This design comes from an exercise in tuning for small area on the open sky130 flow, not from production work. RTL that was checked went through simulation tests only; none was proved equivalent to the original. Not every run is shown, and edits may drop behaviour that the tests do not exercise. Only the layout flow was run in run 3; the RTL was not checked for function there. No activity file was given, so power comes from the tool's default toggle rates.

**run.sh**
```bash
#!/bin/bash
# synth_recipe.tcl (not shown) runs the flow's synth.tcl, then flattens the netlist and writes it again
# the make line also repeats each setting of config.mk as NAME=value (left out here)
make -C /OpenROAD-flow-scripts/flow DESIGN_CONFIG=/design/flow/config.mk WORK_HOME=/design/flow/orfs CLKGATE_MAP_FILE= SYNTH_SCRIPT=/design/flow/synth_recipe.tcl finish
```
**config.mk**
```make
export PLATFORM = sky130hd
export DESIGN_NAME = simple_cpu
export DESIGN_NICKNAME = simple_cpu
export VERILOG_FILES = /design/flow/design.v
export SDC_FILE = /design/flow/constraint.sdc
export NUM_CORES = 4
export LEC_CHECK = 0
export CAP_MARGIN = 20
export CORE_MARGIN = 2
export CORE_UTILIZATION = 40
export PLACE_DENSITY = 0.6
export SLEW_MARGIN = 20
```
**constraint.sdc**
```tcl
create_clock -name core_clock -period 11.0 [get_ports {clk}]
set_input_delay 2.2000 -clock core_clock [delete_from_list [all_inputs] [get_ports {clk}]]
set_output_delay 2.2000 -clock core_clock [all_outputs]
set_load 0.01 [all_outputs]
```
**design.v**
```verilog
`timescale 10 ns / 1 ns
module alu(
	input  [32 - 1:0]  A,
	input  [32 - 1:0]  B,
	input  [              2:0]  ALUop,
	output                      Overflow,
	output                      CarryOut,
	output                      Zero,
	output [32 - 1:0]  Result
); 
	wire[32-1:0] ADD_ ={32{ALUop==3'b010}};
	wire[32-1:0] AND_ ={32{ALUop==3'b000}};
	wire[32-1:0] SUB_ ={32{ALUop==3'b110}};
	wire[32-1:0] SLT_ ={32{ALUop==3'b111}};
	wire[32-1:0] OR_ ={32{ALUop==3'b001}};
	wire[32-1:0] XOR_={32{ALUop==3'b100}};
	wire[32-1:0]NOR_={32{ALUop==3'b101}};
	wire[32-1:0]SLTU_={32{ALUop==3'b011}};
	wire cin,Cout;
	wire[31:0]a;
	wire[31:0]b;
	wire[32-1:0]sum;
	assign {Cout,sum}=a+b+cin;
	assign a=A;
	assign b=(ADD_&B)|(SUB_&~B)|(SLT_&~B)|(SLTU_&~B); 
	assign cin=	((ALUop==3'b110)&1)|
			((ALUop==3'b111)&1)|
			((ALUop==3'b011)&1);
	assign Result=	(AND_&(A&B))|
			(OR_&(A|B))|
			(ADD_&sum)|
			(SUB_&sum)|
			{32{ALUop==3'b111}}&{31'b0,(Overflow^sum[32-1])}|
			({32{(ALUop==3'b100)}}&((A&~B)|(~A&B)))|
			({32{(ALUop==3'b101)}}&~(A|B))| 
			({32{ALUop==3'b011}}&{31'b0,(~Cout)}); 
	assign CarryOut=(ALUop==3'b110)?(B?~Cout:0):Cout;
	assign Zero=(Result==32'b0)?1:0;
	assign Overflow=(ALUop==3'b010)?(A[31]==B[31]?((~sum[31]==A[31])?1:0):0):((A[31]==B[31])?0:((sum[31]==~A[31])?1:0));
endmodule
`timescale 10 ns / 1 ns
module shifter (
	input  [32 - 1:0] A,
	input  [              4:0] B,
	input  [              1:0] Shiftop,
	output [32 - 1:0] Result
);
	assign Result =	{(32){~Shiftop[1] & ~Shiftop[0]}} & (A<<B)
				  |	{(32){ Shiftop[1] & ~Shiftop[0]}} & (A>>B)	 
				  |	{(32){ Shiftop[1] &  Shiftop[0]}} & (		 
					(A>>B) | ~((~32'b0)>>B) & {(32){A[31]}}
				);
endmodule
`timescale 10 ns / 1 ns
module reg_file(
	input                       clk,
	input  [5 - 1:0]  waddr,
	input  [5 - 1:0]  raddr1,
	input  [5 - 1:0]  raddr2,
	input                       wen,
	input  [32 - 1:0]  wdata,
	output [32 - 1:0]  rdata1,
	output [32 - 1:0]  rdata2
);
	reg [32-1:0] rf[31:0];
	always @(posedge clk ) begin
		if(wen&&waddr!=0)
		rf[waddr]<=wdata;
	end
	assign rdata1=(raddr1==32'b0)?32'b0:rf[raddr1];
	assign rdata2=(raddr2==32'b0)?32'b0:rf[raddr2];
endmodule
`timescale 10ns / 1ns
module simple_cpu(
	input             clk,
	input             rst,
	output reg [31:0] PC,
	input  [31:0]     Instruction,
	output [31:0]     Address,
	output            MemWrite,
	output [31:0]     Write_data,
	output [ 3:0]     Write_strb,
	input  [31:0]     Read_data,
	output            MemRead
);
	wire			RF_wen;
	wire [4:0]		RF_waddr;
	wire [31:0]		RF_wdata;
	wire[5:0]opcode,func;
	wire[4:0]rs,rt,rd,shamt;
	wire[15:0]immediate;
	wire[25:0]target_addr;
	wire RegDst,ALUSrc,MemtoReg,Branch,RFtoALU; 
	assign {opcode,rs,rt,rd,shamt,func}=Instruction[31:0];
	assign immediate=Instruction[15:0];
	assign target_addr=Instruction[25:0];
	wire Rtype,REGIMM,Jtype,Itype_branch,Itype_calc,Itype_r,Itype_w,Itype;
	wire[31:0]SWL_data,SWR_data;
	wire[31:0]Load_WL,Load_WR;
	wire [7:0] Load_B;
	wire [15:0] Load_H;
	wire[31:0] Readdata1,Readdata2;
	reg_file SM_reg_file(
		.clk(clk),
		.waddr(RF_waddr),
		.raddr1(rs),
		.raddr2(rt),
		.rdata1(Readdata1),
		.rdata2(Readdata2),
		.wen(RF_wen),
		.wdata(RF_wdata)
	);
	wire[31:0] result,ALU_B;
	wire[2:0]ALUop;
	wire Zero;
	wire [31:0]Wdata_IR;
	alu SM_alu(
		.A(Readdata1),
		.B(ALU_B),
		.ALUop(ALUop),
		.Overflow(), 
		.CarryOut(),
		.Zero(Zero),
		.Result(result)
	);
	assign ALU_B=RFtoALU?Readdata2:(
		{32{Itype_r||Itype_w||opcode[5:1]==5'b00100||opcode[5:1]==5'b00101}}&{{16{Instruction[15]}},Instruction[15:0]}|
		{32{opcode[5:2]==4'b0011&&(~opcode[1]|~opcode[0])}}&{16'd0,Instruction[15:0]}|
		{32{opcode==6'b001111}}&({16'd0,Instruction[15:0]}<<16)
	);
	wire[31:0] Shifter_Result;
	wire[1:0]Shiftop;
	wire[4:0]Shifter_B;
	shifter SM_Shifter(
		.A(Readdata2),
		.B(Shifter_B),
		.Shiftop(Shiftop),
		.Result(Shifter_Result)
	);
	assign Rtype = (opcode == 6'b000000);
	assign REGIMM = (opcode == 6'b000001);
	assign Jtype = (opcode[5:1] == 5'b00001);
	assign Itype_branch = (opcode[5:2] == 4'b0001);
	assign Itype_calc = (opcode[5:3] == 3'b001);
	assign Itype_r = (opcode[5:3] == 3'b100);
	assign Itype_w = (opcode[5:3] == 3'b101);
	assign Itype=Itype_branch|Itype_calc|Itype_r|Itype_w;
	assign RF_waddr=Jtype?5'b11111:(({5{RegDst}}&rd)|{5{~{RegDst}}}&rt);
	assign RF_wdata=(
		{32{(Rtype&func[5])||(Itype_calc)}}&result|
		{32{(Rtype&&func[5:3]==3'b000)}}&Shifter_Result|
		{32{Rtype&&{func[5:3],func[1]}==4'b0010||Jtype}}&(PC+32'd8)|
		{32{Rtype&&{func[5:3],func[1]}==4'b0011}}&Readdata1|
		{32{Itype_r}}&Wdata_IR
	);
	wire[15:0]SignEX_lh;
	wire[23:0]SignEX_lb;
	assign SignEX_lh=(opcode[2]?16'b0:{16{Load_H[15]}});
	assign SignEX_lb=(opcode[2]?24'b0:{24{Load_B[7]}});
	assign Wdata_IR=(
		{32{opcode[1:0]==2'b00}}&{SignEX_lb,Load_B}|
		{32{opcode[1:0]==2'b01}}&{SignEX_lh,Load_H}|
		{32{opcode[1:0]==2'b10}}&(opcode[2]?Load_WR:Load_WL)|
		{32{opcode[1:0]==2'b11}}&Read_data
	);
	assign Load_B=Read_data[{result[1:0],3'd0}+:8];
	assign Load_H=Read_data[{result[1],4'd0}+:16];
	assign Load_WL=(
		{32{result[1:0]==2'b00}}&{Read_data[7:0],Readdata2[23:0]}|
		{32{result[1:0]==2'b01}}&{Read_data[15:0],Readdata2[15:0]}|
		{32{result[1:0]==2'b10}}&{Read_data[23:0],Readdata2[7:0]}|
		{32{result[1:0]==2'b11}}&Read_data
	);
	assign Load_WR=(
		{32{result[1:0]==2'b00}}&Read_data |
		{32{result[1:0]==2'b01}}&{Readdata2[31:24],Read_data[31:8]}|
		{32{result[1:0]==2'b10}}&{Readdata2[31:16],Read_data[31:16]}|
		{32{result[1:0]==2'b11}}&{Readdata2[31:8],Read_data[31:24]}
	);
	assign RF_wen=((Rtype&&func[5:0]!=6'b001000&&func[5:1]!=5'b00101)|(Rtype&&func[5:1] == 5'b00101&&(|Readdata2)==func[0]))|(Jtype&&(opcode[0]))|Itype_calc|Itype_r;
	assign Shiftop=func[1:0];
	assign Shifter_B=func[2]?Readdata1:Instruction[10:6];
	wire[31:0]PC4;
	assign PC4=PC+32'd4;
	always @(posedge clk) begin
		if(rst!=1'b0)begin
				PC<=32'b0;
		end
		else begin
			if(Rtype&&({func[3],func[1]}==2'b10))begin
				PC<=Readdata1;
			end
			else if((Zero^(REGIMM&~Instruction[16]|Itype_branch&(opcode[0]^(opcode[1]&|Readdata1))))&Branch)
				begin
					PC<=(PC+32'd4)+({{16{Instruction[15]}},Instruction[15:0]}<<2);
				end
			else if(Jtype)begin
					PC<={PC4[31:28],Instruction[25:0],2'b00};
			end
			else
				PC<=PC4;
		end
	end
	assign RegDst=Rtype;
	assign ALUSrc=Itype_branch|REGIMM;
	assign RFtoALU=(Rtype&&func[5]==1||Itype_branch);
	assign Branch = REGIMM | Itype_branch;
	assign MemtoReg=Itype_r;
	assign MemWrite=opcode[5]&opcode[3];
	assign MemRead=opcode[5]&(~opcode[3]);
	assign ALUop= (
		({3{Rtype}}&(
			{3{func[3:2]==2'b00}}&{func[1],2'b10}|
			{3{func[3:2]==2'b01}}&{func[1],1'b0,func[0]}|
			{3{func[3:2]==2'b10}}&{~func[0],2'b11}
		))|
		({3{Itype_calc}}&(
			{3{opcode[2:1]==2'b00}}&{opcode[1],2'b10}|
			{3{opcode[2]==1'b1&&opcode!=6'b001111}}&{opcode[1],1'b0,opcode[0]}|
			{3{opcode[2:1]==2'b01}}&{~opcode[0],2'b11}|
			{3{opcode==6'b001111}}&{3'b001}
		))|
		({3{Itype_r|Itype_w}}&3'b010)|
		({3{Itype_branch}}&(({3{opcode[2:1]==2'b11}}&3'b111)|({3{opcode[2:1]==2'b10}}&3'b110)))|
		({3{REGIMM}}&3'b111)
	);
	assign Address={result[31:2],2'b00};
	assign Write_data={32{opcode[1]==0}}&Readdata2<<{result[1:0],3'd0}|
			{32{opcode[1:0]==2'b11}}&Readdata2|
			{32{opcode[1:0]==2'b10}}&(opcode[2]?SWR_data:SWL_data);
	assign SWL_data=(
		{32{result[1:0]==2'b11}}&Readdata2|
		{32{result[1:0]==2'b00}}&{24'b0,Readdata2[31:24]}|
		{32{result[1:0]==2'b01}}&{16'b0,Readdata2[31:16]}|
		{32{result[1:0]==2'b10}}&{8'b0,Readdata2[31:8]}
	);
	assign SWR_data=(
		{32{result[1:0]==2'b00}}&Readdata2|
		{32{result[1:0]==2'b01}}&{Readdata2[23:0],8'b0}|
		{32{result[1:0]==2'b10}}&{Readdata2[15:0],16'b0}|
		{32{result[1:0]==2'b11}}&{Readdata2[7:0],24'b0}
	);
	assign Write_strb=(
		{4{opcode[1:0]==2'b00}}&(4'd1<<result[1:0])|
		{4{opcode[1:0]==2'b01}}&(4'd3<<result[1:0])|
		{4{opcode[1:0]==2'b11}}&4'd15|
		{4{opcode[1:0]==2'b10}}&(opcode[2]?(4'd15<<result[1:0]):~(4'd14<<result[1:0]))
	);
endmodule
```
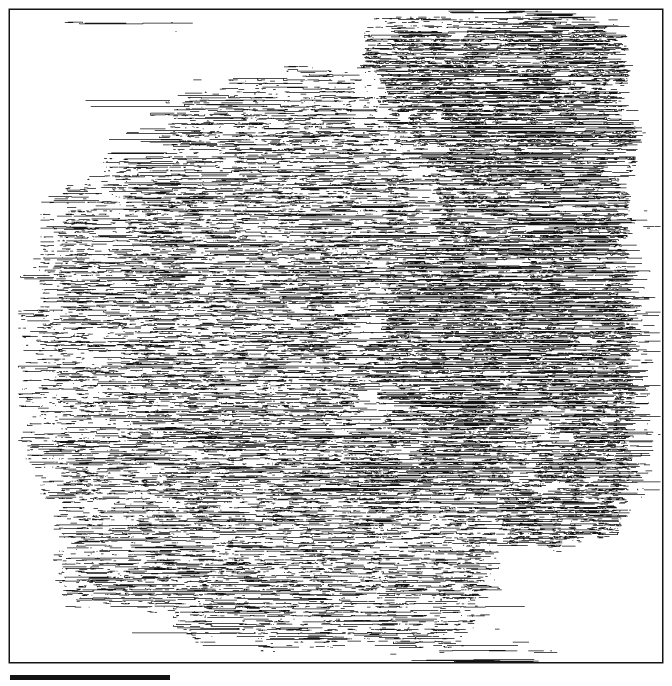
Fig. 1. Metal 1 (run 1).
The bar under the picture is 100 um long.
The layer carries 104 mm of wire. The layer holds 38% of the routed length.
DRT Wirelength: 274 mm
vias: 52.2k
met1 Usage GRT: 44.9%

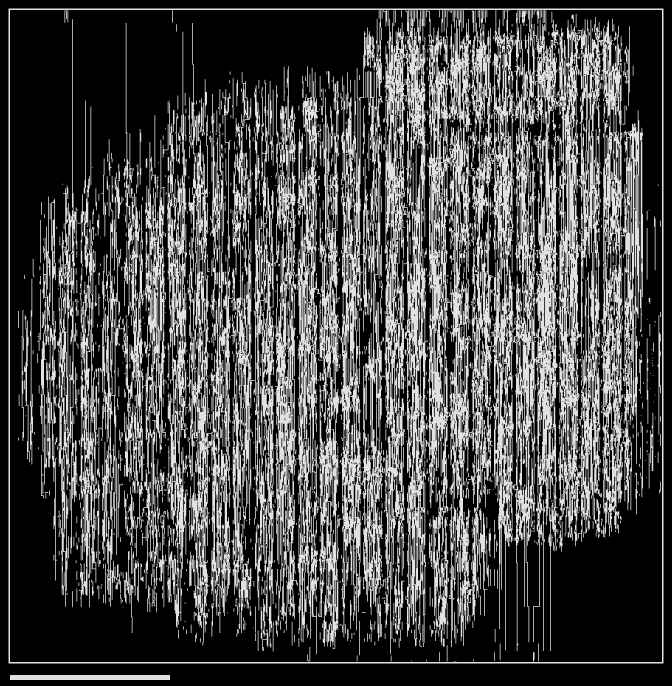
Fig. 2. Metal 2 (run 1).
The bar under the picture is 100 um long.
4879 nets have wire on it. The layer carries 120 mm of wire. The wires run mostly vertical.
met2 usage: 49.0%

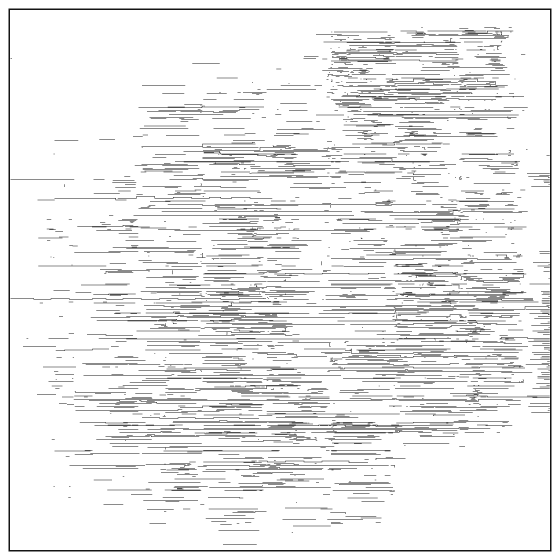
Fig. 3. Met3 routing (run 1).
The wires run mostly horizontal. The layer carries 34.0 mm of wire. The longest straight run is 225 um. 967 nets have wire on it. The layer holds 12% of the routed length.
GR Util met3: 7.40%

==> impl_metrics.py, run 1 <==
metrics = {
    "setup_path": {
        "startpoint_type": "input pin",
        "regToRegSetupSlack_ns": 2.91,
        "path_class": "input pin to output pin",
        "cpLargestDelayFamily": "compound AO/OA/AOI/OAI gates",
        "critPathBufInv": 7,
        "r2r_start": "SM_reg_file.rf[7][0]",
        "crit_end": "Write_data[23]",
        "end_kind": "output pin",
        "rr_worst_depth": 27,
    },
    "run": {
        "maxCapViolCount": 0,
    },
    "timing": {
        "worst_pin_slew_ns": 1.28,
        "max_freq_mhz": 91.9,
        "slew_violations": 0,
        "hold_viol": 0,
        "setup_tns_ns": 0,
        "finClkSkew_ns": 0.0434,
        "setup_slack_ns": 0.123,
    },
    "clock_tree": {
        "ctsHoldBuffers": 0,
        "cts_tree": "built",
        "cts-resized-gates": 7,
        "root_buffer": "clkbuf_16",
        "cts_setup_buffers": 1,
        "cts-htree-levels": 3,
        "cts-buffers-inserted": 110,
        "path_clk_slew_ns": 0.10,
        "clk_latency_ns": 0.76,
    },
    "layout": {
        "multi_input_cells": 3336,
        "multi_input_area_share_pct": 41.3,
        "clkCellAreaFrac_pct": 4.47,
        "seq_area_share_pct": 40.7,
        "regArea_mm2": 0.0314,
        "fill_cells": 14100,
        "final_layout_size_suffix_gt1_share_pct": 28.0,
        "antennaDiodeCount": 5,
        "final_common_cell": "edfxtp_1",
        "seq_cells": 1056,
        "largestClassByArea": "multi-input combinational cells",
        "final_cell_mix": "edfxtp_1, buf_4, mux4_2",
    },
    "yosys": {
        "synth_cells": 4889,
        "synth_most_common_cell": "edfxtp_1",
        "synth_common_cells": "edfxtp_1, mux4_2, nand2_1, clkbuf_1, nor2_1",
        "synthAdderAreaFrac_pct": 2.62,
        "ys_seq_elements": 1056,
        "yosysWarnings": 2,
        "synthSimpleGateAreaFrac_pct": 7.70,
        "synth_edf_count": 1024,
        "synth.top_cell.area_share_pct": 47.4,
        "synthTopCellsByArea": "edfxtp_1, mux4_2, mux2i_1",
        "synth.area.mux_share_pct": 23.4,
        "synth_compound_area_share_pct": 12.6,
        "synth-main-ff-cell": "edfxtp_1",
        "yosysSeqAreaShare_pct": 48.4,
    },
    "detailed_routing": {
        "wl_met1_mm": 104,
        "drc": 0,
        "wl_met3_mm": 34.0,
        "drt-initial-drc-count": 8339,
        "top_layer_used": "met5",
        "wl_per_cell_um": 35.7,
    },
    "power": {
        "p_comb_share_pct": 26.8,
        "leakagePower_nw": 27.5,
        "ir_drop_mv": 0.141,
        "clock_power_share_pct": 32.7,
        "power_density_mw_per_mm2": 144,
    },
    "min_path": {
        "min_path_type": "register to register",
        "hold_path_end": "PC[1]",
    },
    "floorplan": {
        "coreArea_mm2": 0.161,
        "start_util_pct": 40.3,
        "die_w_um": 407,
        "ioPinCount": 168,
        "fp.dieH_um": 407,
    },
    "global_routing": {
        "overflow": 0,
        "busiest_layer": "met2",
        "antenna_found_initial": 12,
    },
    "placed_design": {
        "numPortBuffers": 165,
    },
    "run_status": {
        "outcome": "finished clean",
    },
}
-- run 1: power groups by stage --
stage | Combinational [mW] | Clock (mW) | Sequential (mW)
after global routing | 3.09 | 3.83 | 4.51
after detailed placement | 2.84 | 0 | 4.60
after global placement | 2.83 | 0 | 4.60
final | 2.98 | 3.64 | 4.51
after CTS | 2.85 | 3.69 | 4.51
after floorplan | 1.55 | 0 | 4.59
-- run 1: state kept, by name, indices dropped and copies added (netlist names) --
signal          flops
SM_reg_file.rf   1024
PC                 32
-- run 1: stage by stage --
step / power, mW / std cells / utilization [%] / area [um2] / hold slack, ns
6_report: 11.1 / 7667 / 48.0 / 77100 / 0.510
5_1_grt: 11.4 / 7662 / 47.9 / 77100 / 0.567
4_1_cts: 11.1 / 7642 / 47.7 / 76700 / 0.507
3_5_place_dp: 7.43 / 7443 / 45.5 / 73200 / 0.492
3_3_place_gp: 7.43 / 7443 / 45.5 / 73200 / 0.481
2_1_floorplan: 6.14 / 4922 / - / 65200 / 0.504
Fig. 4: run 1, finished layout with every layer on
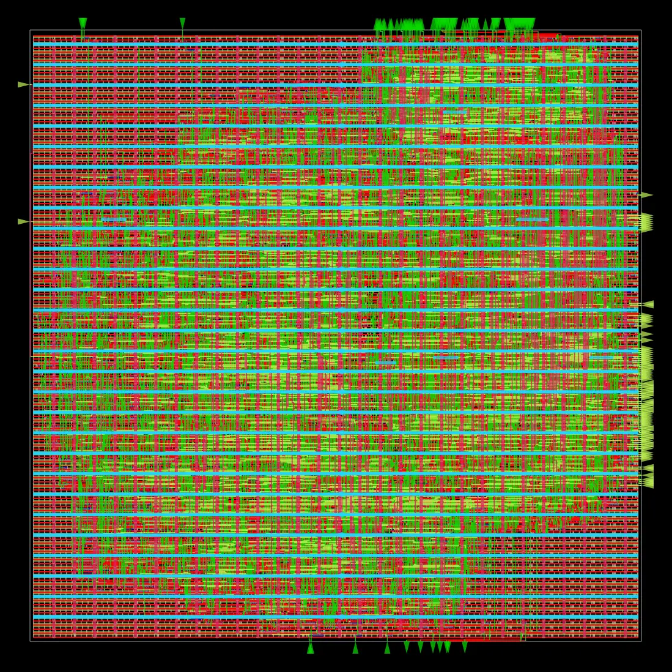

--- run 2 (changed files replaced; the others as in run 1) ---
==> design.v <==
`timescale 10 ns / 1 ns
module alu(
	input  [31:0] A,
	input  [31:0] B,
	input         sub,
	input         sgn,
	input         sl,
	input         st,
	input  [ 3:0] lop,
	output [31:0] Sum,
	output [31:0] Result
);
	assign Sum = A + (sub ? ~B : B) + {31'd0, sub};
	wire lt = (A[31] ^ B[31]) ? (sgn ? A[31] : B[31]) : Sum[31];
	reg [31:0] logic_r;
	integer i;
	always @(*)
		for (i = 0; i < 32; i = i + 1)
			logic_r[i] = lop[{A[i], B[i]}];
	assign Result = sl ? logic_r : st ? {31'd0, lt} : Sum;
endmodule
`timescale 10 ns / 1 ns
module shifter (
	input  [31:0] A,
	input  [ 4:0] R,
	output [31:0] Rot
);
	wire [31:0] s0 = R[0] ? {A[0],     A[31:1]}  : A;
	wire [31:0] s1 = R[1] ? {s0[1:0],  s0[31:2]} : s0;
	wire [31:0] s2 = R[2] ? {s1[3:0],  s1[31:4]} : s1;
	wire [31:0] s3 = R[3] ? {s2[7:0],  s2[31:8]} : s2;
	assign Rot     = R[4] ? {s3[15:0], s3[31:16]} : s3;
endmodule
`timescale 10 ns / 1 ns
module reg_file(
	input         clk,
	input  [4:0]  waddr,
	input  [4:0]  raddr1,
	input  [4:0]  raddr2,
	input         wen,
	input  [31:0] wdata,
	output [31:0] rdata1,
	output [31:0] rdata2
);
	reg [31:0] rf [31:1];
	genvar r;
	generate
		for (r = 1; r < 32; r = r + 1) begin : g_row
			always @(posedge clk)
				if (wen && waddr == r)
					rf[r] <= wdata;
		end
	endgenerate
	reg [31:0] d1, d2;
	integer k;
	always @(*) begin
		d1 = 32'd0;
		d2 = 32'd0;
		for (k = 1; k < 32; k = k + 1) begin
			d1 = d1 | ({32{raddr1 == k}} & rf[k]);
			d2 = d2 | ({32{raddr2 == k}} & rf[k]);
		end
	end
	assign rdata1 = d1;
	assign rdata2 = d2;
endmodule
`timescale 10ns / 1ns
module simple_cpu(
	input             clk,
	input             rst,
	output reg [31:0] PC,
	input  [31:0]     Instruction,
	output [31:0]     Address,
	output            MemWrite,
	output [31:0]     Write_data,
	output [ 3:0]     Write_strb,
	input  [31:0]     Read_data,
	output            MemRead
);
	wire [5:0] op = Instruction[31:26];
	wire [5:0] fn = Instruction[5:0];
	wire [4:0] rs = Instruction[25:21];
	wire [4:0] rt = Instruction[20:16];
	wire [4:0] rd = Instruction[15:11];
	wire [4:0] sa = Instruction[10:6];
	wire [15:0] imm = Instruction[15:0];
	wire Rtype  = op == 6'b000000;
	wire REGIMM = op == 6'b000001;
	wire Jtype  = op[5:1] == 5'b00001;
	wire Branch = op[5:2] == 4'b0001;
	wire Icalc  = op[5:3] == 3'b001;
	wire Load   = op[5] & ~op[3];
	wire Store  = op[5] & op[3];
	wire jal    = Jtype & op[0];
	wire r_jr   = Rtype & fn[3] & ~fn[1];           
	wire jalr   = r_jr & fn[0];
	wire r_mov  = fn[3] & fn[1] & ~fn[5];           
	wire r_sh   = Rtype & ~fn[5] & ~fn[3];          
	wire link   = jal | jalr;
	assign MemRead  = Load;
	assign MemWrite = Store;
	wire [31:0] rdata1, rdata2, wdata;
	wire rt_zero = rdata2 == 32'd0;
	wire wen_r = ~(fn[3] & ~fn[5] & (fn[1] ? ~(rt_zero ^ fn[0]) : ~fn[0]));
	wire wen = (Rtype & wen_r) | jal | Icalc | Load;
	wire [4:0] waddr = jal ? 5'd31 : Rtype ? rd : rt;
	reg_file u_rf(
		.clk(clk), .waddr(waddr), .raddr1(rs), .raddr2(rt),
		.wen(wen), .wdata(wdata), .rdata1(rdata1), .rdata2(rdata2)
	);
	wire use_rt = ~op[5] & ~op[3];
	wire sext   = op[5] | ~op[2];
	wire lui    = op[1] & op[0];
	wire [15:0] b_hi = sext ? {16{imm[15]}} : lui ? imm : 16'd0;
	wire [15:0] b_lo = (~sext & lui) ? 16'd0 : imm;
	wire [31:0] alu_b = use_rt ? rdata2 : {b_hi, b_lo};
	wire sub = Rtype ? fn[1] : (~op[5] & (~op[3] | op[1]));
	wire sgn = ~(Rtype ? fn[0] : op[0]);
	wire sl  = Rtype ? (fn[2] | ~fn[5]) : op[2];
	wire st  = Rtype ? fn[3] : op[1];
	wire [1:0] lsel = Rtype ? fn[1:0] : op[1:0];
	reg  [3:0] lop;
	always @(*) begin
		case (lsel)
			2'b00: lop = 4'b1000;                   
			2'b01: lop = 4'b1110;                   
			2'b10: lop = 4'b0110;                   
			default: lop = Rtype ? 4'b0001 : 4'b1110;  
		endcase
		if (Rtype & ~fn[5])
			lop = 4'b1100;                          
	end
	wire [31:0] sum, alu_res;
	alu u_alu(
		.A(rdata1), .B(alu_b), .sub(sub), .sgn(sgn), .sl(sl), .st(st),
		.lop(lop), .Sum(sum), .Result(alu_res)
	);
	wire [1:0] e = sum[1:0];
	assign Address = {sum[31:2], 2'b00};
	wire [4:0] s_amt = fn[2] ? rdata1[4:0] : sa;
	reg  [1:0] m_amt;
	always @(*) begin
		case (op[1:0])
			2'b00: m_amt = op[3] ? -e : e;                               
			2'b01: m_amt = op[3] ? -e : {e[1], 1'b0};                    
			2'b10: m_amt = op[3] ? (op[2] ? -e : ~e) : (op[2] ? e : e + 2'd1);  
			default: m_amt = 2'b00;                                      
		endcase
	end
	wire [4:0] rot_amt = Rtype ? (fn[1] ? s_amt : -s_amt) : {m_amt, 3'b000};
	wire [31:0] sh_in = Load ? Read_data : rdata2;
	wire [31:0] rot;
	shifter u_sh(.A(sh_in), .R(rot_amt), .Rot(rot));
	assign Write_data = rot;
	reg [31:0] keep, take_rt;
	reg fill;
	integer i;
	always @(*) begin
		if (Rtype) begin
			for (i = 0; i < 32; i = i + 1)
				keep[i] = fn[1] ? ({1'b0, s_amt} <= 6'd31 - i) : ({1'b0, s_amt} <= i);
			take_rt = 32'd0;
			fill = fn[1] & fn[0] & rdata2[31];
		end else begin
			for (i = 0; i < 4; i = i + 1) begin
				case (op[1:0])
					2'b00: keep[8*i +: 8] = {8{i == 0}};
					2'b01: keep[8*i +: 8] = {8{i <= 1}};
					2'b10: keep[8*i +: 8] = {8{op[2] ? (i <= 3 - e) : (i >= 3 - e)}};
					default: keep[8*i +: 8] = 8'hff;
				endcase
				take_rt[8*i +: 8] = {8{op[1] & ~op[0]}};
			end
			fill = ~op[2] & (op[0] ? rot[15] : rot[7]);
		end
	end
	wire [31:0] sh_res;
	genvar g;
	generate
		for (g = 0; g < 32; g = g + 1) begin : g_sel
			assign sh_res[g] = keep[g] ? rot[g] : take_rt[g] ? rdata2[g] : fill;
		end
	endgenerate
	wire [31:0] pc4 = {PC[31:2] + 30'd1, PC[1:0]};
	wire [15:0] boff = link ? 16'd1 : imm;
	wire [31:0] bt = {pc4[31:2] + {{14{boff[15]}}, boff}, PC[1:0]};
	wire zero = sum == 32'd0;
	wire taken = (Branch & (op[0] ^ (zero | (op[1] & rdata1[31])))) |
	             (REGIMM & (rt[0] ^ rdata1[31]));
	assign wdata = link ? bt : (r_sh | Load) ? sh_res : alu_res;
	always @(posedge clk) begin
		if (rst)
			PC <= 32'd0;
		else if (r_jr)
			PC <= rdata1;
		else if (taken)
			PC <= bt;
		else if (Jtype)
			PC <= {pc4[31:28], Instruction[25:0], 2'b00};
		else
			PC <= pc4;
	end
	assign Write_strb =
		{4{op[1:0] == 2'b00}} & (4'd1 << e) |
		{4{op[1:0] == 2'b01}} & (4'd3 << e) |
		{4{op[1:0] == 2'b11}} & 4'd15 |
		{4{op[1:0] == 2'b10}} & (op[2] ? (4'd15 << e) : ~(4'd14 << e));
endmodule
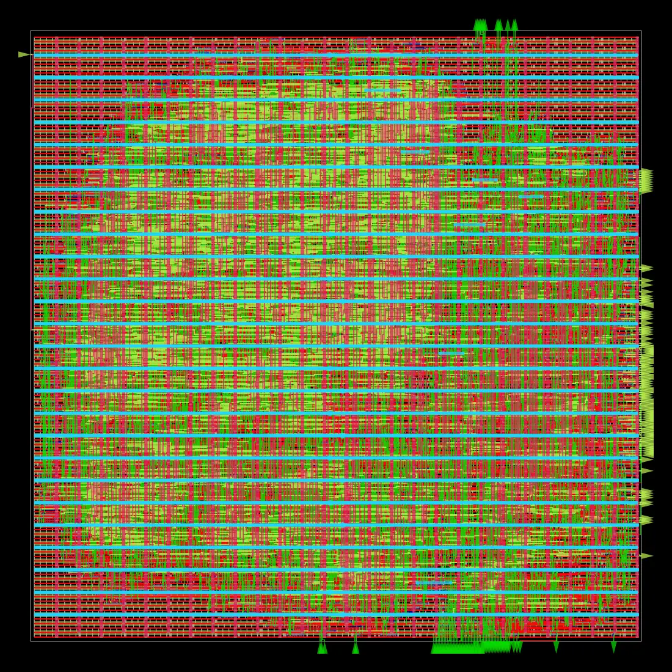
Fig. 5. Finished layout with every layer on (run 2).
num rows: 134
fin util: 49.7%

==> run 2 against run 1 <==
Effect of this change: die area shrank 17%; highest routed layer unchanged; utilization is 1.7 points higher; critical path depth rose by 1; still clean on timing, DRC and antenna; critical endpoint is now Address[26]; cell count fell by 7.4%; sequential cell count decreased by 32; fmax increased by 2.6%; clock skew grew 0.017 ns; sequential share of layout area is 5.1 points higher; wire length grew 8.7%.
==> impl_metrics.py, run 2 <==
metrics = {
    "yosys": {
        "yosysTopAreaCell": "edfxtp_1",
        "ys_seq_elements": 1024,
        "synth_edf_count": 992,
        "synth.top_cell.area_share_pct": 55.2,
        "synth_most_common_cell": "edfxtp_1",
        "synth_common_cells": "edfxtp_1, a22oi_1, nand2_1, nor2_1, clkbuf_1",
        "synth_cells": 4704,
        "yosysSeqAreaShare_pct": 56.4,
        "async_reset_ff_share_pct": 0,
        "synth-main-ff-cell": "edfxtp_1",
        "synthTopCellsByArea": "edfxtp_1, a22oi_1, nand2_1",
        "yosysWarnings": 4,
    },
    "power": {
        "ir_drop_mv": 0.172,
        "p_comb_share_pct": 26.5,
        "p_int_mw": 8.01,
        "p_switching_mw": 3.71,
        "pg_clk_mw": 3.98,
        "leakagePower_nw": 23.2,
        "power.group.top": "sequential cells",
        "pg_comb_mw": 3.10,
        "power_density_mw_per_mm2": 177,
        "clock_power_share_pct": 33.9,
        "power_frac_seq_pct": 39.6,
        "p_seq_mw": 4.64,
        "p_total_mw": 11.7,
    },
    "timing": {
        "min_period_over_period_pct": 96.4,
        "hold_viol": 0,
        "slew_violations": 0,
        "whs_ns": 0.511,
        "worst_pin_slew_ns": 1.29,
        "finClkSkew_ns": 0.0605,
        "setup_slack_ns": 0.400,
        "layout_min_cycle_time_ns": 10.60,
        "max_freq_mhz": 94.3,
        "setup_tns_ns": 0,
        "setup_viol": 0,
    },
    "clock_tree": {
        "cts.sinks": 1024,
        "cts-buffers-inserted": 108,
        "cts_tree": "built",
        "clk_latency_ns": 0.78,
        "cts_buffer_depth": 3,
        "root_buffer": "clkbuf_16",
        "ctsHoldBuffers": 0,
        "cts-htree-levels": 3,
        "path_clk_slew_ns": 0.06,
    },
    "layout": {
        "final_layout_size_suffix_gt1_share_pct": 19.9,
        "nonClkBufAreaFrac_pct": 10.2,
        "largest_reg_flops": 992,
        "largestClassByArea": "registers",
        "inverters": 63,
        "regMostFlops": "u_rf.rf",
        "final_cell_mix": "edfxtp_1, a22oi_1, buf_4",
        "fin_area_mm2": 0.0664,
        "fin_cells": 7098,
        "final_common_cell": "edfxtp_1",
        "clkCellAreaFrac_pct": 5.75,
        "seq_cells": 1024,
        "antennaDiodeCount": 4,
        "n_all_buffers": 767,
        "regArea_mm2": 0.0304,
        "multi_input_area_share_pct": 34.5,
        "seq_area_share_pct": 45.8,
        "nClkBuffers": 120,
        "largest_registers": "u_rf.rf (992), PC (32)",
        "fill_cells": 11800,
        "multi_input_cells": 3272,
    },
    "setup_path": {
        "critPathBufInv": 8,
        "regToRegSetupSlack_ns": 2.74,
        "worst_path_most_repeated_cell": "buf_4",
        "cp_num_cells": 28,
        "end_kind": "output pin",
        "startpoint_type": "input pin",
        "r2r_start": "u_rf.rf[31][0]",
        "rr_worst_depth": 26,
        "cpLargestDelayFamily": "buffers and inverters",
        "crit_fanout": 14,
        "cp-startpoint": "Instruction[20]",
        "crit_end": "Address[26]",
        "path_class": "input pin to output pin",
        "slowest_delay_ns": 0.62,
        "cp_slowest_cell": "clkdlybuf4s50_1",
    },
    "floorplan": {
        "fp.dieH_um": 371,
        "ioPinCount": 168,
        "die_w_um": 371,
        "coreArea_mm2": 0.134,
        "nWellTaps": 1768,
        "start_util_pct": 40.4,
    },
    "placed_design": {
        "placed_cells": 6890,
        "gp_congestion": 1.06,
        "numPortBuffers": 165,
        "post_dp_cell_area_mm2": 0.0624,
    },
    "global_routing": {
        "use_met1_pct": 52.6,
        "busiest_layer": "met2",
        "overflow": 0,
        "use_met2_pct": 60.1,
        "antenna_found_initial": 16,
        "use_met3_pct": 14.8,
    },
    "detailed_routing": {
        "wl_per_cell_um": 41.9,
        "drt-initial-drc-count": 11800,
        "ant_nets": 0,
        "vias_per_cell": 7.29,
        "drc": 0,
    },
    "min_path": {
        "holdPathStages": 2,
        "hp-start": "PC[0]",
        "min_path_type": "register to register",
        "hold_path_end": "PC[0]",
    },
    "run_status": {
        "outcome": "finished clean",
    },
    "run": {
        "maxCapViolCount": 0,
    },
}
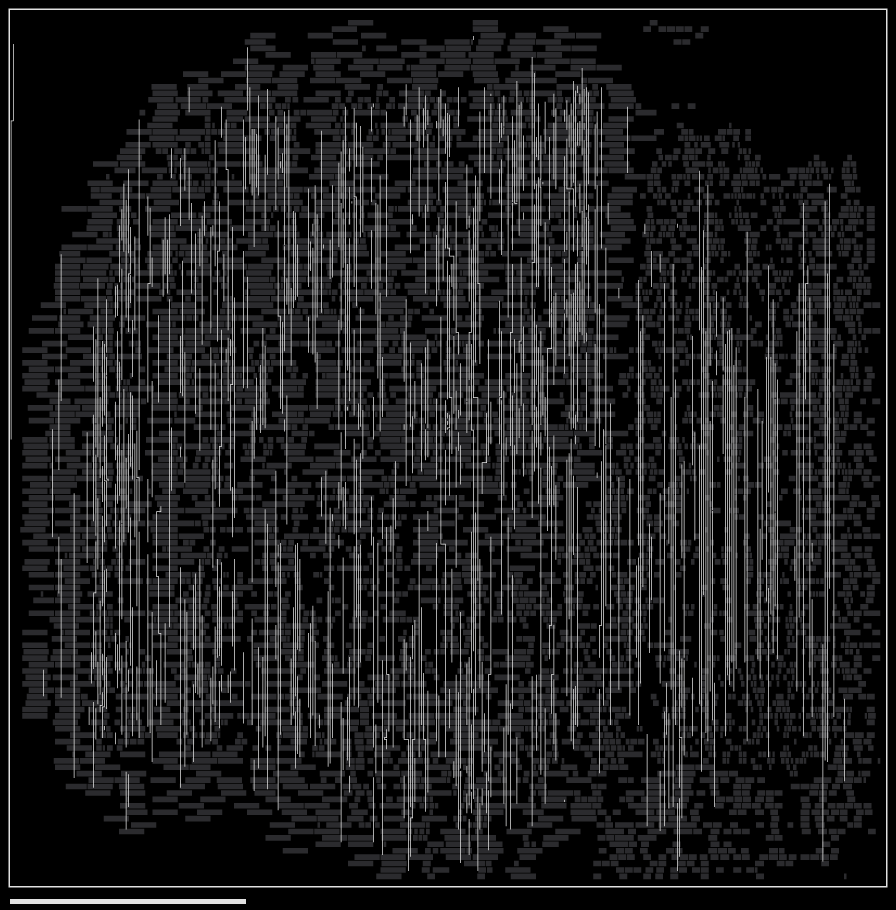
Fig. 6. Metal 4 (run 2).
The bar under the picture is 100 um long. Cells faint in the background.
The layer carries 28.0 mm of wire. The wires run mostly vertical. 359 nets have wire on it.
DRT Wirelength: 297 mm
vias: 51.7k

run 2: changes by cell type after synthesis, moves of 44 or more:
cell and delta:
a221oi_1 -47, a222oi_1 +44, a22oi_1 +712, ha_1 -60
mux2i_1 -89, mux4_2 -530, nand4_1 +85, nor2_1 +60
o21ai_0 -57, o22ai_1 -55
run 2: timing repair:
action / 4_1_cts / 5_1_grt
gates cloned: 0 / 0
buffers inserted: 0 / 4
resized for setup: 2 / 13
endpoints found under the setup margin: 1 / 6
pin swaps: 0 / 2
run 2: cells by family (layout without fill, tap and decap cells):
family,count (synthesis),after routing,share of synthesized area [%]
AOI/OAI and AO/OA,1584,1584,20.8
and+or+nand+nor,1298,1298,11.6
DFF,1024,1024,56.4
buffers and inverters,409,1030,2.92
muxes,197,197,4.59
xor gates and xnor gates,118,118,1.92
adders and majority gates,73,73,1.72
other,1,6,0.00695
run 2: per-layer routing:
| metal | vias up | share of wire, % |
|---|---|---|
| met4 | 14 | 9.4 |
| met3 | 1456 | 15 |
| met5 | - | 0.038 |
| met1 | 24900 | 35 |
| met2 | 5338 | 41 |
| li1 | 20000 | - |
Fig. 7: run 2, met3 routing
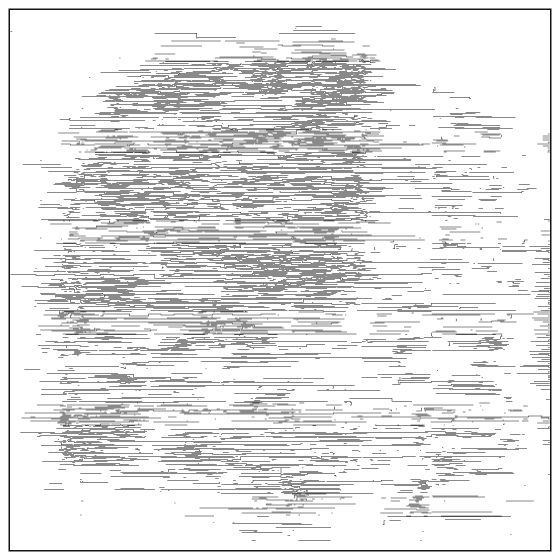

==> inputs of run 3 (changes only) <==
--- a/design.v
+++ b/design.v
@@ -34,33 +34,96 @@
 `timescale 10 ns / 1 ns
+module rf_hold(input q, input w, input we, input hold, output d);
+	assign d = (q & hold) | (w & we);
+endmodule
+module rf_aoi222(input a0, input b0, input a1, input b1, input a2, input b2, output y);
+	assign y = ~((a0 & b0) | (a1 & b1) | (a2 & b2));
+endmodule
+module rf_nand2(input a, input b, output y);
+	assign y = ~(a & b);
+endmodule
+module rf_nand3(input a, input b, input c, output y);
+	assign y = ~(a & b & c);
+endmodule
+module rf_nand4(input a, input b, input c, input d, output y);
+	assign y = ~(a & b & c & d);
+endmodule
+module rf_or3(input a, input b, input c, output y);
+	assign y = a | b | c;
+endmodule
+module reg_dec(
+	input  [4:0]  a,
+	output [30:0] y
+);
+	genvar r;
+	generate
+		for (r = 1; r < 32; r = r + 1) begin : g
+			assign y[r-1] = a == r;
+		end
+	endgenerate
+endmodule
+module reg_wdec(
+	input  [4:0]  waddr,
+	input         wen,
+	output [30:0] we,
+	output [30:0] hold
+);
+	genvar r;
+	generate
+		for (r = 1; r < 32; r = r + 1) begin : g
+			assign we[r-1]   = wen & (waddr == r);
+			assign hold[r-1] = ~(wen & (waddr == r));
+		end
+	endgenerate
+endmodule
+module reg_rbit(
+	input  [30:0] sel,
+	input  [30:0] q,
+	output        y
+);
+	wire [10:0] n;
+	genvar k;
+	generate
+		for (k = 0; k < 10; k = k + 1) begin : g
+			rf_aoi222 u(.a0(sel[3*k]), .b0(q[3*k]), .a1(sel[3*k+1]), .b1(q[3*k+1]),
+			            .a2(sel[3*k+2]), .b2(q[3*k+2]), .y(n[k]));
+		end
+	endgenerate
+	rf_nand2 u_n(.a(sel[30]), .b(q[30]), .y(n[10]));
+	wire x0, x1, x2;
+	rf_nand4 u_x0(.a(n[0]), .b(n[1]), .c(n[2]), .d(n[3]), .y(x0));
+	rf_nand4 u_x1(.a(n[4]), .b(n[5]), .c(n[6]), .d(n[7]), .y(x1));
+	rf_nand3 u_x2(.a(n[8]), .b(n[9]), .c(n[10]), .y(x2));
+	rf_or3 u_y(.a(x0), .b(x1), .c(x2), .y(y));
+endmodule
 module reg_file(
-	input         clk,
-	input  [4:0]  waddr,
-	input  [4:0]  raddr1,
-	input  [4:0]  raddr2,
-	input         wen,
-	input  [31:0] wdata,
-	output [31:0] rdata1,
-	output [31:0] rdata2
-);
-	reg [31:0] rf [31:1];
-	genvar r;
-	generate
-		for (r = 1; r < 32; r = r + 1) begin : g_row
-			always @(posedge clk)
-				if (wen && waddr == r)
-					rf[r] <= wdata;
-		end
-	endgenerate
-	reg [31:0] d1, d2;
-	integer k;
-	always @(*) begin
-		d1 = 32'd0;
-		d2 = 32'd0;
-		for (k = 1; k < 32; k = k + 1) begin
-			d1 = d1 | ({32{raddr1 == k}} & rf[k]);
-			d2 = d2 | ({32{raddr2 == k}} & rf[k]);
-		end
-	end
-	assign rdata1 = d1;
-	assign rdata2 = d2;
+	input  [4:0]   waddr,
+	input  [4:0]   raddr1,
+	input  [4:0]   raddr2,
+	input          wen,
+	input  [31:0]  wdata,
+	input  [991:0] q,
+	output [991:0] d,
+	output [31:0]  rdata1,
+	output [31:0]  rdata2
+);
+	wire [30:0] we, hold, s1, s2;
+	reg_wdec u_wdec(.waddr(waddr), .wen(wen), .we(we), .hold(hold));
+	reg_dec u_dec1(.a(raddr1), .y(s1));
+	reg_dec u_dec2(.a(raddr2), .y(s2));
+	genvar r, b;
+	generate
+		for (r = 0; r < 31; r = r + 1) begin : g_row
+			for (b = 0; b < 32; b = b + 1) begin : g_b
+				rf_hold u(.q(q[32*r + b]), .w(wdata[b]), .we(we[r]), .hold(hold[r]), .d(d[32*r + b]));
+			end
+		end
+		for (b = 0; b < 32; b = b + 1) begin : g_bit
+			wire [30:0] col;
+			for (r = 0; r < 31; r = r + 1) begin : g_c
+				assign col[r] = q[32*r + b];
+			end
+			reg_rbit u_r1(.sel(s1), .q(col), .y(rdata1[b]));
+			reg_rbit u_r2(.sel(s2), .q(col), .y(rdata2[b]));
+		end
+	endgenerate
 endmodule
@@ -106,4 +169,7 @@
 	wire [4:0] waddr = jal ? 5'd31 : Rtype ? rd : rt;
+	reg [991:0] rf_q;
+	wire [991:0] rf_d;
+	always @(posedge clk) rf_q <= rf_d;
 	reg_file u_rf(
-		.clk(clk), .waddr(waddr), .raddr1(rs), .raddr2(rt),
+		.q(rf_q), .d(rf_d), .waddr(waddr), .raddr1(rs), .raddr2(rt),
 		.wen(wen), .wdata(wdata), .rdata1(rdata1), .rdata2(rdata2)
--- a/config.mk
+++ b/config.mk
@@ -9,4 +9,6 @@
 export CORE_MARGIN = 2
-export CORE_UTILIZATION = 40
-export PLACE_DENSITY = 0.6
+export CORE_UTILIZATION = 55
+export CTS_BUF_LIST = sky130_fd_sc_hd__clkbuf_4 sky130_fd_sc_hd__clkbuf_8
+export PLACE_DENSITY = 0.7
 export SLEW_MARGIN = 20
+export SYNTH_HIERARCHICAL = 1
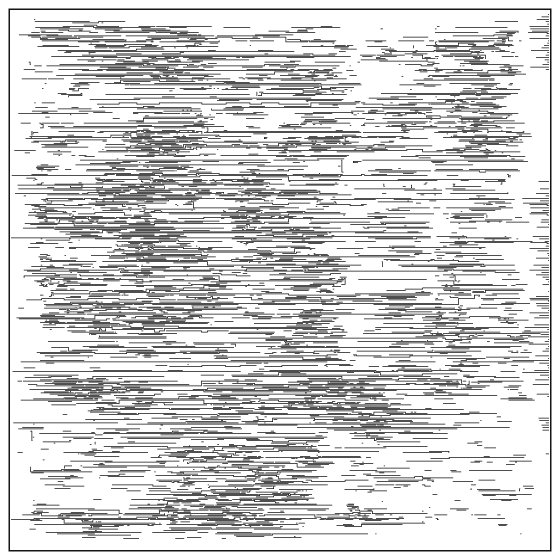
Fig. 8. Met3 routing (run 3).
The layer holds 17% of the routed length. The longest straight run is 181 um. The wires run mostly horizontal.
DRT Wirelength: 256 mm
vias: 55.0k

==> run 3 against run 2 <==
Effect of this change: the layout now fails its checks (setup timing); critical path depth shrank 10; cell count shrank 6.5%; final area shrank 9.1%; area after synthesis decreased by 6.1%; total power rose by 0.82%; die area fell by 31%; synthesized cell count up 2.4%; combinational power grew 7.4%; sequential power grew 5.2%; critical endpoint is now Address[28]; count of clock-buffer cells in the layout up 140; highest routed layer unchanged; non-clock buffer count shrank 289.
==> impl_metrics.py, run 3 <==
metrics = {
    "yosys": {
        "ys_seq_elements": 1024,
        "yosysTopAreaCell": "dfxtp_1",
        "synthTopCellsByArea": "dfxtp_1, a22o_1, a222oi_1",
        "synth_cells": 4818,
        "synth_edf_count": 0,
        "synth_most_common_cell": "a22o_1",
        "synth.top_cell.area_share_pct": 40.5,
        "synth_common_cells": "a22o_1, dfxtp_1, a222oi_1, nand2_1, nor2_1",
        "yosysSeqAreaShare_pct": 40.5,
        "async_reset_ff_share_pct": 0,
    },
    "setup_path": {
        "startpoint_type": "input pin",
        "path_class": "input pin to output pin",
        "critPathBufInv": 4,
        "worst_path_most_repeated_cell": "o211ai_1",
        "slowest_delay_ns": 0.72,
        "end_kind": "output pin",
        "cp_slowest_cell": "nand4_1",
        "r2r_start": "rf_q[673]",
        "cp_num_cells": 18,
    },
    "timing": {
        "setup_slack_ns": -0.0841,
        "setup_viol": 5,
        "worst_pin_slew_ns": 1.29,
        "layout_min_cycle_time_ns": 11.08,
    },
    "power": {
        "p_total_mw": 11.8,
        "p_seq_mw": 4.88,
        "power.group.top": "sequential cells",
        "power_frac_seq_pct": 41.3,
        "p_int_mw": 7.75,
        "p_comb_share_pct": 28.1,
        "clock_power_share_pct": 30.6,
        "pg_comb_mw": 3.33,
        "power_density_mw_per_mm2": 196,
        "ir_drop_mv": 0.158,
    },
    "floorplan": {
        "nWellTaps": 1186,
        "start_util_pct": 55.4,
        "rows": 111,
        "coreArea_mm2": 0.0915,
        "ioPinCount": 168,
        "fp.dieH_um": 308,
        "die_w_um": 308,
    },
    "layout": {
        "inverters": 38,
        "largest_reg_flops": 992,
        "nClkBuffers": 260,
        "largest_registers": "rf_q (992), PC (32)",
        "seq_area_share_pct": 34.0,
        "nonClkBufAreaFrac_pct": 7.05,
        "largestClassByArea": "multi-input combinational cells",
        "regMostFlops": "rf_q",
        "fin_cells": 6634,
        "multi_input_area_share_pct": 50.2,
        "fill_cells": 7406,
        "final_common_cell": "a22o_1",
        "utilization_pct": 65.9,
        "antennaDiodeCount": 11,
        "multi_input_cells": 3600,
        "fin_area_mm2": 0.0603,
    },
    "run": {
        "maxCapViolCount": 0,
    },
    "detailed_routing": {
        "wl_met1_mm": 86.8,
        "drt-initial-drc-count": 13900,
        "drc": 0,
        "top_layer_used": "met5",
        "ant_nets": 0,
        "wl_per_cell_um": 38.6,
    },
    "placed_design": {
        "placed_cells": 6316,
        "gp_congestion": 1.09,
    },
    "clock_tree": {
        "root_buffer": "clkbuf_8",
        "clk_latency_ns": 0.87,
        "cts_buffer_depth": 3,
        "ctsHoldBuffers": 0,
        "path_clk_slew_ns": 0.06,
    },
    "min_path": {
        "holdPathStages": 1,
        "hp-start": "rf_q[349]",
        "hold_path_end": "rf_q[349]",
    },
    "global_routing": {
        "antenna_found_initial": 28,
        "use_met1_pct": 62.7,
        "use_met3_pct": 21.6,
        "overflow": 0,
    },
    "run_status": {
        "outcome": "finished with violations",
        "checkFailReasons": "setup timing",
    },
}
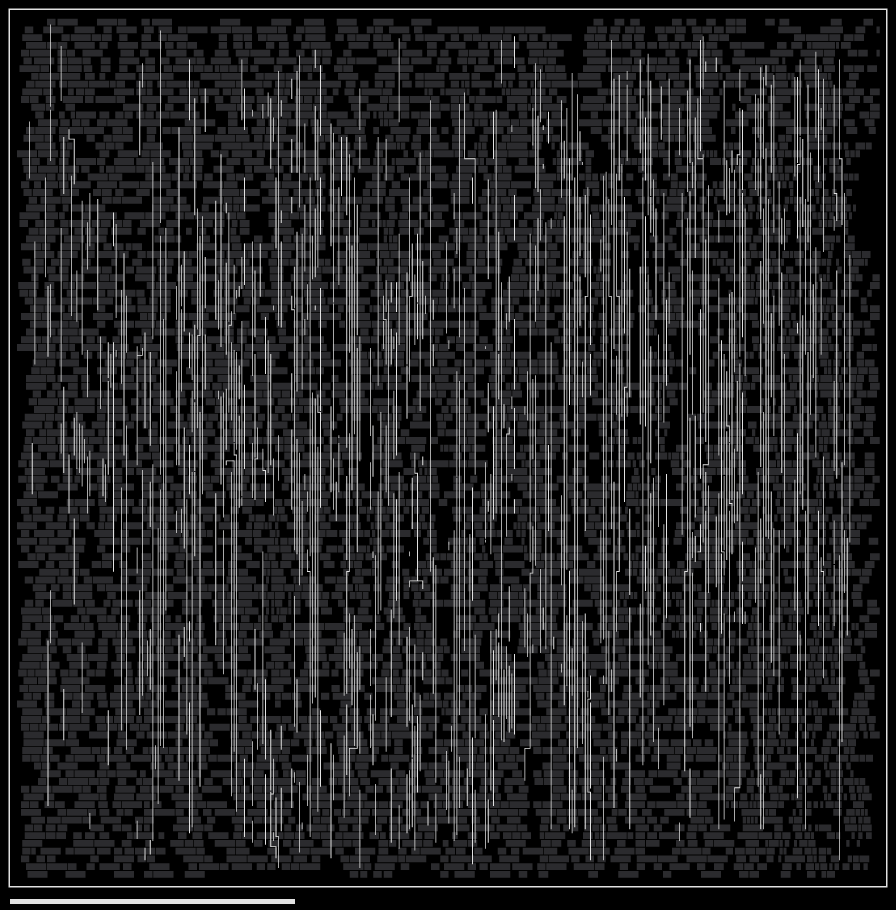
Fig. 9. Metal 4 (run 3).
The bar under the picture is 100 um long. Cells faint in the background.
The wires run mostly vertical. The longest straight run is 229 um. The layer carries 24.3 mm of wire.

[run 3: cell count changes after synthesis, sizes merged, moves of 133 or more]
cell and change:
a222oi +585, clkbuf -173, a22o +1029, dfxtp +992
edfxtp -992, a22oi -853, nand2 -133
[run 3: what timing repair did]
item	in CTS	in global routing
resized for setup	0	22
setup endpoints to repair	0	41
setup buffers	0	4
[run 3: worst max path at each step]
stage,slack [ns],startpoint,to
finish,-0.08,Instruction[21],Address[28]
global route,0.02,Instruction[21],Address[28]
CTS,0.07,Instruction[16],Write_data[24]
detailed placement,0.08,Instruction[16],Write_data[24]
global placement,0.10,Instruction[19],Address[30]
floorplan,0.52,Instruction[20],rf_q[111]
[run 3: kinds of logic (layout without fill, tap and decap cells)]
family	Yosys count	in the layout	synth area share, %
and+or+nand+nor	1049	1050	10.7
DFF	1024	1024	40.5
other	1	13	0.00740
muxes	206	206	6.62
buffers and inverters	196	813	1.68
AOI/OAI and AO/OA	2158	2158	36.8
xor gates and xnor gates	116	116	2.02
adders and majority gates	68	68	1.71
Fig. 10: run 3, clock wiring as the flow saved it
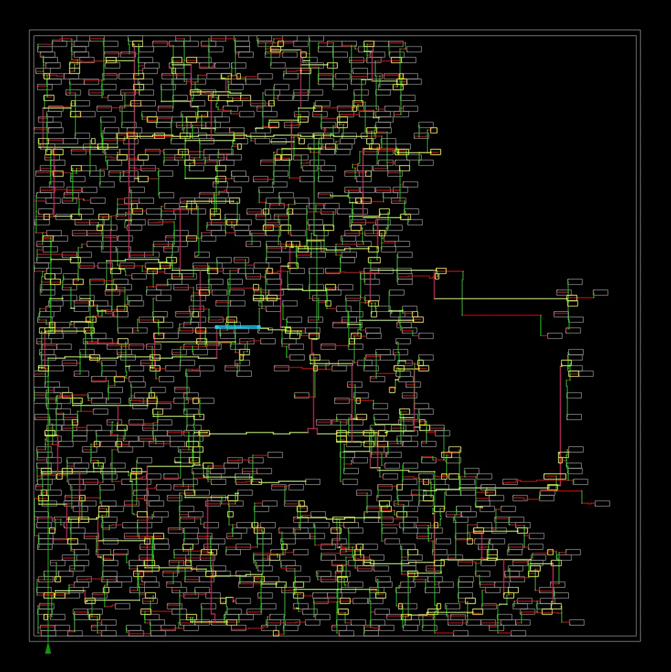

## Run 4: files that changed since run 3, shown whole
removed: run.sh
==> design.v <==
`timescale 10 ns / 1 ns
module alu_se(
	input  a, input rt, input ix, input use_rt, input sub,
	input  c, input s_x, input s_g, input s_sum, input s_inv,
	output p, output g, output res
);
	wire bx = use_rt ? (rt ^ sub) : ix;
	assign p = a ^ bx;
	assign g = a & bx;
	wire qn = ~((s_x & p) | (s_g & g));
	wire tn = ~((c & s_sum) | s_inv);
	assign res = qn ^ tn;
endmodule
module alu_so(
	input  a, input rt, input ix, input use_rt, input sub,
	input  cn, input s_xn, input s_gn, input s_sum_n, input s_inv_n,
	output pn, output gn, output res
);
	wire bx = use_rt ? (rt ^ sub) : ix;
	c_xnor2 u_p(.a(a), .b(bx), .y(pn));
	c_nand2 u_g(.a(a), .b(bx), .y(gn));
	wire q = ~((s_xn | pn) & (s_gn | gn));
	wire t = ~((cn | s_sum_n) & s_inv_n);
	assign res = q ^ t;
endmodule
module alu(
	input  [31:0] A,
	input  [31:0] rt,
	input  [31:0] ix,
	input         use_rt,
	input         sub,
	input         sgn,
	input         slt,
	input         s_x,
	input         s_g,
	input         s_sum,
	input         s_inv,
	output [31:0] Result,
	output [ 1:0] Low,       
	output        Equal
);
	wire [32:0] c;         
	wire [31:0] pz;        
	wire [31:0] gz;        
	wire [31:0] res;
	assign c[0] = sub;
	wire s_xn = ~s_x, s_gn = ~s_g, s_sum_n = ~s_sum, s_inv_n = ~s_inv;
	genvar i;
	generate
		for (i = 0; i < 32; i = i + 2) begin : g
			alu_se u_e(.a(A[i]), .rt(rt[i]), .ix(ix[i]), .use_rt(use_rt), .sub(sub),
			           .c(c[i]), .s_x(s_x), .s_g(s_g), .s_sum(s_sum), .s_inv(s_inv),
			           .p(pz[i]), .g(gz[i]), .res(res[i]));
			alu_so u_o(.a(A[i+1]), .rt(rt[i+1]), .ix(ix[i+1]), .use_rt(use_rt), .sub(sub),
			           .cn(c[i+1]), .s_xn(s_xn), .s_gn(s_gn), .s_sum_n(s_sum_n), .s_inv_n(s_inv_n),
			           .pn(pz[i+1]), .gn(gz[i+1]), .res(res[i+1]));
		end
		for (i = 0; i < 16; i = i + 2) begin : g_lo
			c_a21oi u_e(.a0(pz[i]), .a1(c[i]), .b(gz[i]), .y(c[i+1]));
			c_o21ai u_o(.a0(pz[i+1]), .a1(c[i+1]), .b(gz[i+1]), .y(c[i+2]));
		end
	endgenerate
	wire [31:17] c0, c1;
	assign c0[17] = ~gz[16];
	assign c1[17] = ~(pz[16] | gz[16]);
	generate
		for (i = 17; i < 31; i = i + 1) begin : g_hi
			if (i % 2) begin : g_o
				c_o21ai u0(.a0(pz[i]), .a1(c0[i]), .b(gz[i]), .y(c0[i+1]));
				c_o21ai u1(.a0(pz[i]), .a1(c1[i]), .b(gz[i]), .y(c1[i+1]));
			end else begin : g_e
				c_a21oi u0(.a0(pz[i]), .a1(c0[i]), .b(gz[i]), .y(c0[i+1]));
				c_a21oi u1(.a0(pz[i]), .a1(c1[i]), .b(gz[i]), .y(c1[i+1]));
			end
		end
		for (i = 17; i < 32; i = i + 1) begin : g_sel
			c_mux2 u(.a0(c0[i]), .a1(c1[i]), .s(c[16]), .y(c[i]));
		end
	endgenerate
	wire lt = pz[31] ? ~(A[31] ^ sgn) : c[31];
	assign Result = {res[31:1], res[0] | (slt & lt)};
	assign Low = res[1:0];
	assign Equal = ~|(pz & 32'h55555555) & &(pz | 32'h55555555);
endmodule
`timescale 10 ns / 1 ns
module shifter (
	input  [31:0] A,
	input  [31:0] B,
	input         selb,
	input  [ 4:0] amt,
	input         left,
	input         fill,
	output [31:0] Y
);
	wire [31:0] x [0:5];
	wire [4:0] L = {5{left}} & amt;
	wire [4:0] R = {5{~left}} & amt;
	wire [4:0] N = ~amt;
	wire [4:0] fp = {~fill, fill, ~fill, fill, ~fill};
	genvar i, k;
	generate
		for (i = 0; i < 32; i = i + 1) begin : g_in
			c_mux2i u(.a0(A[i]), .a1(B[i]), .s(selb), .y(x[0][i]));
		end
		for (k = 0; k < 5; k = k + 1) begin : g_st
			for (i = 0; i < 32; i = i + 1) begin : g_b
				if (i + (1 << k) > 31) begin : g_r
					c_a222oi u(.a0(L[k]), .b0(x[k][i - (1 << k)]), .a1(N[k]), .b1(x[k][i]),
					           .a2(R[k]), .b2(fp[k]), .y(x[k+1][i]));
				end else if (i < (1 << k)) begin : g_l
					if (k % 2 == 0) begin : g_e
						c_a222oi u(.a0(R[k]), .b0(x[k][i + (1 << k)]), .a1(N[k]), .b1(x[k][i]),
						           .a2(L[k]), .b2(L[k]), .y(x[k+1][i]));
					end else begin : g_o
						c_a22oi u(.a0(R[k]), .b0(x[k][i + (1 << k)]), .a1(N[k]), .b1(x[k][i]),
						          .y(x[k+1][i]));
					end
				end else begin : g_m
					c_a222oi u(.a0(L[k]), .b0(x[k][i - (1 << k)]), .a1(R[k]), .b1(x[k][i + (1 << k)]),
					           .a2(N[k]), .b2(x[k][i]), .y(x[k+1][i]));
				end
			end
		end
	endgenerate
	assign Y = x[5];
endmodule
`timescale 10 ns / 1 ns
module c_a22o(input a0, input b0, input a1, input b1, output y);
	assign y = (a0 & b0) | (a1 & b1);
endmodule
module c_a222oi(input a0, input b0, input a1, input b1, input a2, input b2, output y);
	assign y = ~((a0 & b0) | (a1 & b1) | (a2 & b2));
endmodule
module c_a21oi(input a0, input a1, input b, output y);
	assign y = ~((a0 & a1) | b);
endmodule
module c_o21ai(input a0, input a1, input b, output y);
	assign y = ~((a0 | a1) & b);
endmodule
module c_nand2(input a, input b, output y);
	assign y = ~(a & b);
endmodule
module c_nand3(input a, input b, input c, output y);
	assign y = ~(a & b & c);
endmodule
module c_nand4(input a, input b, input c, input d, output y);
	assign y = ~(a & b & c & d);
endmodule
module c_or3(input a, input b, input c, output y);
	assign y = a | b | c;
endmodule
module c_mux2i(input a0, input a1, input s, output y);
	assign y = ~(s ? a1 : a0);
endmodule
module c_ha(input a, input b, output s, output c);
	assign s = a ^ b;
	assign c = a & b;
endmodule
module c_a22oi(input a0, input b0, input a1, input b1, output y);
	assign y = ~((a0 & b0) | (a1 & b1));
endmodule
module c_a221oi(input a0, input b0, input a1, input b1, input c, output y);
	assign y = ~((a0 & b0) | (a1 & b1) | c);
endmodule
module c_xnor2(input a, input b, output y);
	assign y = ~(a ^ b);
endmodule
module c_xor2(input a, input b, output y);
	assign y = a ^ b;
endmodule
module c_mux2(input a0, input a1, input s, output y);
	assign y = s ? a1 : a0;
endmodule
module reg_dec(
	input  [4:0]  a,
	output [30:0] y
);
	genvar r;
	generate
		for (r = 1; r < 32; r = r + 1) begin : g
			assign y[r-1] = a == r;
		end
	endgenerate
endmodule
module reg_wdec(
	input  [4:0]  waddr,
	input         wen,
	output [30:0] we,
	output [30:0] hold
);
	genvar r;
	generate
		for (r = 1; r < 32; r = r + 1) begin : g
			assign we[r-1]   = wen & (waddr == r);
			assign hold[r-1] = ~(wen & (waddr == r));
		end
	endgenerate
endmodule
module reg_rbit(
	input  [30:0] sel,
	input  [30:0] q,
	output        y
);
	wire [10:0] n;
	genvar k;
	generate
		for (k = 0; k < 10; k = k + 1) begin : g
			c_a222oi u(.a0(sel[3*k]), .b0(q[3*k]), .a1(sel[3*k+1]), .b1(q[3*k+1]),
			           .a2(sel[3*k+2]), .b2(q[3*k+2]), .y(n[k]));
		end
	endgenerate
	c_nand2 u_n(.a(sel[30]), .b(q[30]), .y(n[10]));
	wire x0, x1, x2;
	c_nand4 u_x0(.a(n[0]), .b(n[1]), .c(n[2]), .d(n[3]), .y(x0));
	c_nand4 u_x1(.a(n[4]), .b(n[5]), .c(n[6]), .d(n[7]), .y(x1));
	c_nand3 u_x2(.a(n[8]), .b(n[9]), .c(n[10]), .y(x2));
	c_or3 u_y(.a(x0), .b(x1), .c(x2), .y(y));
endmodule
module reg_file(
	input  [4:0]   waddr,
	input  [4:0]   raddr1,
	input  [4:0]   raddr2,
	input          wen,
	input  [31:0]  wdata,
	input  [991:0] q,
	output [991:0] d,
	output [31:0]  rdata1,
	output [31:0]  rdata2
);
	wire [30:0] we, hold, s1, s2;
	reg_wdec u_wdec(.waddr(waddr), .wen(wen), .we(we), .hold(hold));
	reg_dec u_dec1(.a(raddr1), .y(s1));
	reg_dec u_dec2(.a(raddr2), .y(s2));
	genvar r, b;
	generate
		for (r = 0; r < 31; r = r + 1) begin : g_row
			for (b = 0; b < 32; b = b + 1) begin : g_b
				c_a22o u(.a0(q[32*r + b]), .b0(hold[r]), .a1(wdata[b]), .b1(we[r]), .y(d[32*r + b]));
			end
		end
		for (b = 0; b < 32; b = b + 1) begin : g_bit
			wire [30:0] col;
			for (r = 0; r < 31; r = r + 1) begin : g_c
				assign col[r] = q[32*r + b];
			end
			reg_rbit u_r1(.sel(s1), .q(col), .y(rdata1[b]));
			reg_rbit u_r2(.sel(s2), .q(col), .y(rdata2[b]));
		end
	endgenerate
endmodule
`timescale 10ns / 1ns
module add_se(input a, input b, input c, output cn, output s);
	wire p = a ^ b;
	wire g = a & b;
	c_a21oi u_c(.a0(p), .a1(c), .b(g), .y(cn));
	assign s = p ^ c;
endmodule
module add_so(input a, input b, input cn, output c, output s);
	wire pn, gn;
	c_xnor2 u_p(.a(a), .b(b), .y(pn));
	c_nand2 u_g(.a(a), .b(b), .y(gn));
	c_o21ai u_c(.a0(pn), .a1(cn), .b(gn), .y(c));
	c_xor2 u_s(.a(pn), .b(cn), .y(s));
endmodule
module wd_bit(
	input sh, input rt, input alu, input bt,
	input k, input r, input a, input l, input f,
	output y
);
	assign y = (sh & k) | (rt & r) | (alu & a) | (bt & l) | f;
endmodule
module pc_bit(
	input rs, input bt, input jt, input p4,
	input sj, input st, input sjt, input sp4,
	output y
);
	assign y = (rs & sj) | (bt & st) | (jt & sjt) | (p4 & sp4);
endmodule
module simple_cpu(
	input             clk,
	input             rst,
	output reg [31:0] PC,
	input  [31:0]     Instruction,
	output [31:0]     Address,
	output            MemWrite,
	output [31:0]     Write_data,
	output [ 3:0]     Write_strb,
	input  [31:0]     Read_data,
	output            MemRead
);
	wire [5:0] op = Instruction[31:26];
	wire [5:0] fn = Instruction[5:0];
	wire [4:0] rs = Instruction[25:21];
	wire [4:0] rt = Instruction[20:16];
	wire [4:0] rd = Instruction[15:11];
	wire [4:0] sa = Instruction[10:6];
	wire [15:0] imm = Instruction[15:0];
	wire Rtype  = op == 6'b000000;
	wire REGIMM = op == 6'b000001;
	wire Jtype  = op[5:1] == 5'b00001;
	wire Branch = op[5:2] == 4'b0001;
	wire Icalc  = op[5:3] == 3'b001;
	wire Load   = op[5] & ~op[3];
	wire Store  = op[5] & op[3];
	wire jal    = Jtype & op[0];
	wire r_jr   = Rtype & fn[3] & ~fn[1];           
	wire jalr   = r_jr & fn[0];
	wire r_mov  = Rtype & fn[3] & fn[1] & ~fn[5];   
	wire r_sh   = Rtype & ~fn[5] & ~fn[3];          
	wire link   = jal | jalr;
	assign MemRead  = Load;
	assign MemWrite = Store;
	reg  [991:0] rf_q;
	wire [991:0] rf_d;
	always @(posedge clk) rf_q <= rf_d;
	wire [31:0] rdata1, rdata2, wdata;
	wire rt_zero = rdata2 == 32'd0;
	wire wen_r = ~(fn[3] & ~fn[5] & (fn[1] ? ~(rt_zero ^ fn[0]) : ~fn[0]));
	wire wen = (Rtype & wen_r) | jal | Icalc | Load;
	wire [4:0] waddr = jal ? 5'd31 : Rtype ? rd : rt;
	reg_file u_rf(
		.q(rf_q), .d(rf_d), .waddr(waddr), .raddr1(rs), .raddr2(rt),
		.wen(wen), .wdata(wdata), .rdata1(rdata1), .rdata2(rdata2)
	);
	wire lg  = Rtype ? (fn[2] | ~fn[5]) : (Icalc & op[2]);            
	wire slt = Rtype ? (fn[5] & ~fn[2] & fn[3]) : (Icalc & ~op[2] & op[1]);
	wire [1:0] lc = Rtype ? (fn[5] ? fn[1:0] : 2'b01) : (op[1:0] == 2'b11 ? 2'b01 : op[1:0]);
	wire s_sum = ~lg & ~slt;
	wire s_x   = s_sum | (lg & lc != 2'b00);
	wire s_g   = lg & lc != 2'b10;
	wire s_inv = lg & lc == 2'b11;
	wire sub   = Rtype ? (fn[5] & ~fn[2] & fn[1]) : (Icalc & ~op[2] & op[1]);
	wire sgn   = ~(Rtype ? fn[0] : op[0]);
	wire use_rt = ~op[5] & ~op[3] & ~r_mov;
	wire sext   = op[5] | ~op[2];
	wire lui    = ~op[5] & op[2] & op[1] & op[0];
	wire [15:0] b_lo = imm & {16{~Rtype & ~lui}};
	wire [15:0] b_hi = lui ? imm : {16{sext & imm[15] & ~Rtype}};
	wire [31:0] ix = {b_hi, b_lo} ^ {32{sub}};
	wire [31:0] alu_res;
	wire equal;
	wire [1:0] e;
	alu u_alu(
		.A(rdata1), .rt(rdata2), .ix(ix), .use_rt(use_rt), .sub(sub), .sgn(sgn),
		.slt(slt), .s_x(s_x), .s_g(s_g), .s_sum(s_sum), .s_inv(s_inv),
		.Result(alu_res), .Low(e), .Equal(equal)
	);
	assign Address = {alu_res[31:2], 2'b00};
	reg  [1:0] m_amt;
	reg        m_left;
	always @(*) begin
		case (op[1:0])
			2'b00: begin m_amt = e; m_left = op[3]; end                        
			2'b01: begin m_amt = op[3] ? e : {e[1], 1'b0}; m_left = op[3]; end  
			2'b10: begin m_amt = op[2] ? e : ~e; m_left = op[3] ~^ op[2]; end   
			default: begin m_amt = 2'b00; m_left = 1'b0; end                   
		endcase
	end
	wire [4:0] sh_amt  = Rtype ? (fn[2] ? rdata1[4:0] : sa) : {m_amt, 3'b000};
	wire       sh_left = Rtype ? ~fn[1] : m_left;
	wire       sh_fill = Rtype & fn[1] & fn[0] & rdata2[31];
	wire [31:0] sh;
	shifter u_sh(.A(rdata2), .B(Read_data), .selb(Load), .amt(sh_amt), .left(sh_left),
	             .fill(sh_fill), .Y(sh));
	assign Write_data = sh;
	reg [3:0] lk, lr, lf;
	integer l;
	always @(*)
		for (l = 0; l < 4; l = l + 1) begin
			case (op[1:0])
				2'b00: lk[l] = l == 0;
				2'b01: lk[l] = l <= 1;
				2'b10: lk[l] = op[2] ? (l <= 3 - e) : (l >= 3 - e);
				default: lk[l] = 1'b1;
			endcase
			lr[l] = op[1] & ~op[0] & ~lk[l];
			lf[l] = ~op[1] & ~lk[l];
		end
	wire ext = ~op[2] & (op[0] ? sh[15] : sh[7]);
	wire [3:0] wk = {4{r_sh}} | ({4{Load}} & lk);
	wire [3:0] wr = {4{Load}} & lr;
	wire [3:0] wf = {4{Load & ext}} & lf;
	wire wa = ~link & ~r_sh & ~Load;
	wire [31:0] bt;
	genvar j;
	generate
		for (j = 0; j < 32; j = j + 1) begin : g_wd
			wd_bit u(.sh(sh[j]), .rt(rdata2[j]), .alu(alu_res[j]), .bt(bt[j]),
			         .k(wk[j/8]), .r(wr[j/8]), .a(wa), .l(link), .f(wf[j/8]), .y(wdata[j]));
		end
	endgenerate
	wire [31:0] pc4;
	wire [31:3] pc4c;
	assign pc4[1:0] = PC[1:0];
	assign pc4[2] = ~PC[2];
	assign pc4c[3] = PC[2];
	generate
		for (j = 3; j < 31; j = j + 1) begin : g_inc
			c_ha u(.a(PC[j]), .b(pc4c[j]), .s(pc4[j]), .c(pc4c[j+1]));
		end
	endgenerate
	assign pc4[31] = PC[31] ^ pc4c[31];
	wire [15:0] x = link ? 16'd1 : imm;
	wire [29:0] xb = {{14{x[15]}}, x};
	wire [30:0] bc;       
	assign bc[0] = 1'b1;
	assign bt[1:0] = PC[1:0];
	generate
		for (j = 0; j < 30; j = j + 2) begin : g_bt
			add_se u_e(.a(PC[j+2]), .b(xb[j]), .c(bc[j]), .cn(bc[j+1]), .s(bt[j+2]));
			add_so u_o(.a(PC[j+3]), .b(xb[j+1]), .cn(bc[j+1]), .c(bc[j+2]), .s(bt[j+3]));
		end
	endgenerate
	wire taken = (Branch & (op[0] ^ (equal | (op[1] & rdata1[31])))) |
	             (REGIMM & (rt[0] ^ rdata1[31]));
	wire p_jr  = ~rst & r_jr;
	wire p_bt  = ~rst & ~r_jr & taken;
	wire p_j   = ~rst & ~r_jr & ~taken & Jtype;
	wire p_seq = ~rst & ~r_jr & ~taken & ~Jtype;
	wire [31:0] jt = {pc4[31:28], Instruction[25:0], 2'b00};
	wire [31:0] pc_next;
	assign pc_next[1:0] = (rdata1[1:0] & {2{p_jr}}) | (PC[1:0] & {2{p_bt | p_seq}});
	generate
		for (j = 2; j < 32; j = j + 1) begin : g_pc
			pc_bit u(.rs(rdata1[j]), .bt(bt[j]), .jt(jt[j]), .p4(pc4[j]),
			         .sj(p_jr), .st(p_bt), .sjt(p_j), .sp4(p_seq), .y(pc_next[j]));
		end
	endgenerate
	always @(posedge clk) PC <= pc_next;
	assign Write_strb =
		{4{op[1:0] == 2'b00}} & (4'd1 << e) |
		{4{op[1:0] == 2'b01}} & (4'd3 << e) |
		{4{op[1:0] == 2'b11}} & 4'd15 |
		{4{op[1:0] == 2'b10}} & (op[2] ? (4'd15 << e) : ~(4'd14 << e));
endmodule
==> flow/run.sh <==
#!/bin/bash
# Layout: the standard ORFS flow (standard.sh) with three changes:
#  - port buffers are buf_2 (the default pick is the slow clkdlybuf4s50_1),
#  - the clock tree uses clkbuf_8 leaves over clusters of up to 16 flip-flops
#    and no dummy loads,
#  - abc is told a module output drives 10 fF (the platform's setting reads as
#    5 pF, which upsizes every gate at a module boundary).
# standard.sh writes each tool's log under orfs/logs; its own output goes to
# standard.log here.
export BUFFER_PORTS_ARGS="-buffer_cell sky130_fd_sc_hd__buf_2"
export CTS_ARGS="-sink_clustering_enable -repair_clock_nets -dont_use_dummy_load -sink_clustering_size 16 -sink_clustering_max_diameter 50 -buf_list {sky130_fd_sc_hd__clkbuf_8}"
bash standard.sh ABC_LOAD_IN_FF=0.01 finish > standard.log 2>&1
==> standard.sh <==
#!/bin/bash
# synth_recipe.tcl (not shown) runs the flow's synth.tcl, then flattens the netlist and writes it again
# the make line also repeats each setting of config.mk as NAME=value (left out here)
make -C /OpenROAD-flow-scripts/flow DESIGN_CONFIG=/design/flow/config.mk WORK_HOME=/design/flow/orfs CLKGATE_MAP_FILE= SYNTH_SCRIPT=/design/flow/synth_recipe.tcl "${@:-finish}"
==> config.mk <==
export PLATFORM = sky130hd
export DESIGN_NAME = simple_cpu
export DESIGN_NICKNAME = simple_cpu
export VERILOG_FILES = /design/flow/design.v
export SDC_FILE = /design/flow/constraint.sdc
export NUM_CORES = 4
export LEC_CHECK = 0
export CAP_MARGIN = 20
export CORE_MARGIN = 2
export CORE_UTILIZATION = 45
export PLACE_DENSITY = 0.65
export SETUP_SLACK_MARGIN = 0.2
export SLEW_MARGIN = 20
export SYNTH_HIERARCHICAL = 1
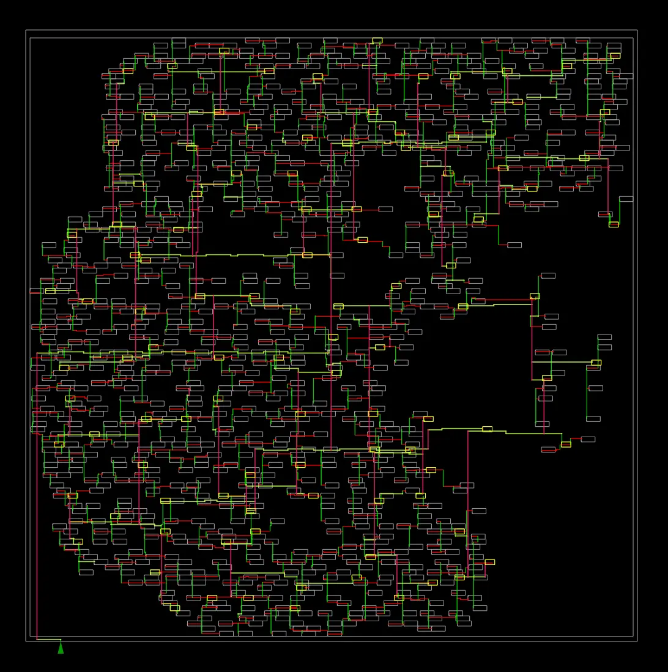
Fig. 11. Clock wiring as the flow saved it (run 4).
Clock Skew: 0.139 ns
Seq cells: 1024
cts bufs inserted: 108

==> run 4 against run 3 <==
Effect of this change: the run now finishes clean; die area grew 12%; total power grew 8.1%; final area down 11%; first-iteration DRC count fell by 3.5%; count of clock-buffer cells in the layout decreased by 152; via count shrank 7.7%; largest power group unchanged.
==> impl_metrics.py, run 4 <==
metrics = {
    "global_routing": {
        "grt_use_total_pct": 44.3,
        "grt_pass1_vias": 45700,
        "use_met3_pct": 14.6,
        "use_met2_pct": 61.8,
        "grt_max_degree": 53,
        "busiest_layer": "met2",
        "antenna_found_initial": 13,
        "overflow": 0,
        "grt_pass1_wl_mm": 347,
        "use_met1_pct": 57.7,
    },
    "layout": {
        "final_nets": 4989,
        "fin_area_mm2": 0.0539,
        "largest_registers": "rf_q (992), PC (32)",
        "largest_reg_flops": 992,
        "utilization_pct": 52.8,
        "fin_cells": 6233,
        "final_layout_size_suffix_gt1_share_pct": 15.8,
        "final_cell_mix": "dfxtp_1, a22o_1, a222oi_1",
        "final_common_cell": "dfxtp_1",
        "regMostFlops": "rf_q",
        "area_growth_pct": 16.0,
    },
    "placed_design": {
        "gp_congestion": 1.10,
        "numPortBuffers": 165,
        "placed_cells": 6102,
        "post_dp_cell_area_mm2": 0.0521,
        "dp_hpwl_mm": 165,
        "pre_cts_ws_ns": 0.432,
    },
    "setup_path": {
        "slowest_delay_ns": 0.51,
        "cp_num_cells": 32,
        "cp_slowest_cell": "or3_4",
        "end_kind": "output pin",
        "startpoint_type": "input pin",
        "rr_worst_depth": 35,
        "path_class": "input pin to output pin",
        "r2r_start": "PC[2]",
        "crit_end": "Address[23]",
        "regToRegSetupSlack_ns": 3.31,
        "arrival_ns": 8.49,
        "cp-startpoint": "Instruction[17]",
        "crit_required_ns": 8.80,
        "cpLargestDelayFamily": "compound AO/OA/AOI/OAI gates",
        "reg2reg_to": "rf_q[543]",
        "crit_fanout": 14,
        "critPathBufInv": 6,
    },
    "detailed_routing": {
        "drc": 0,
        "wl_met1_mm": 89.6,
        "wl_per_cell_um": 39.8,
        "top_layer_used": "met5",
        "wl_met3_mm": 39.4,
        "ant_nets": 0,
        "drt-initial-drc-count": 13400,
        "vias_per_cell": 8.15,
        "route.met2.wl_mm": 97.8,
        "first_pass_iters": 20,
    },
    "timing": {
        "whs_ns": 0.511,
        "setup_tns_ns": 0,
        "max_freq_mhz": 93.5,
        "layout_min_cycle_time_ns": 10.69,
        "hold_viol": 0,
        "slew_violations": 0,
        "setup_viol": 0,
        "min_period_over_period_pct": 97.2,
        "worst_pin_slew_ns": 1.29,
        "slew_headroom_pct": 13.5,
        "setup_slack_ns": 0.309,
        "rsz0062_at_grt": "yes",
    },
    "min_path": {
        "holdPathStages": 1,
        "min_path_type": "register to register",
    },
    "power": {
        "power_density_mw_per_mm2": 237,
        "p_total_mw": 12.8,
        "ir_drop_mv": 0.230,
        "leakagePower_nw": 20.3,
    },
    "yosys": {
        "synth_area_mm2": 0.0464,
        "yosysWarnings": 8,
        "synth_cells": 4284,
        "syn_area_per_cell_um2": 10.8,
    },
    "floorplan": {
        "fp.dieH_um": 325,
        "die-area_mm2": 0.106,
        "start_util_pct": 45.5,
        "coreArea_mm2": 0.102,
        "die_w_um": 325,
        "rows": 117,
        "ioPinCount": 168,
    },
    "clock_tree": {
        "cts_buffer_depth": 3,
        "cts_tree": "built",
        "path_clk_slew_ns": 0.03,
        "clk_latency_ns": 0.87,
        "cts.sinks": 1024,
        "cts-htree-levels": 3,
        "root_buffer": "clkbuf_8",
    },
    "run_status": {
        "outcome": "finished clean",
    },
    "run": {
        "maxCapViolCount": 0,
    },
}
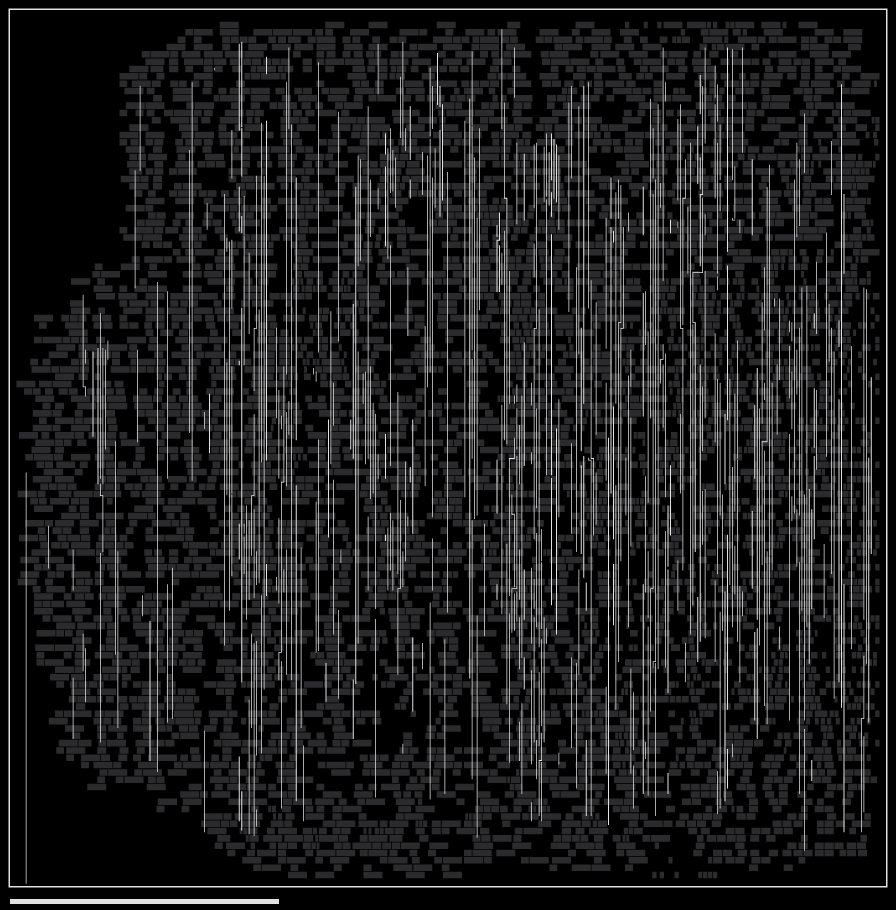
Fig. 12. Metal 4 (run 4).
The bar under the picture is 100 um long. Cells faint in the background.
323 nets have wire on it. The longest straight run is 231 um. The layer holds 8.5% of the routed length.
DRT Wirelength: 248 mm
vias: 50.8k

==> run 4: final cells by class <==
type,count,area (um2)
antenna,9,22.5
inverter,24,90.1
multi-input combinational,3205,26400
timing repair buffer,495,3610
fill,9162,48200
tap,1368,1710
clock buffer,108,1490
sequential,1024,20500
==> run 4: repair_timing <==
item                                    CTS  global route
gates resized for setup                   0            23
endpoints found under the setup margin    0            15
hold buffers                              0             0
setup buffers                             0            11
==> run 4: worst min-delay path by stage <==
stage / endpoint / startpoint / slack, ns
detailed placement: rf_q[543] / rf_q[543] / 0.49
CTS: rf_q[513] / rf_q[513] / 0.51
global route: rf_q[980] / rf_q[980] / 0.52
finish: rf_q[807] / rf_q[807] / 0.51
floorplan: PC[0] / PC[0] / 0.45
global placement: rf_q[297] / rf_q[297] / 0.49
==> run 4: report_power, final <==
| group | switching (mW) | internal (mW) | leakage [nW] | total [mW] |
|---|---|---|---|---|
| Clock | 1.31 | 0.864 | 0.777 | 2.18 |
| Combinational | 2.91 | 1.85 | 11.1 | 4.76 |
| Sequential | 0.969 | 4.87 | 8.46 | 5.84 |
| Total | 5.19 | 7.58 | 20.3 | 12.8 |
Fig. 13: run 4, met3 routing
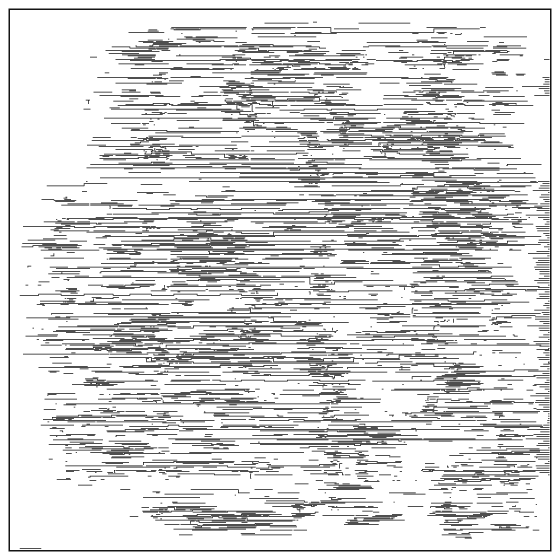

==> inputs of run 5 (changes only) <==
==> flow/run.sh (replaced) <==
#!/bin/bash
# Layout: the standard ORFS flow (standard.sh) with two changes:
#  - port buffers are buf_2 (the default pick is the slow clkdlybuf4s50_1),
#  - the clock tree uses clkbuf_8 leaves over clusters of up to 16 flip-flops
#    and no dummy loads.
# standard.sh writes each tool's log under orfs/logs; its own output goes to
# standard.log here.
export BUFFER_PORTS_ARGS="-buffer_cell sky130_fd_sc_hd__buf_2"
export CTS_ARGS="-sink_clustering_enable -repair_clock_nets -dont_use_dummy_load -sink_clustering_size 16 -sink_clustering_max_diameter 50 -buf_list {sky130_fd_sc_hd__clkbuf_8}"
bash standard.sh > standard.log 2>&1
--- a/config.mk
+++ b/config.mk
@@ -11,3 +11,3 @@
 export PLACE_DENSITY = 0.65
-export SETUP_SLACK_MARGIN = 0.2
+export SETUP_SLACK_MARGIN = 0.15
 export SLEW_MARGIN = 20
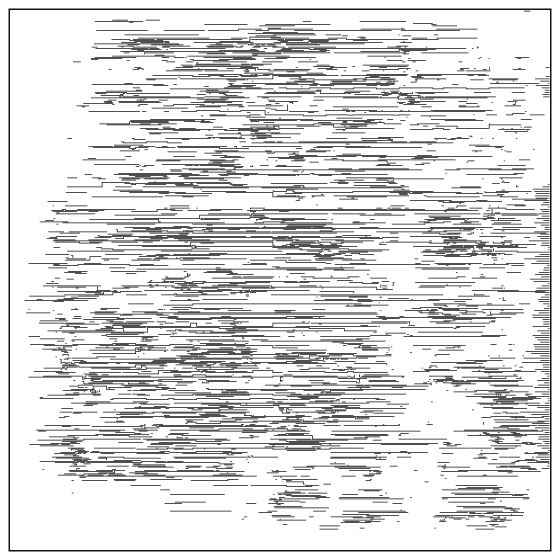
Fig. 14. Met3 routing (run 5).
The layer holds 15% of the routed length. The longest straight run is 173 um. The layer carries 35.9 mm of wire. 1178 nets have wire on it.
DRT Wirelength: 246 mm
vias: 50.1k

==> run 5 against run 4 <==
Effect of this change: global-route usage down 0.50 points; total power down 0.14%; wire length down 0.84%; critical endpoint is now Address[31]; still clean; largest cell class unchanged; worst hold slack worse by 0.0023 ns.
==> impl_metrics.py, run 5 <==
metrics = {
    "layout": {
        "largest_registers": "rf_q (992), PC (32)",
        "regMostFlops": "rf_q",
        "final_cell_mix": "dfxtp_1, a22o_1, a222oi_1",
        "fin_cells": 6179,
        "multi_input_area_mm2": 0.0266,
        "fin_area_mm2": 0.0537,
        "final_layout_size_suffix_gt1_share_pct": 15.8,
        "fill_cells": 9400,
        "largest_reg_flops": 992,
        "utilization_pct": 52.0,
        "regArea_mm2": 0.0205,
        "final_nets": 4916,
        "area_growth_pct": 14.9,
        "final_common_cell": "dfxtp_1",
    },
    "detailed_routing": {
        "wl_met3_mm": 35.9,
        "first_pass_iters": 17,
        "top_layer_used": "met5",
        "drt-initial-drc-count": 13300,
        "drc": 0,
        "ant_nets": 0,
        "wl_met1_mm": 88.4,
        "vias_per_cell": 8.11,
        "wl_per_cell_um": 39.8,
        "route.met2.wl_mm": 99.6,
    },
    "yosys": {
        "synth_cells": 4284,
        "synth_area_mm2": 0.0467,
        "yosysWarnings": 8,
        "syn_area_per_cell_um2": 10.9,
    },
    "floorplan": {
        "fp.dieH_um": 326,
        "ioPinCount": 168,
        "rows": 118,
        "die-area_mm2": 0.106,
        "coreArea_mm2": 0.103,
        "die_w_um": 326,
        "start_util_pct": 45.2,
    },
    "clock_tree": {
        "cts.sinks": 1024,
        "cts_tree": "built",
        "cts-buffers-inserted": 107,
        "clk_latency_ns": 0.84,
        "cts_buffer_depth": 3,
        "path_clk_slew_ns": 0.07,
        "root_buffer": "clkbuf_8",
        "ctsHoldBuffers": 0,
        "cts-htree-levels": 3,
    },
    "run": {
        "maxCapViolCount": 0,
    },
    "power": {
        "power_density_mw_per_mm2": 238,
        "ir_drop_mv": 0.223,
        "leakagePower_nw": 20.1,
        "p_total_mw": 12.8,
    },
    "timing": {
        "hold_viol": 0,
        "layout_min_cycle_time_ns": 10.78,
        "whs_ns": 0.509,
        "setup_viol": 0,
        "slew_violations": 0,
        "setup_slack_ns": 0.216,
        "slew_headroom_pct": 13.3,
        "max_freq_mhz": 92.7,
        "setup_tns_ns": 0,
        "rsz0062_at_grt": "no",
        "min_period_over_period_pct": 98.0,
        "worst_pin_slew_ns": 1.30,
        "finClkSkew_ns": 0.103,
    },
    "global_routing": {
        "overflow": 0,
        "antenna_found_initial": 36,
        "use_met1_pct": 55.7,
        "grt_pass1_wl_mm": 343,
        "busiest_layer": "met2",
        "use_met3_pct": 13.3,
        "grt_use_total_pct": 43.8,
        "grt_max_degree": 51,
        "grt_pass1_vias": 44800,
        "use_met2_pct": 62.9,
    },
    "setup_path": {
        "critPathBufInv": 3,
        "crit_required_ns": 8.80,
        "startpoint_type": "input pin",
        "path_class": "input pin to output pin",
        "end_kind": "output pin",
        "worst_path_most_repeated_cell": "a21oi_2",
        "cp_slowest_cell": "a222oi_1",
        "cpLargestDelayFamily": "compound AO/OA/AOI/OAI gates",
        "arrival_ns": 8.58,
        "crit_fanout": 31,
        "slowest_delay_ns": 0.63,
    },
    "placed_design": {
        "post_dp_cell_area_mm2": 0.0520,
        "pre_cts_ws_ns": 0.455,
        "numPortBuffers": 165,
        "placed_cells": 6045,
        "dp_hpwl_mm": 164,
        "gp_congestion": 1.06,
    },
    "run_status": {
        "outcome": "finished clean",
    },
    "min_path": {
        "min_path_type": "register to register",
    },
}
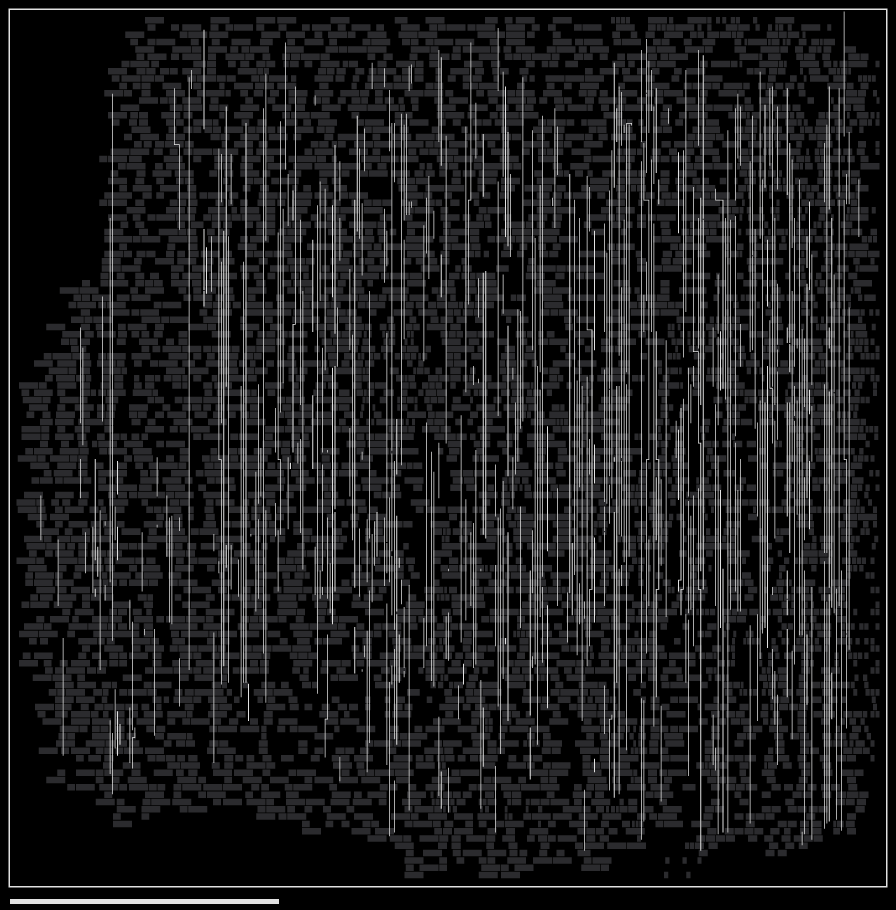
Fig. 15. Metal 4 (run 5).
The bar under the picture is 100 um long. Cells faint in the background.
The layer holds 8.9% of the routed length. 319 nets have wire on it.

run 5: changes by cell type in the layout (fill, tap and decap cells not counted), sizes merged:
cell,delta
buf,-71
clkbuf,-2
diode,+7
run 5: report_power, final:
part / total [mW] / internal [mW] / switching (mW)
clock network: 2.17 / 0.856 / 1.31
registers: 5.83 / 4.87 / 0.966
logic: 4.75 / 1.80 / 2.95
run 5: layout make-up:
type	count	share of cell area (%)
Multi-Input combinational cell	3205	49.6
Inverter	24	0.168
Sequential cell	1024	38.2
Tap cell	1380	3.22
Timing Repair Buffer	423	6.00
Antenna cell	16	0.0746
Clock buffer	107	2.74
run 5: worst paths after layout:
check / startpoint / to / slack (ns) / depth (start not counted)
setup reg to reg: rf_q[210] / rf_q[160] / 3.36 / 26
hold / removal: rf_q[968] / rf_q[968] / 0.51 / 1
setup / recovery: Instruction[18] / Address[31] / 0.22 / 27
hold reg to reg: rf_q[968] / rf_q[968] / 0.51 / 1
run 5: timing repair:
item                                    in CTS  in global routing
resized for setup                            0                  9
endpoints found under the setup margin       0                 11
setup buffers                                0                  8
Fig. 16: run 5, metal 1
The bar under the picture is 100 um long.
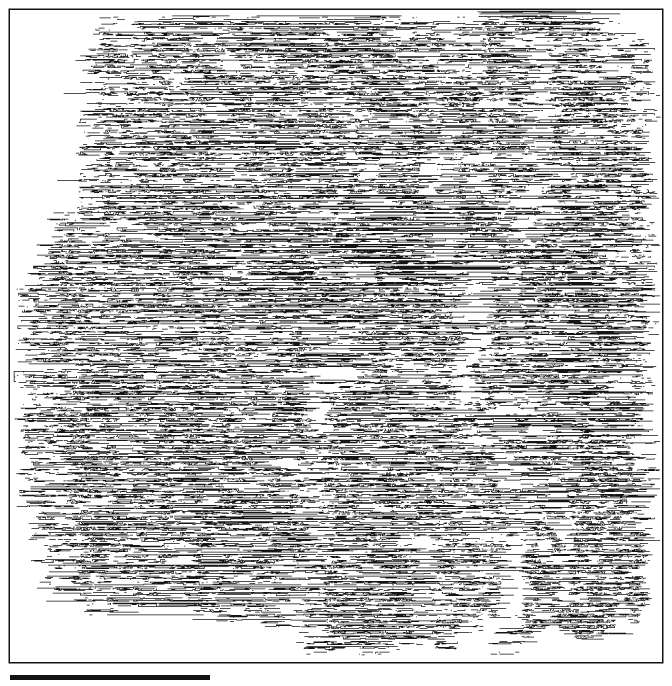

==> inputs of run 6 (changes only) <==
--- a/design.v
+++ b/design.v
@@ -336,5 +336,15 @@
 	wire lui    = ~op[5] & op[2] & op[1] & op[0];
-	wire [15:0] b_lo = imm & {16{~Rtype & ~lui}};
-	wire [15:0] b_hi = lui ? imm : {16{sext & imm[15] & ~Rtype}};
-	wire [31:0] ix = {b_hi, b_lo} ^ {32{sub}};
+	wire lo_en = ~Rtype & ~lui;
+	wire lo_1  = lo_en & ~sub;          
+	wire lo_0  = lo_en & sub;           
+	wire hi_x  = ((sext & imm[15]) ^ sub) & ~Rtype & ~lui;
+	wire [15:0] ix_lo, ix_hi;
+	genvar k;
+	generate
+		for (k = 0; k < 16; k = k + 1) begin : g_ix
+			assign ix_lo[k] = imm[k] ? lo_1 : lo_0;
+			assign ix_hi[k] = (imm[k] & lui) | hi_x;
+		end
+	endgenerate
+	wire [31:0] ix = {ix_hi, ix_lo};
 	wire [31:0] alu_res;
==> flow/run.sh (replaced) <==
#!/bin/bash
# Layout: the standard ORFS flow (standard.sh) with two changes:
#  - port buffers are buf_2 (the default pick is the slow clkdlybuf4s50_1),
#  - the clock tree uses clkbuf_16 leaves over clusters of up to 30 flip-flops
#    and no dummy loads.
# standard.sh writes each tool's log under orfs/logs; its own output goes to
# standard.log here.
export BUFFER_PORTS_ARGS="-buffer_cell sky130_fd_sc_hd__buf_2"
export CTS_ARGS="-sink_clustering_enable -repair_clock_nets -dont_use_dummy_load -sink_clustering_size 30 -sink_clustering_max_diameter 100 -buf_list {sky130_fd_sc_hd__clkbuf_16}"
bash standard.sh > standard.log 2>&1
--- a/config.mk
+++ b/config.mk
@@ -9,4 +9,4 @@
 export CORE_MARGIN = 2
-export CORE_UTILIZATION = 45
-export PLACE_DENSITY = 0.65
+export CORE_UTILIZATION = 50
+export PLACE_DENSITY = 0.7
 export SETUP_SLACK_MARGIN = 0.15
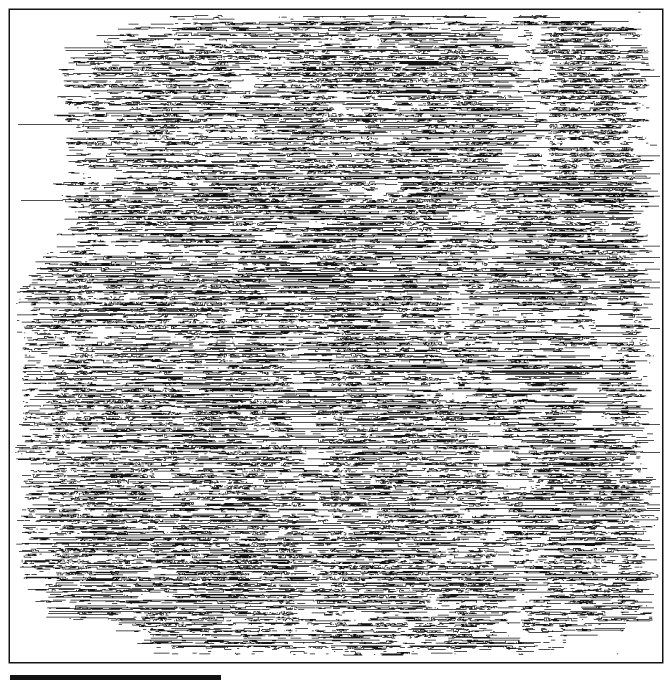
Fig. 17. Metal 1 (run 6).
The bar under the picture is 100 um long.
The layer holds 35% of the routed length. The longest straight run is 141 um.
vias: 49.7k
met1 Usage GRT: 58.6%

==> run 6 against run 5 <==
Effect of this change: sequential cell count unchanged; area after synthesis about the same; utilization grew 5.1 points; via count decreased by 0.74%; critical path type unchanged; largest cell class unchanged; highest routed layer unchanged.
==> impl_metrics.py, run 6 <==
metrics = {
    "setup_path": {
        "critPathBufInv": 3,
        "arrival_ns": 8.51,
        "cpLargestDelayFamily": "compound AO/OA/AOI/OAI gates",
        "r2r_start": "PC[2]",
        "cp_slowest_cell": "a222oi_1",
        "end_kind": "output pin",
        "startpoint_type": "input pin",
        "crit_end": "Write_data[0]",
        "crit_fanout": 32,
        "rr_worst_depth": 35,
        "worst_path_most_repeated_cell": "a222oi_1",
        "regToRegSetupSlack_ns": 3.62,
        "path_cells": "buf_2 -> or3b_4 -> nor2_4 -> a222oi_1 -> nand4_1 -> or3_1 -> mux2i_1 -> nor2_1 -> inv_1 -> a222oi_1 -> a222oi_1 -> a222oi_1 -> a222oi_1 -> a222oi_1 -> buf_2",
        "cp_num_cells": 15,
        "path_class": "input pin to output pin",
        "cp-startpoint": "Instruction[23]",
        "reg2reg_to": "rf_q[895]",
        "crit_required_ns": 8.80,
        "slowest_delay_ns": 0.89,
    },
    "detailed_routing": {
        "drc": 0,
        "drt-initial-drc-count": 13700,
        "wl_per_cell_um": 39.3,
        "first_pass_iters": 17,
        "vias_per_cell": 8.27,
        "ant_nets": 0,
    },
    "layout": {
        "final_layout_size_suffix_gt1_share_pct": 15.2,
        "largest_registers": "rf_q (992), PC (32)",
        "final_common_cell": "dfxtp_1",
        "regArea_mm2": 0.0205,
        "fin_area_mm2": 0.0530,
        "multi_input_area_mm2": 0.0266,
        "regMostFlops": "rf_q",
        "final_nets": 4872,
        "area_growth_pct": 13.6,
        "final_cell_mix": "dfxtp_1, a22o_1, a222oi_1",
        "fill_cells": 8179,
        "largest_reg_flops": 992,
    },
    "floorplan": {
        "coreArea_mm2": 0.0929,
        "die-area_mm2": 0.0958,
        "ioPinCount": 168,
        "rows": 112,
        "die_w_um": 310,
        "fp.dieH_um": 310,
        "start_util_pct": 50.2,
    },
    "placed_design": {
        "gp_congestion": 1.09,
        "numPortBuffers": 165,
        "dp_hpwl_mm": 156,
        "post_dp_cell_area_mm2": 0.0516,
    },
    "yosys": {
        "syn_area_per_cell_um2": 10.9,
        "yosysWarnings": 8,
        "synth_cells": 4283,
        "synth_area_mm2": 0.0467,
    },
    "global_routing": {
        "grt_pass1_vias": 44400,
        "grt_use_total_pct": 47.1,
        "antenna_found_initial": 26,
        "grt_max_degree": 59,
        "grt_pass1_wl_mm": 331,
        "overflow": 0,
    },
    "power": {
        "leakagePower_nw": 19.9,
        "p_comb_share_pct": 37.8,
        "pg_clk_mw": 1.90,
        "p_switching_mw": 5.04,
        "p_int_mw": 7.30,
        "pg_comb_mw": 4.66,
        "power_density_mw_per_mm2": 233,
        "p_sw_share_pct": 40.9,
        "power.group.top": "sequential cells",
        "p_seq_mw": 5.78,
        "ir_drop_mv": 0.177,
        "clock_power_share_pct": 15.4,
        "power_frac_seq_pct": 46.9,
    },
    "clock_tree": {
        "cts_buffer_depth": 3,
        "clk_latency_ns": 0.69,
        "cts-htree-levels": 2,
        "root_buffer": "clkbuf_16",
        "cts_tree": "built",
        "cts-buffers-inserted": 43,
        "cts.sinks": 1024,
        "ctsHoldBuffers": 0,
        "path_clk_slew_ns": 0.11,
    },
    "timing": {
        "slew_violations": 0,
        "rsz0062_at_grt": "no",
        "min_period_over_period_pct": 97.3,
        "setup_viol": 0,
        "setup_tns_ns": 0,
        "finClkSkew_ns": 0.0931,
        "hold_viol": 0,
        "slew_headroom_pct": 8.86,
        "max_freq_mhz": 93.4,
        "worst_pin_slew_ns": 1.37,
        "layout_min_cycle_time_ns": 10.71,
    },
    "min_path": {
        "hold_path_end": "rf_q[417]",
        "min_path_type": "register to register",
        "holdPathStages": 1,
        "hp-start": "rf_q[417]",
    },
    "run_status": {
        "outcome": "finished clean",
    },
    "run": {
        "maxCapViolCount": 0,
    },
}
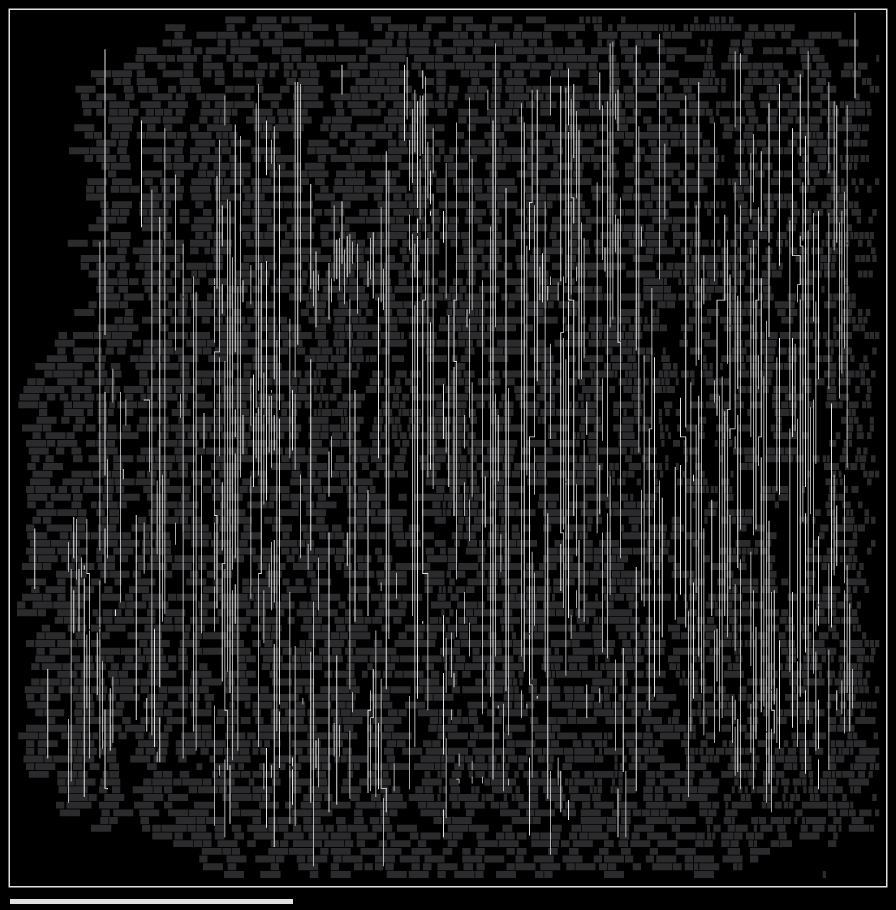
Fig. 18. Metal 4 (run 6).
The bar under the picture is 100 um long. Cells faint in the background.
347 nets have wire on it. The longest straight run is 195 um. The layer carries 21.9 mm of wire.
DRT Wirelength: 237 mm

[run 6: cell count changes in the layout (fill, tap and decap cells not counted), moves of 11 or more]
cell	delta
buf_12	-12
nand2_1	+16
and2_1	-11
xnor2_1	-15
buf_4	+28
clkbuf_8	-107
clkbuf_16	+43
[run 6: area by class of cell]
class | count | area share [%]
well taps | 1254 | 2.96
inverters | 25 | 0.177
multi-input cells | 3203 | 50.1
diodes | 20 | 0.0944
clock buffers | 43 | 2.03
flip-flops and latches | 1024 | 38.7
repair buffers | 444 | 5.95
[run 6: through the flow]
step	utilization [%]	power, mW	hold WS (ns)	cells	setup slack (ns)
2_1_floorplan	-	8.11	0.451	4293	0.507
3_3_place_gp	55.5	10.0	0.486	5925	0.523
3_5_place_dp	55.5	10.1	0.492	5927	0.449
4_1_cts	56.7	11.9	0.518	5970	0.405
5_1_grt	57.0	12.6	0.535	5997	0.130
6_report	57.1	12.3	0.521	6013	0.293
[run 6: layer usage]
metal	GRT usage, %	routed length, um
met5	1.62	545
met4	35.0	21900
met3	17.1	36800
met2	66.5	93900
met1	58.6	83400
[run 6: what timing repair did]
item,in CTS,in global routing
resized for setup,0,9
setup buffers,0,8
endpoints found under the setup margin,0,15
Fig. 19: run 6, finished layout with every layer on
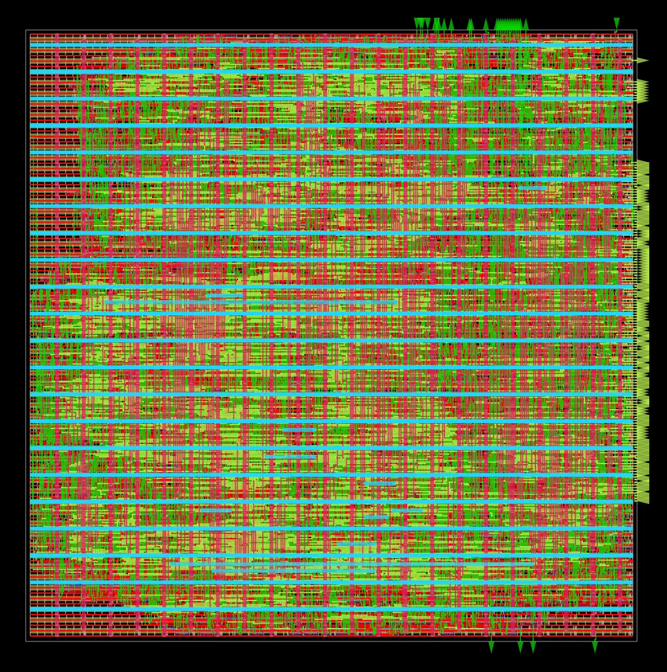

==> inputs of run 7 (changes only) <==
==> flow/run.sh (replaced) <==
#!/bin/bash
# Layout: the standard ORFS flow (standard.sh) with two changes:
#  - port buffers are buf_1 (the default pick is the slow clkdlybuf4s50_1;
#    repair upsizes the ones that need it),
#  - the clock tree uses clkbuf_8 leaves over clusters of up to 18 flip-flops
#    and no dummy loads.
# standard.sh writes each tool's log under orfs/logs; its own output goes to
# standard.log here.
export BUFFER_PORTS_ARGS="-buffer_cell sky130_fd_sc_hd__buf_1"
export CTS_ARGS="-sink_clustering_enable -repair_clock_nets -dont_use_dummy_load -sink_clustering_size 18 -sink_clustering_max_diameter 60 -buf_list {sky130_fd_sc_hd__clkbuf_8}"
bash standard.sh > standard.log 2>&1
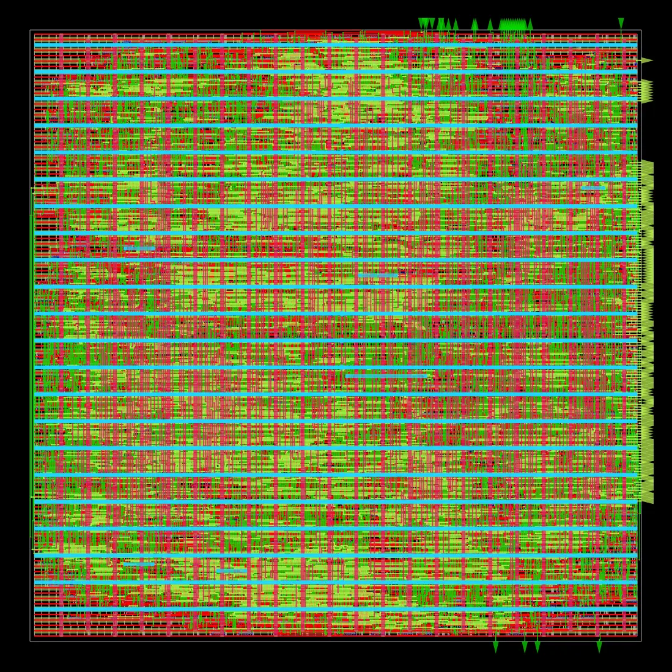
Fig. 20. Finished layout with every layer on (run 7).
fin util: 57.1%
Die Y: 310 um

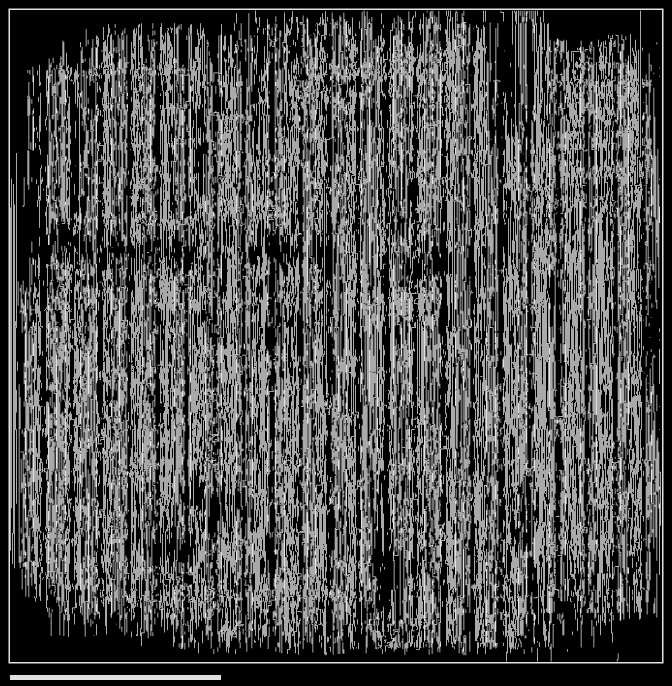
Fig. 21. Metal 2 (run 7).
The bar under the picture is 100 um long.
The layer carries 96.6 mm of wire. The longest straight run is 173 um. The layer holds 40% of the routed length. The wires run mostly vertical.
DRT Wirelength: 244 mm
vias: 50.6k

==> run 7 against run 6 <==
Effect of this change: still clean; final area is essentially flat; area after synthesis is the same; utilization is essentially flat; register-to-register slack lost 0.20 ns; largest power group unchanged.
==> impl_metrics.py, run 7 <==
metrics = {
    "detailed_routing": {
        "drc": 0,
        "top_layer_used": "met5",
        "vias_per_cell": 8.32,
        "wl_met3_mm": 39.1,
        "wl_met1_mm": 86.8,
        "first_pass_iters": 20,
        "route.met2.wl_mm": 96.6,
        "wl_per_cell_um": 40.1,
        "drt-initial-drc-count": 14600,
        "ant_nets": 0,
    },
    "layout": {
        "seq_area_share_pct": 38.7,
        "final_layout_size_suffix_gt1_share_pct": 13.1,
        "nonClkBufAreaFrac_pct": 5.88,
        "area_growth_pct": 13.6,
        "nClkBuffers": 80,
        "multi_input_cells": 3203,
        "final_nets": 4939,
        "regMostFlops": "rf_q",
        "regArea_mm2": 0.0205,
        "fin_area_mm2": 0.0530,
        "fill_cells": 8276,
        "fin_cells": 6077,
        "multi_input_area_mm2": 0.0266,
        "final_cell_mix": "dfxtp_1, a22o_1, a222oi_1",
        "multi_input_area_share_pct": 50.2,
        "largestClassByArea": "multi-input combinational cells",
        "largest_reg_flops": 992,
        "clkCellAreaFrac_pct": 2.08,
        "inverters": 25,
        "seq_cells": 1024,
        "largest_registers": "rf_q (992), PC (32)",
        "antennaDiodeCount": 17,
        "final_common_cell": "dfxtp_1",
        "n_all_buffers": 474,
    },
    "setup_path": {
        "startpoint_type": "input pin",
        "crit_required_ns": 8.80,
        "end_kind": "output pin",
        "slowest_delay_ns": 0.60,
        "rr_worst_depth": 28,
        "path_class": "input pin to output pin",
        "cp_slowest_cell": "or3_1",
        "worst_path_most_repeated_cell": "a21oi_2",
        "crit_fanout": 16,
        "arrival_ns": 8.54,
    },
    "global_routing": {
        "use_met1_pct": 60.3,
        "use_met2_pct": 68.5,
        "grt_use_total_pct": 48.6,
        "busiest_layer": "met2",
        "grt_pass1_wl_mm": 338,
        "grt_pass1_vias": 45300,
        "grt_max_degree": 37,
        "use_met3_pct": 19.3,
        "overflow": 0,
        "antenna_found_initial": 20,
    },
    "floorplan": {
        "die_w_um": 310,
        "ioPinCount": 168,
        "nWellTaps": 1254,
        "start_util_pct": 50.2,
        "die-area_mm2": 0.0958,
        "rows": 112,
        "coreArea_mm2": 0.0929,
    },
    "power": {
        "power_density_mw_per_mm2": 233,
        "leakagePower_nw": 19.6,
        "p_total_mw": 12.3,
        "ir_drop_mv": 0.211,
    },
    "clock_tree": {
        "ctsHoldBuffers": 0,
        "root_buffer": "clkbuf_8",
        "cts.sinks": 1024,
        "cts-htree-levels": 3,
        "clk_latency_ns": 0.85,
        "cts-buffers-inserted": 80,
        "path_clk_slew_ns": 0.08,
        "cts_tree": "built",
        "cts_buffer_depth": 3,
    },
    "timing": {
        "finClkSkew_ns": 0.115,
        "whs_ns": 0.516,
        "max_freq_mhz": 93.1,
        "setup_slack_ns": 0.261,
        "hold_viol": 0,
        "rsz0062_at_grt": "no",
        "setup_viol": 0,
        "layout_min_cycle_time_ns": 10.74,
        "slew_headroom_pct": 11.2,
        "slew_violations": 0,
        "worst_pin_slew_ns": 1.33,
        "setup_tns_ns": 0,
        "min_period_over_period_pct": 97.6,
    },
    "placed_design": {
        "dp_hpwl_mm": 164,
        "pre_cts_ws_ns": 0.392,
        "gp_congestion": 1.10,
        "placed_cells": 5964,
        "post_dp_cell_area_mm2": 0.0516,
        "numPortBuffers": 165,
    },
    "yosys": {
        "syn_area_per_cell_um2": 10.9,
        "synth_area_mm2": 0.0467,
        "synth_cells": 4283,
        "yosysWarnings": 8,
    },
    "min_path": {
        "min_path_type": "register to register",
        "holdPathStages": 1,
    },
    "run": {
        "maxCapViolCount": 0,
    },
    "run_status": {
        "outcome": "finished clean",
    },
}
[run 7: repair_timing]
item	4_1_cts	5_1_grt
gates resized for setup	0	14
endpoints found under the hold margin	0	0
setup endpoints to repair	0	18
setup buffers	0	6
[run 7: critical path, delay by kind of cell]
family	cells	cell delay, ns
simple gates	4	1.35
compound gates	16	2.88
buf+inv	5	1.01
mux	1	0.31
xor+xnor	3	0.75
[run 7: report_power, final]
| part | internal [mW] | switching (mW) | leakage, nW | total [mW] |
|---|---|---|---|---|
| sequential | 4.83 | 0.965 | 8.45 | 5.79 |
| clock | 0.651 | 1.25 | 0.575 | 1.90 |
| combinational | 1.75 | 2.89 | 10.5 | 4.65 |
| total | 7.23 | 5.11 | 19.6 | 12.3 |
[run 7: worst paths after layout]
| kind | from | end | slack [ns] |
|---|---|---|---|
| worst max-delay path | Instruction[17] | Address[29] | 0.26 |
| worst min-delay path | rf_q[525] | rf_q[525] | 0.52 |
| worst max register to register | rf_q[674] | rf_q[435] | 3.42 |
| worst min register to register | rf_q[525] | rf_q[525] | 0.52 |

==> screenshots <==
Metal 1.
The bar under the picture is 100 um long.
image #1
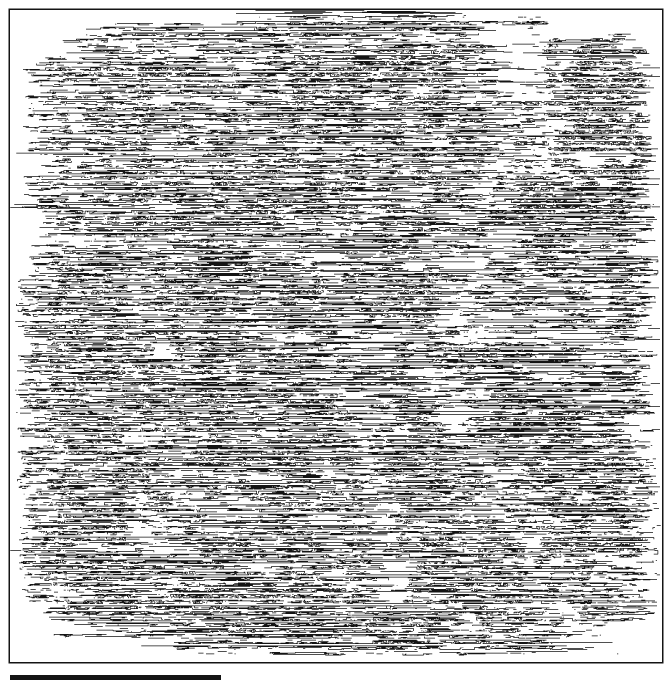
image #2
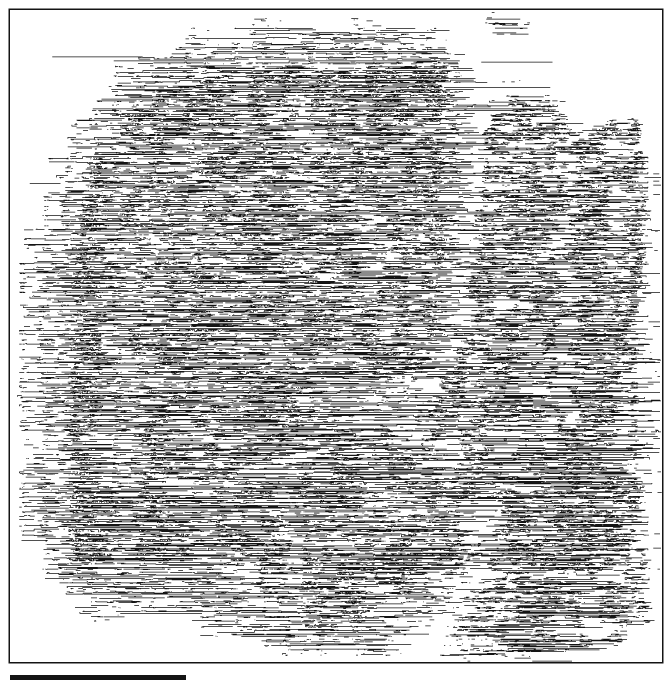
image #3
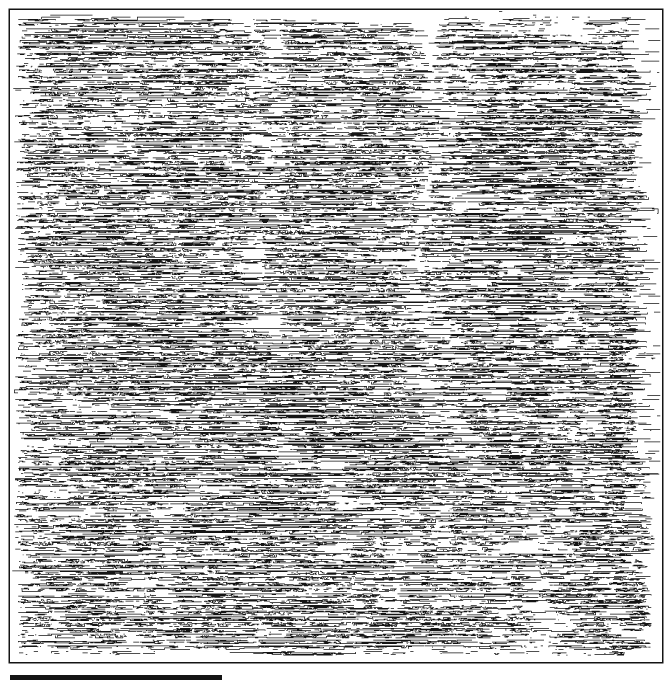
| picture | from |
|---|---|
| image #2 | run 2 |
| image #1 | run 7 |
| image #3 | run 3 |

Key to image #1:
The longest straight run is 152 um. The layer holds 36% of the routed length. 4712 nets have wire on it. The layer carries 86.8 mm of wire.


==> screenshots <==
Clock wiring as the flow saved it.
shot_01.png
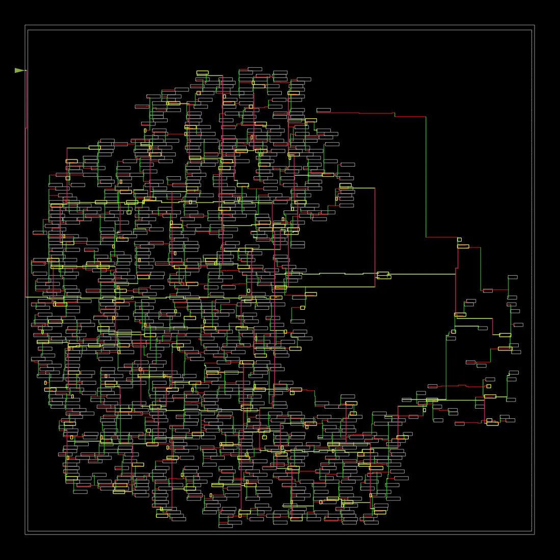
shot_02.png
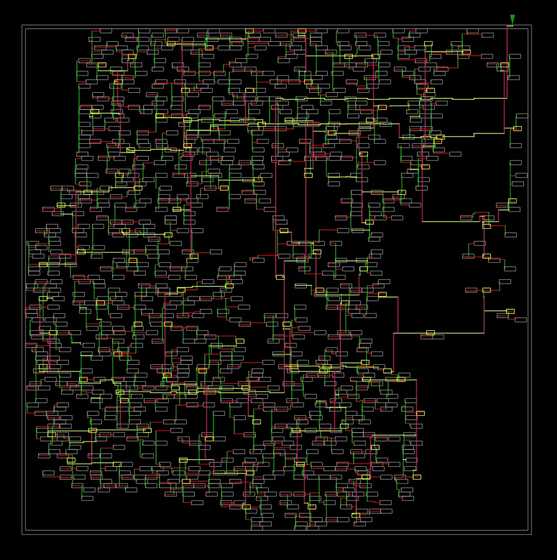
shot_03.png
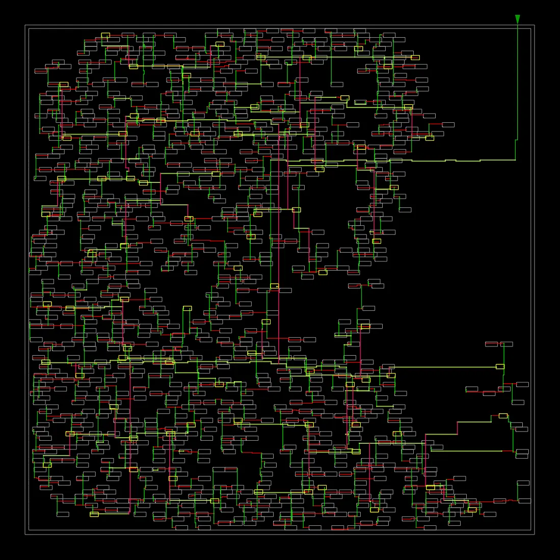
shot_04.png
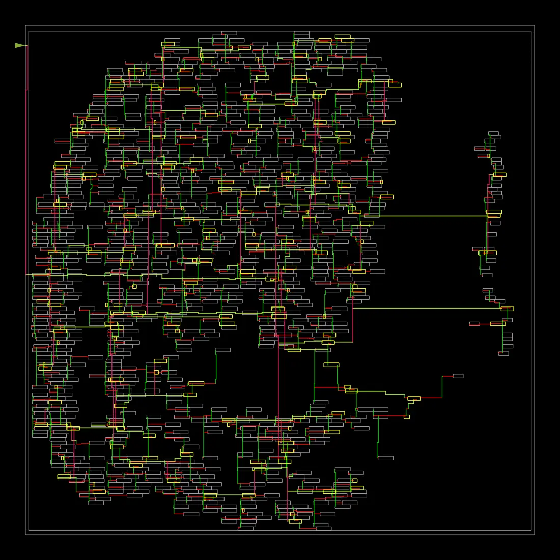
shot_05.png
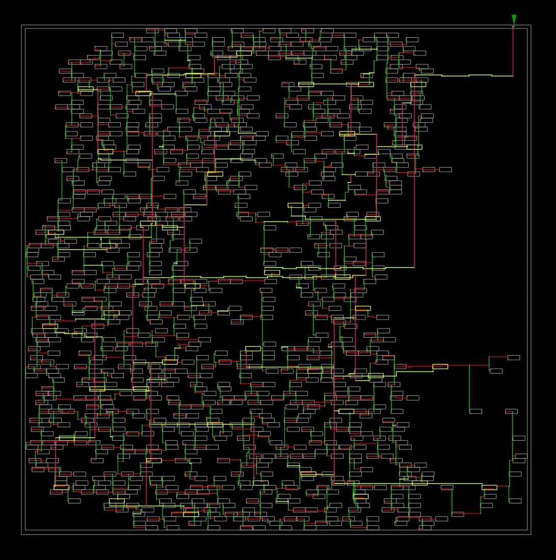
- shot_05.png = run 6
- shot_01.png = run 1
- shot_04.png = run 2
- shot_03.png = run 7
- shot_02.png = run 5
Of these, fewest clock buffers: shot_05.png

## re-timing with driven ports
Ports are ideal in the flow. The routed layouts listed here were re-timed in OpenROAD. Step 1 assumes that a clkbuf_16 drives the clock port and a buf_2 every other input. Step 2, shift: input delay + t, output delay - t, t = (earliest + latest rising clock arrival at the registers) / 2. This alone moves slack from input paths to output paths. Slacks: no drivers / after step 1 / after step 2; pairs: no drivers / after step 1.
| run | shift t [ns] | setup WS [ns] | worst setup path after step 2 | worst register clock-pin slew, ns |
|---|---|---|---|---|
| run 1 | 0.809 | 0.123 / -0.040 / -0.040 | input to output | 0.10 / 0.10 |
| run 2 | 0.821 | 0.400 / 0.372 / 0.106 | input to register | 0.07 / 0.07 |
| run 3 | 0.901 | -0.084 / -0.136 / -0.136 | input to output | 0.08 / 0.08 |
| run 4 | 0.873 | 0.309 / 0.198 / 0.198 | input to output | 0.10 / 0.10 |
| run 5 | 0.867 | 0.216 / 0.136 / 0.136 | input to output | 0.10 / 0.10 |
| run 6 | 0.720 | 0.293 / 0.236 / 0.236 | input to output | 0.12 / 0.12 |
| run 7 | 0.862 | 0.261 / 0.220 / 0.220 | input to output | 0.12 / 0.12 |
Met with ideal ports but missed after step 2: setup timing in run 1. For run 2, which loses most, drivers alone change the setup slack by -0.028 ns; drivers and shift together by -0.294 ns.
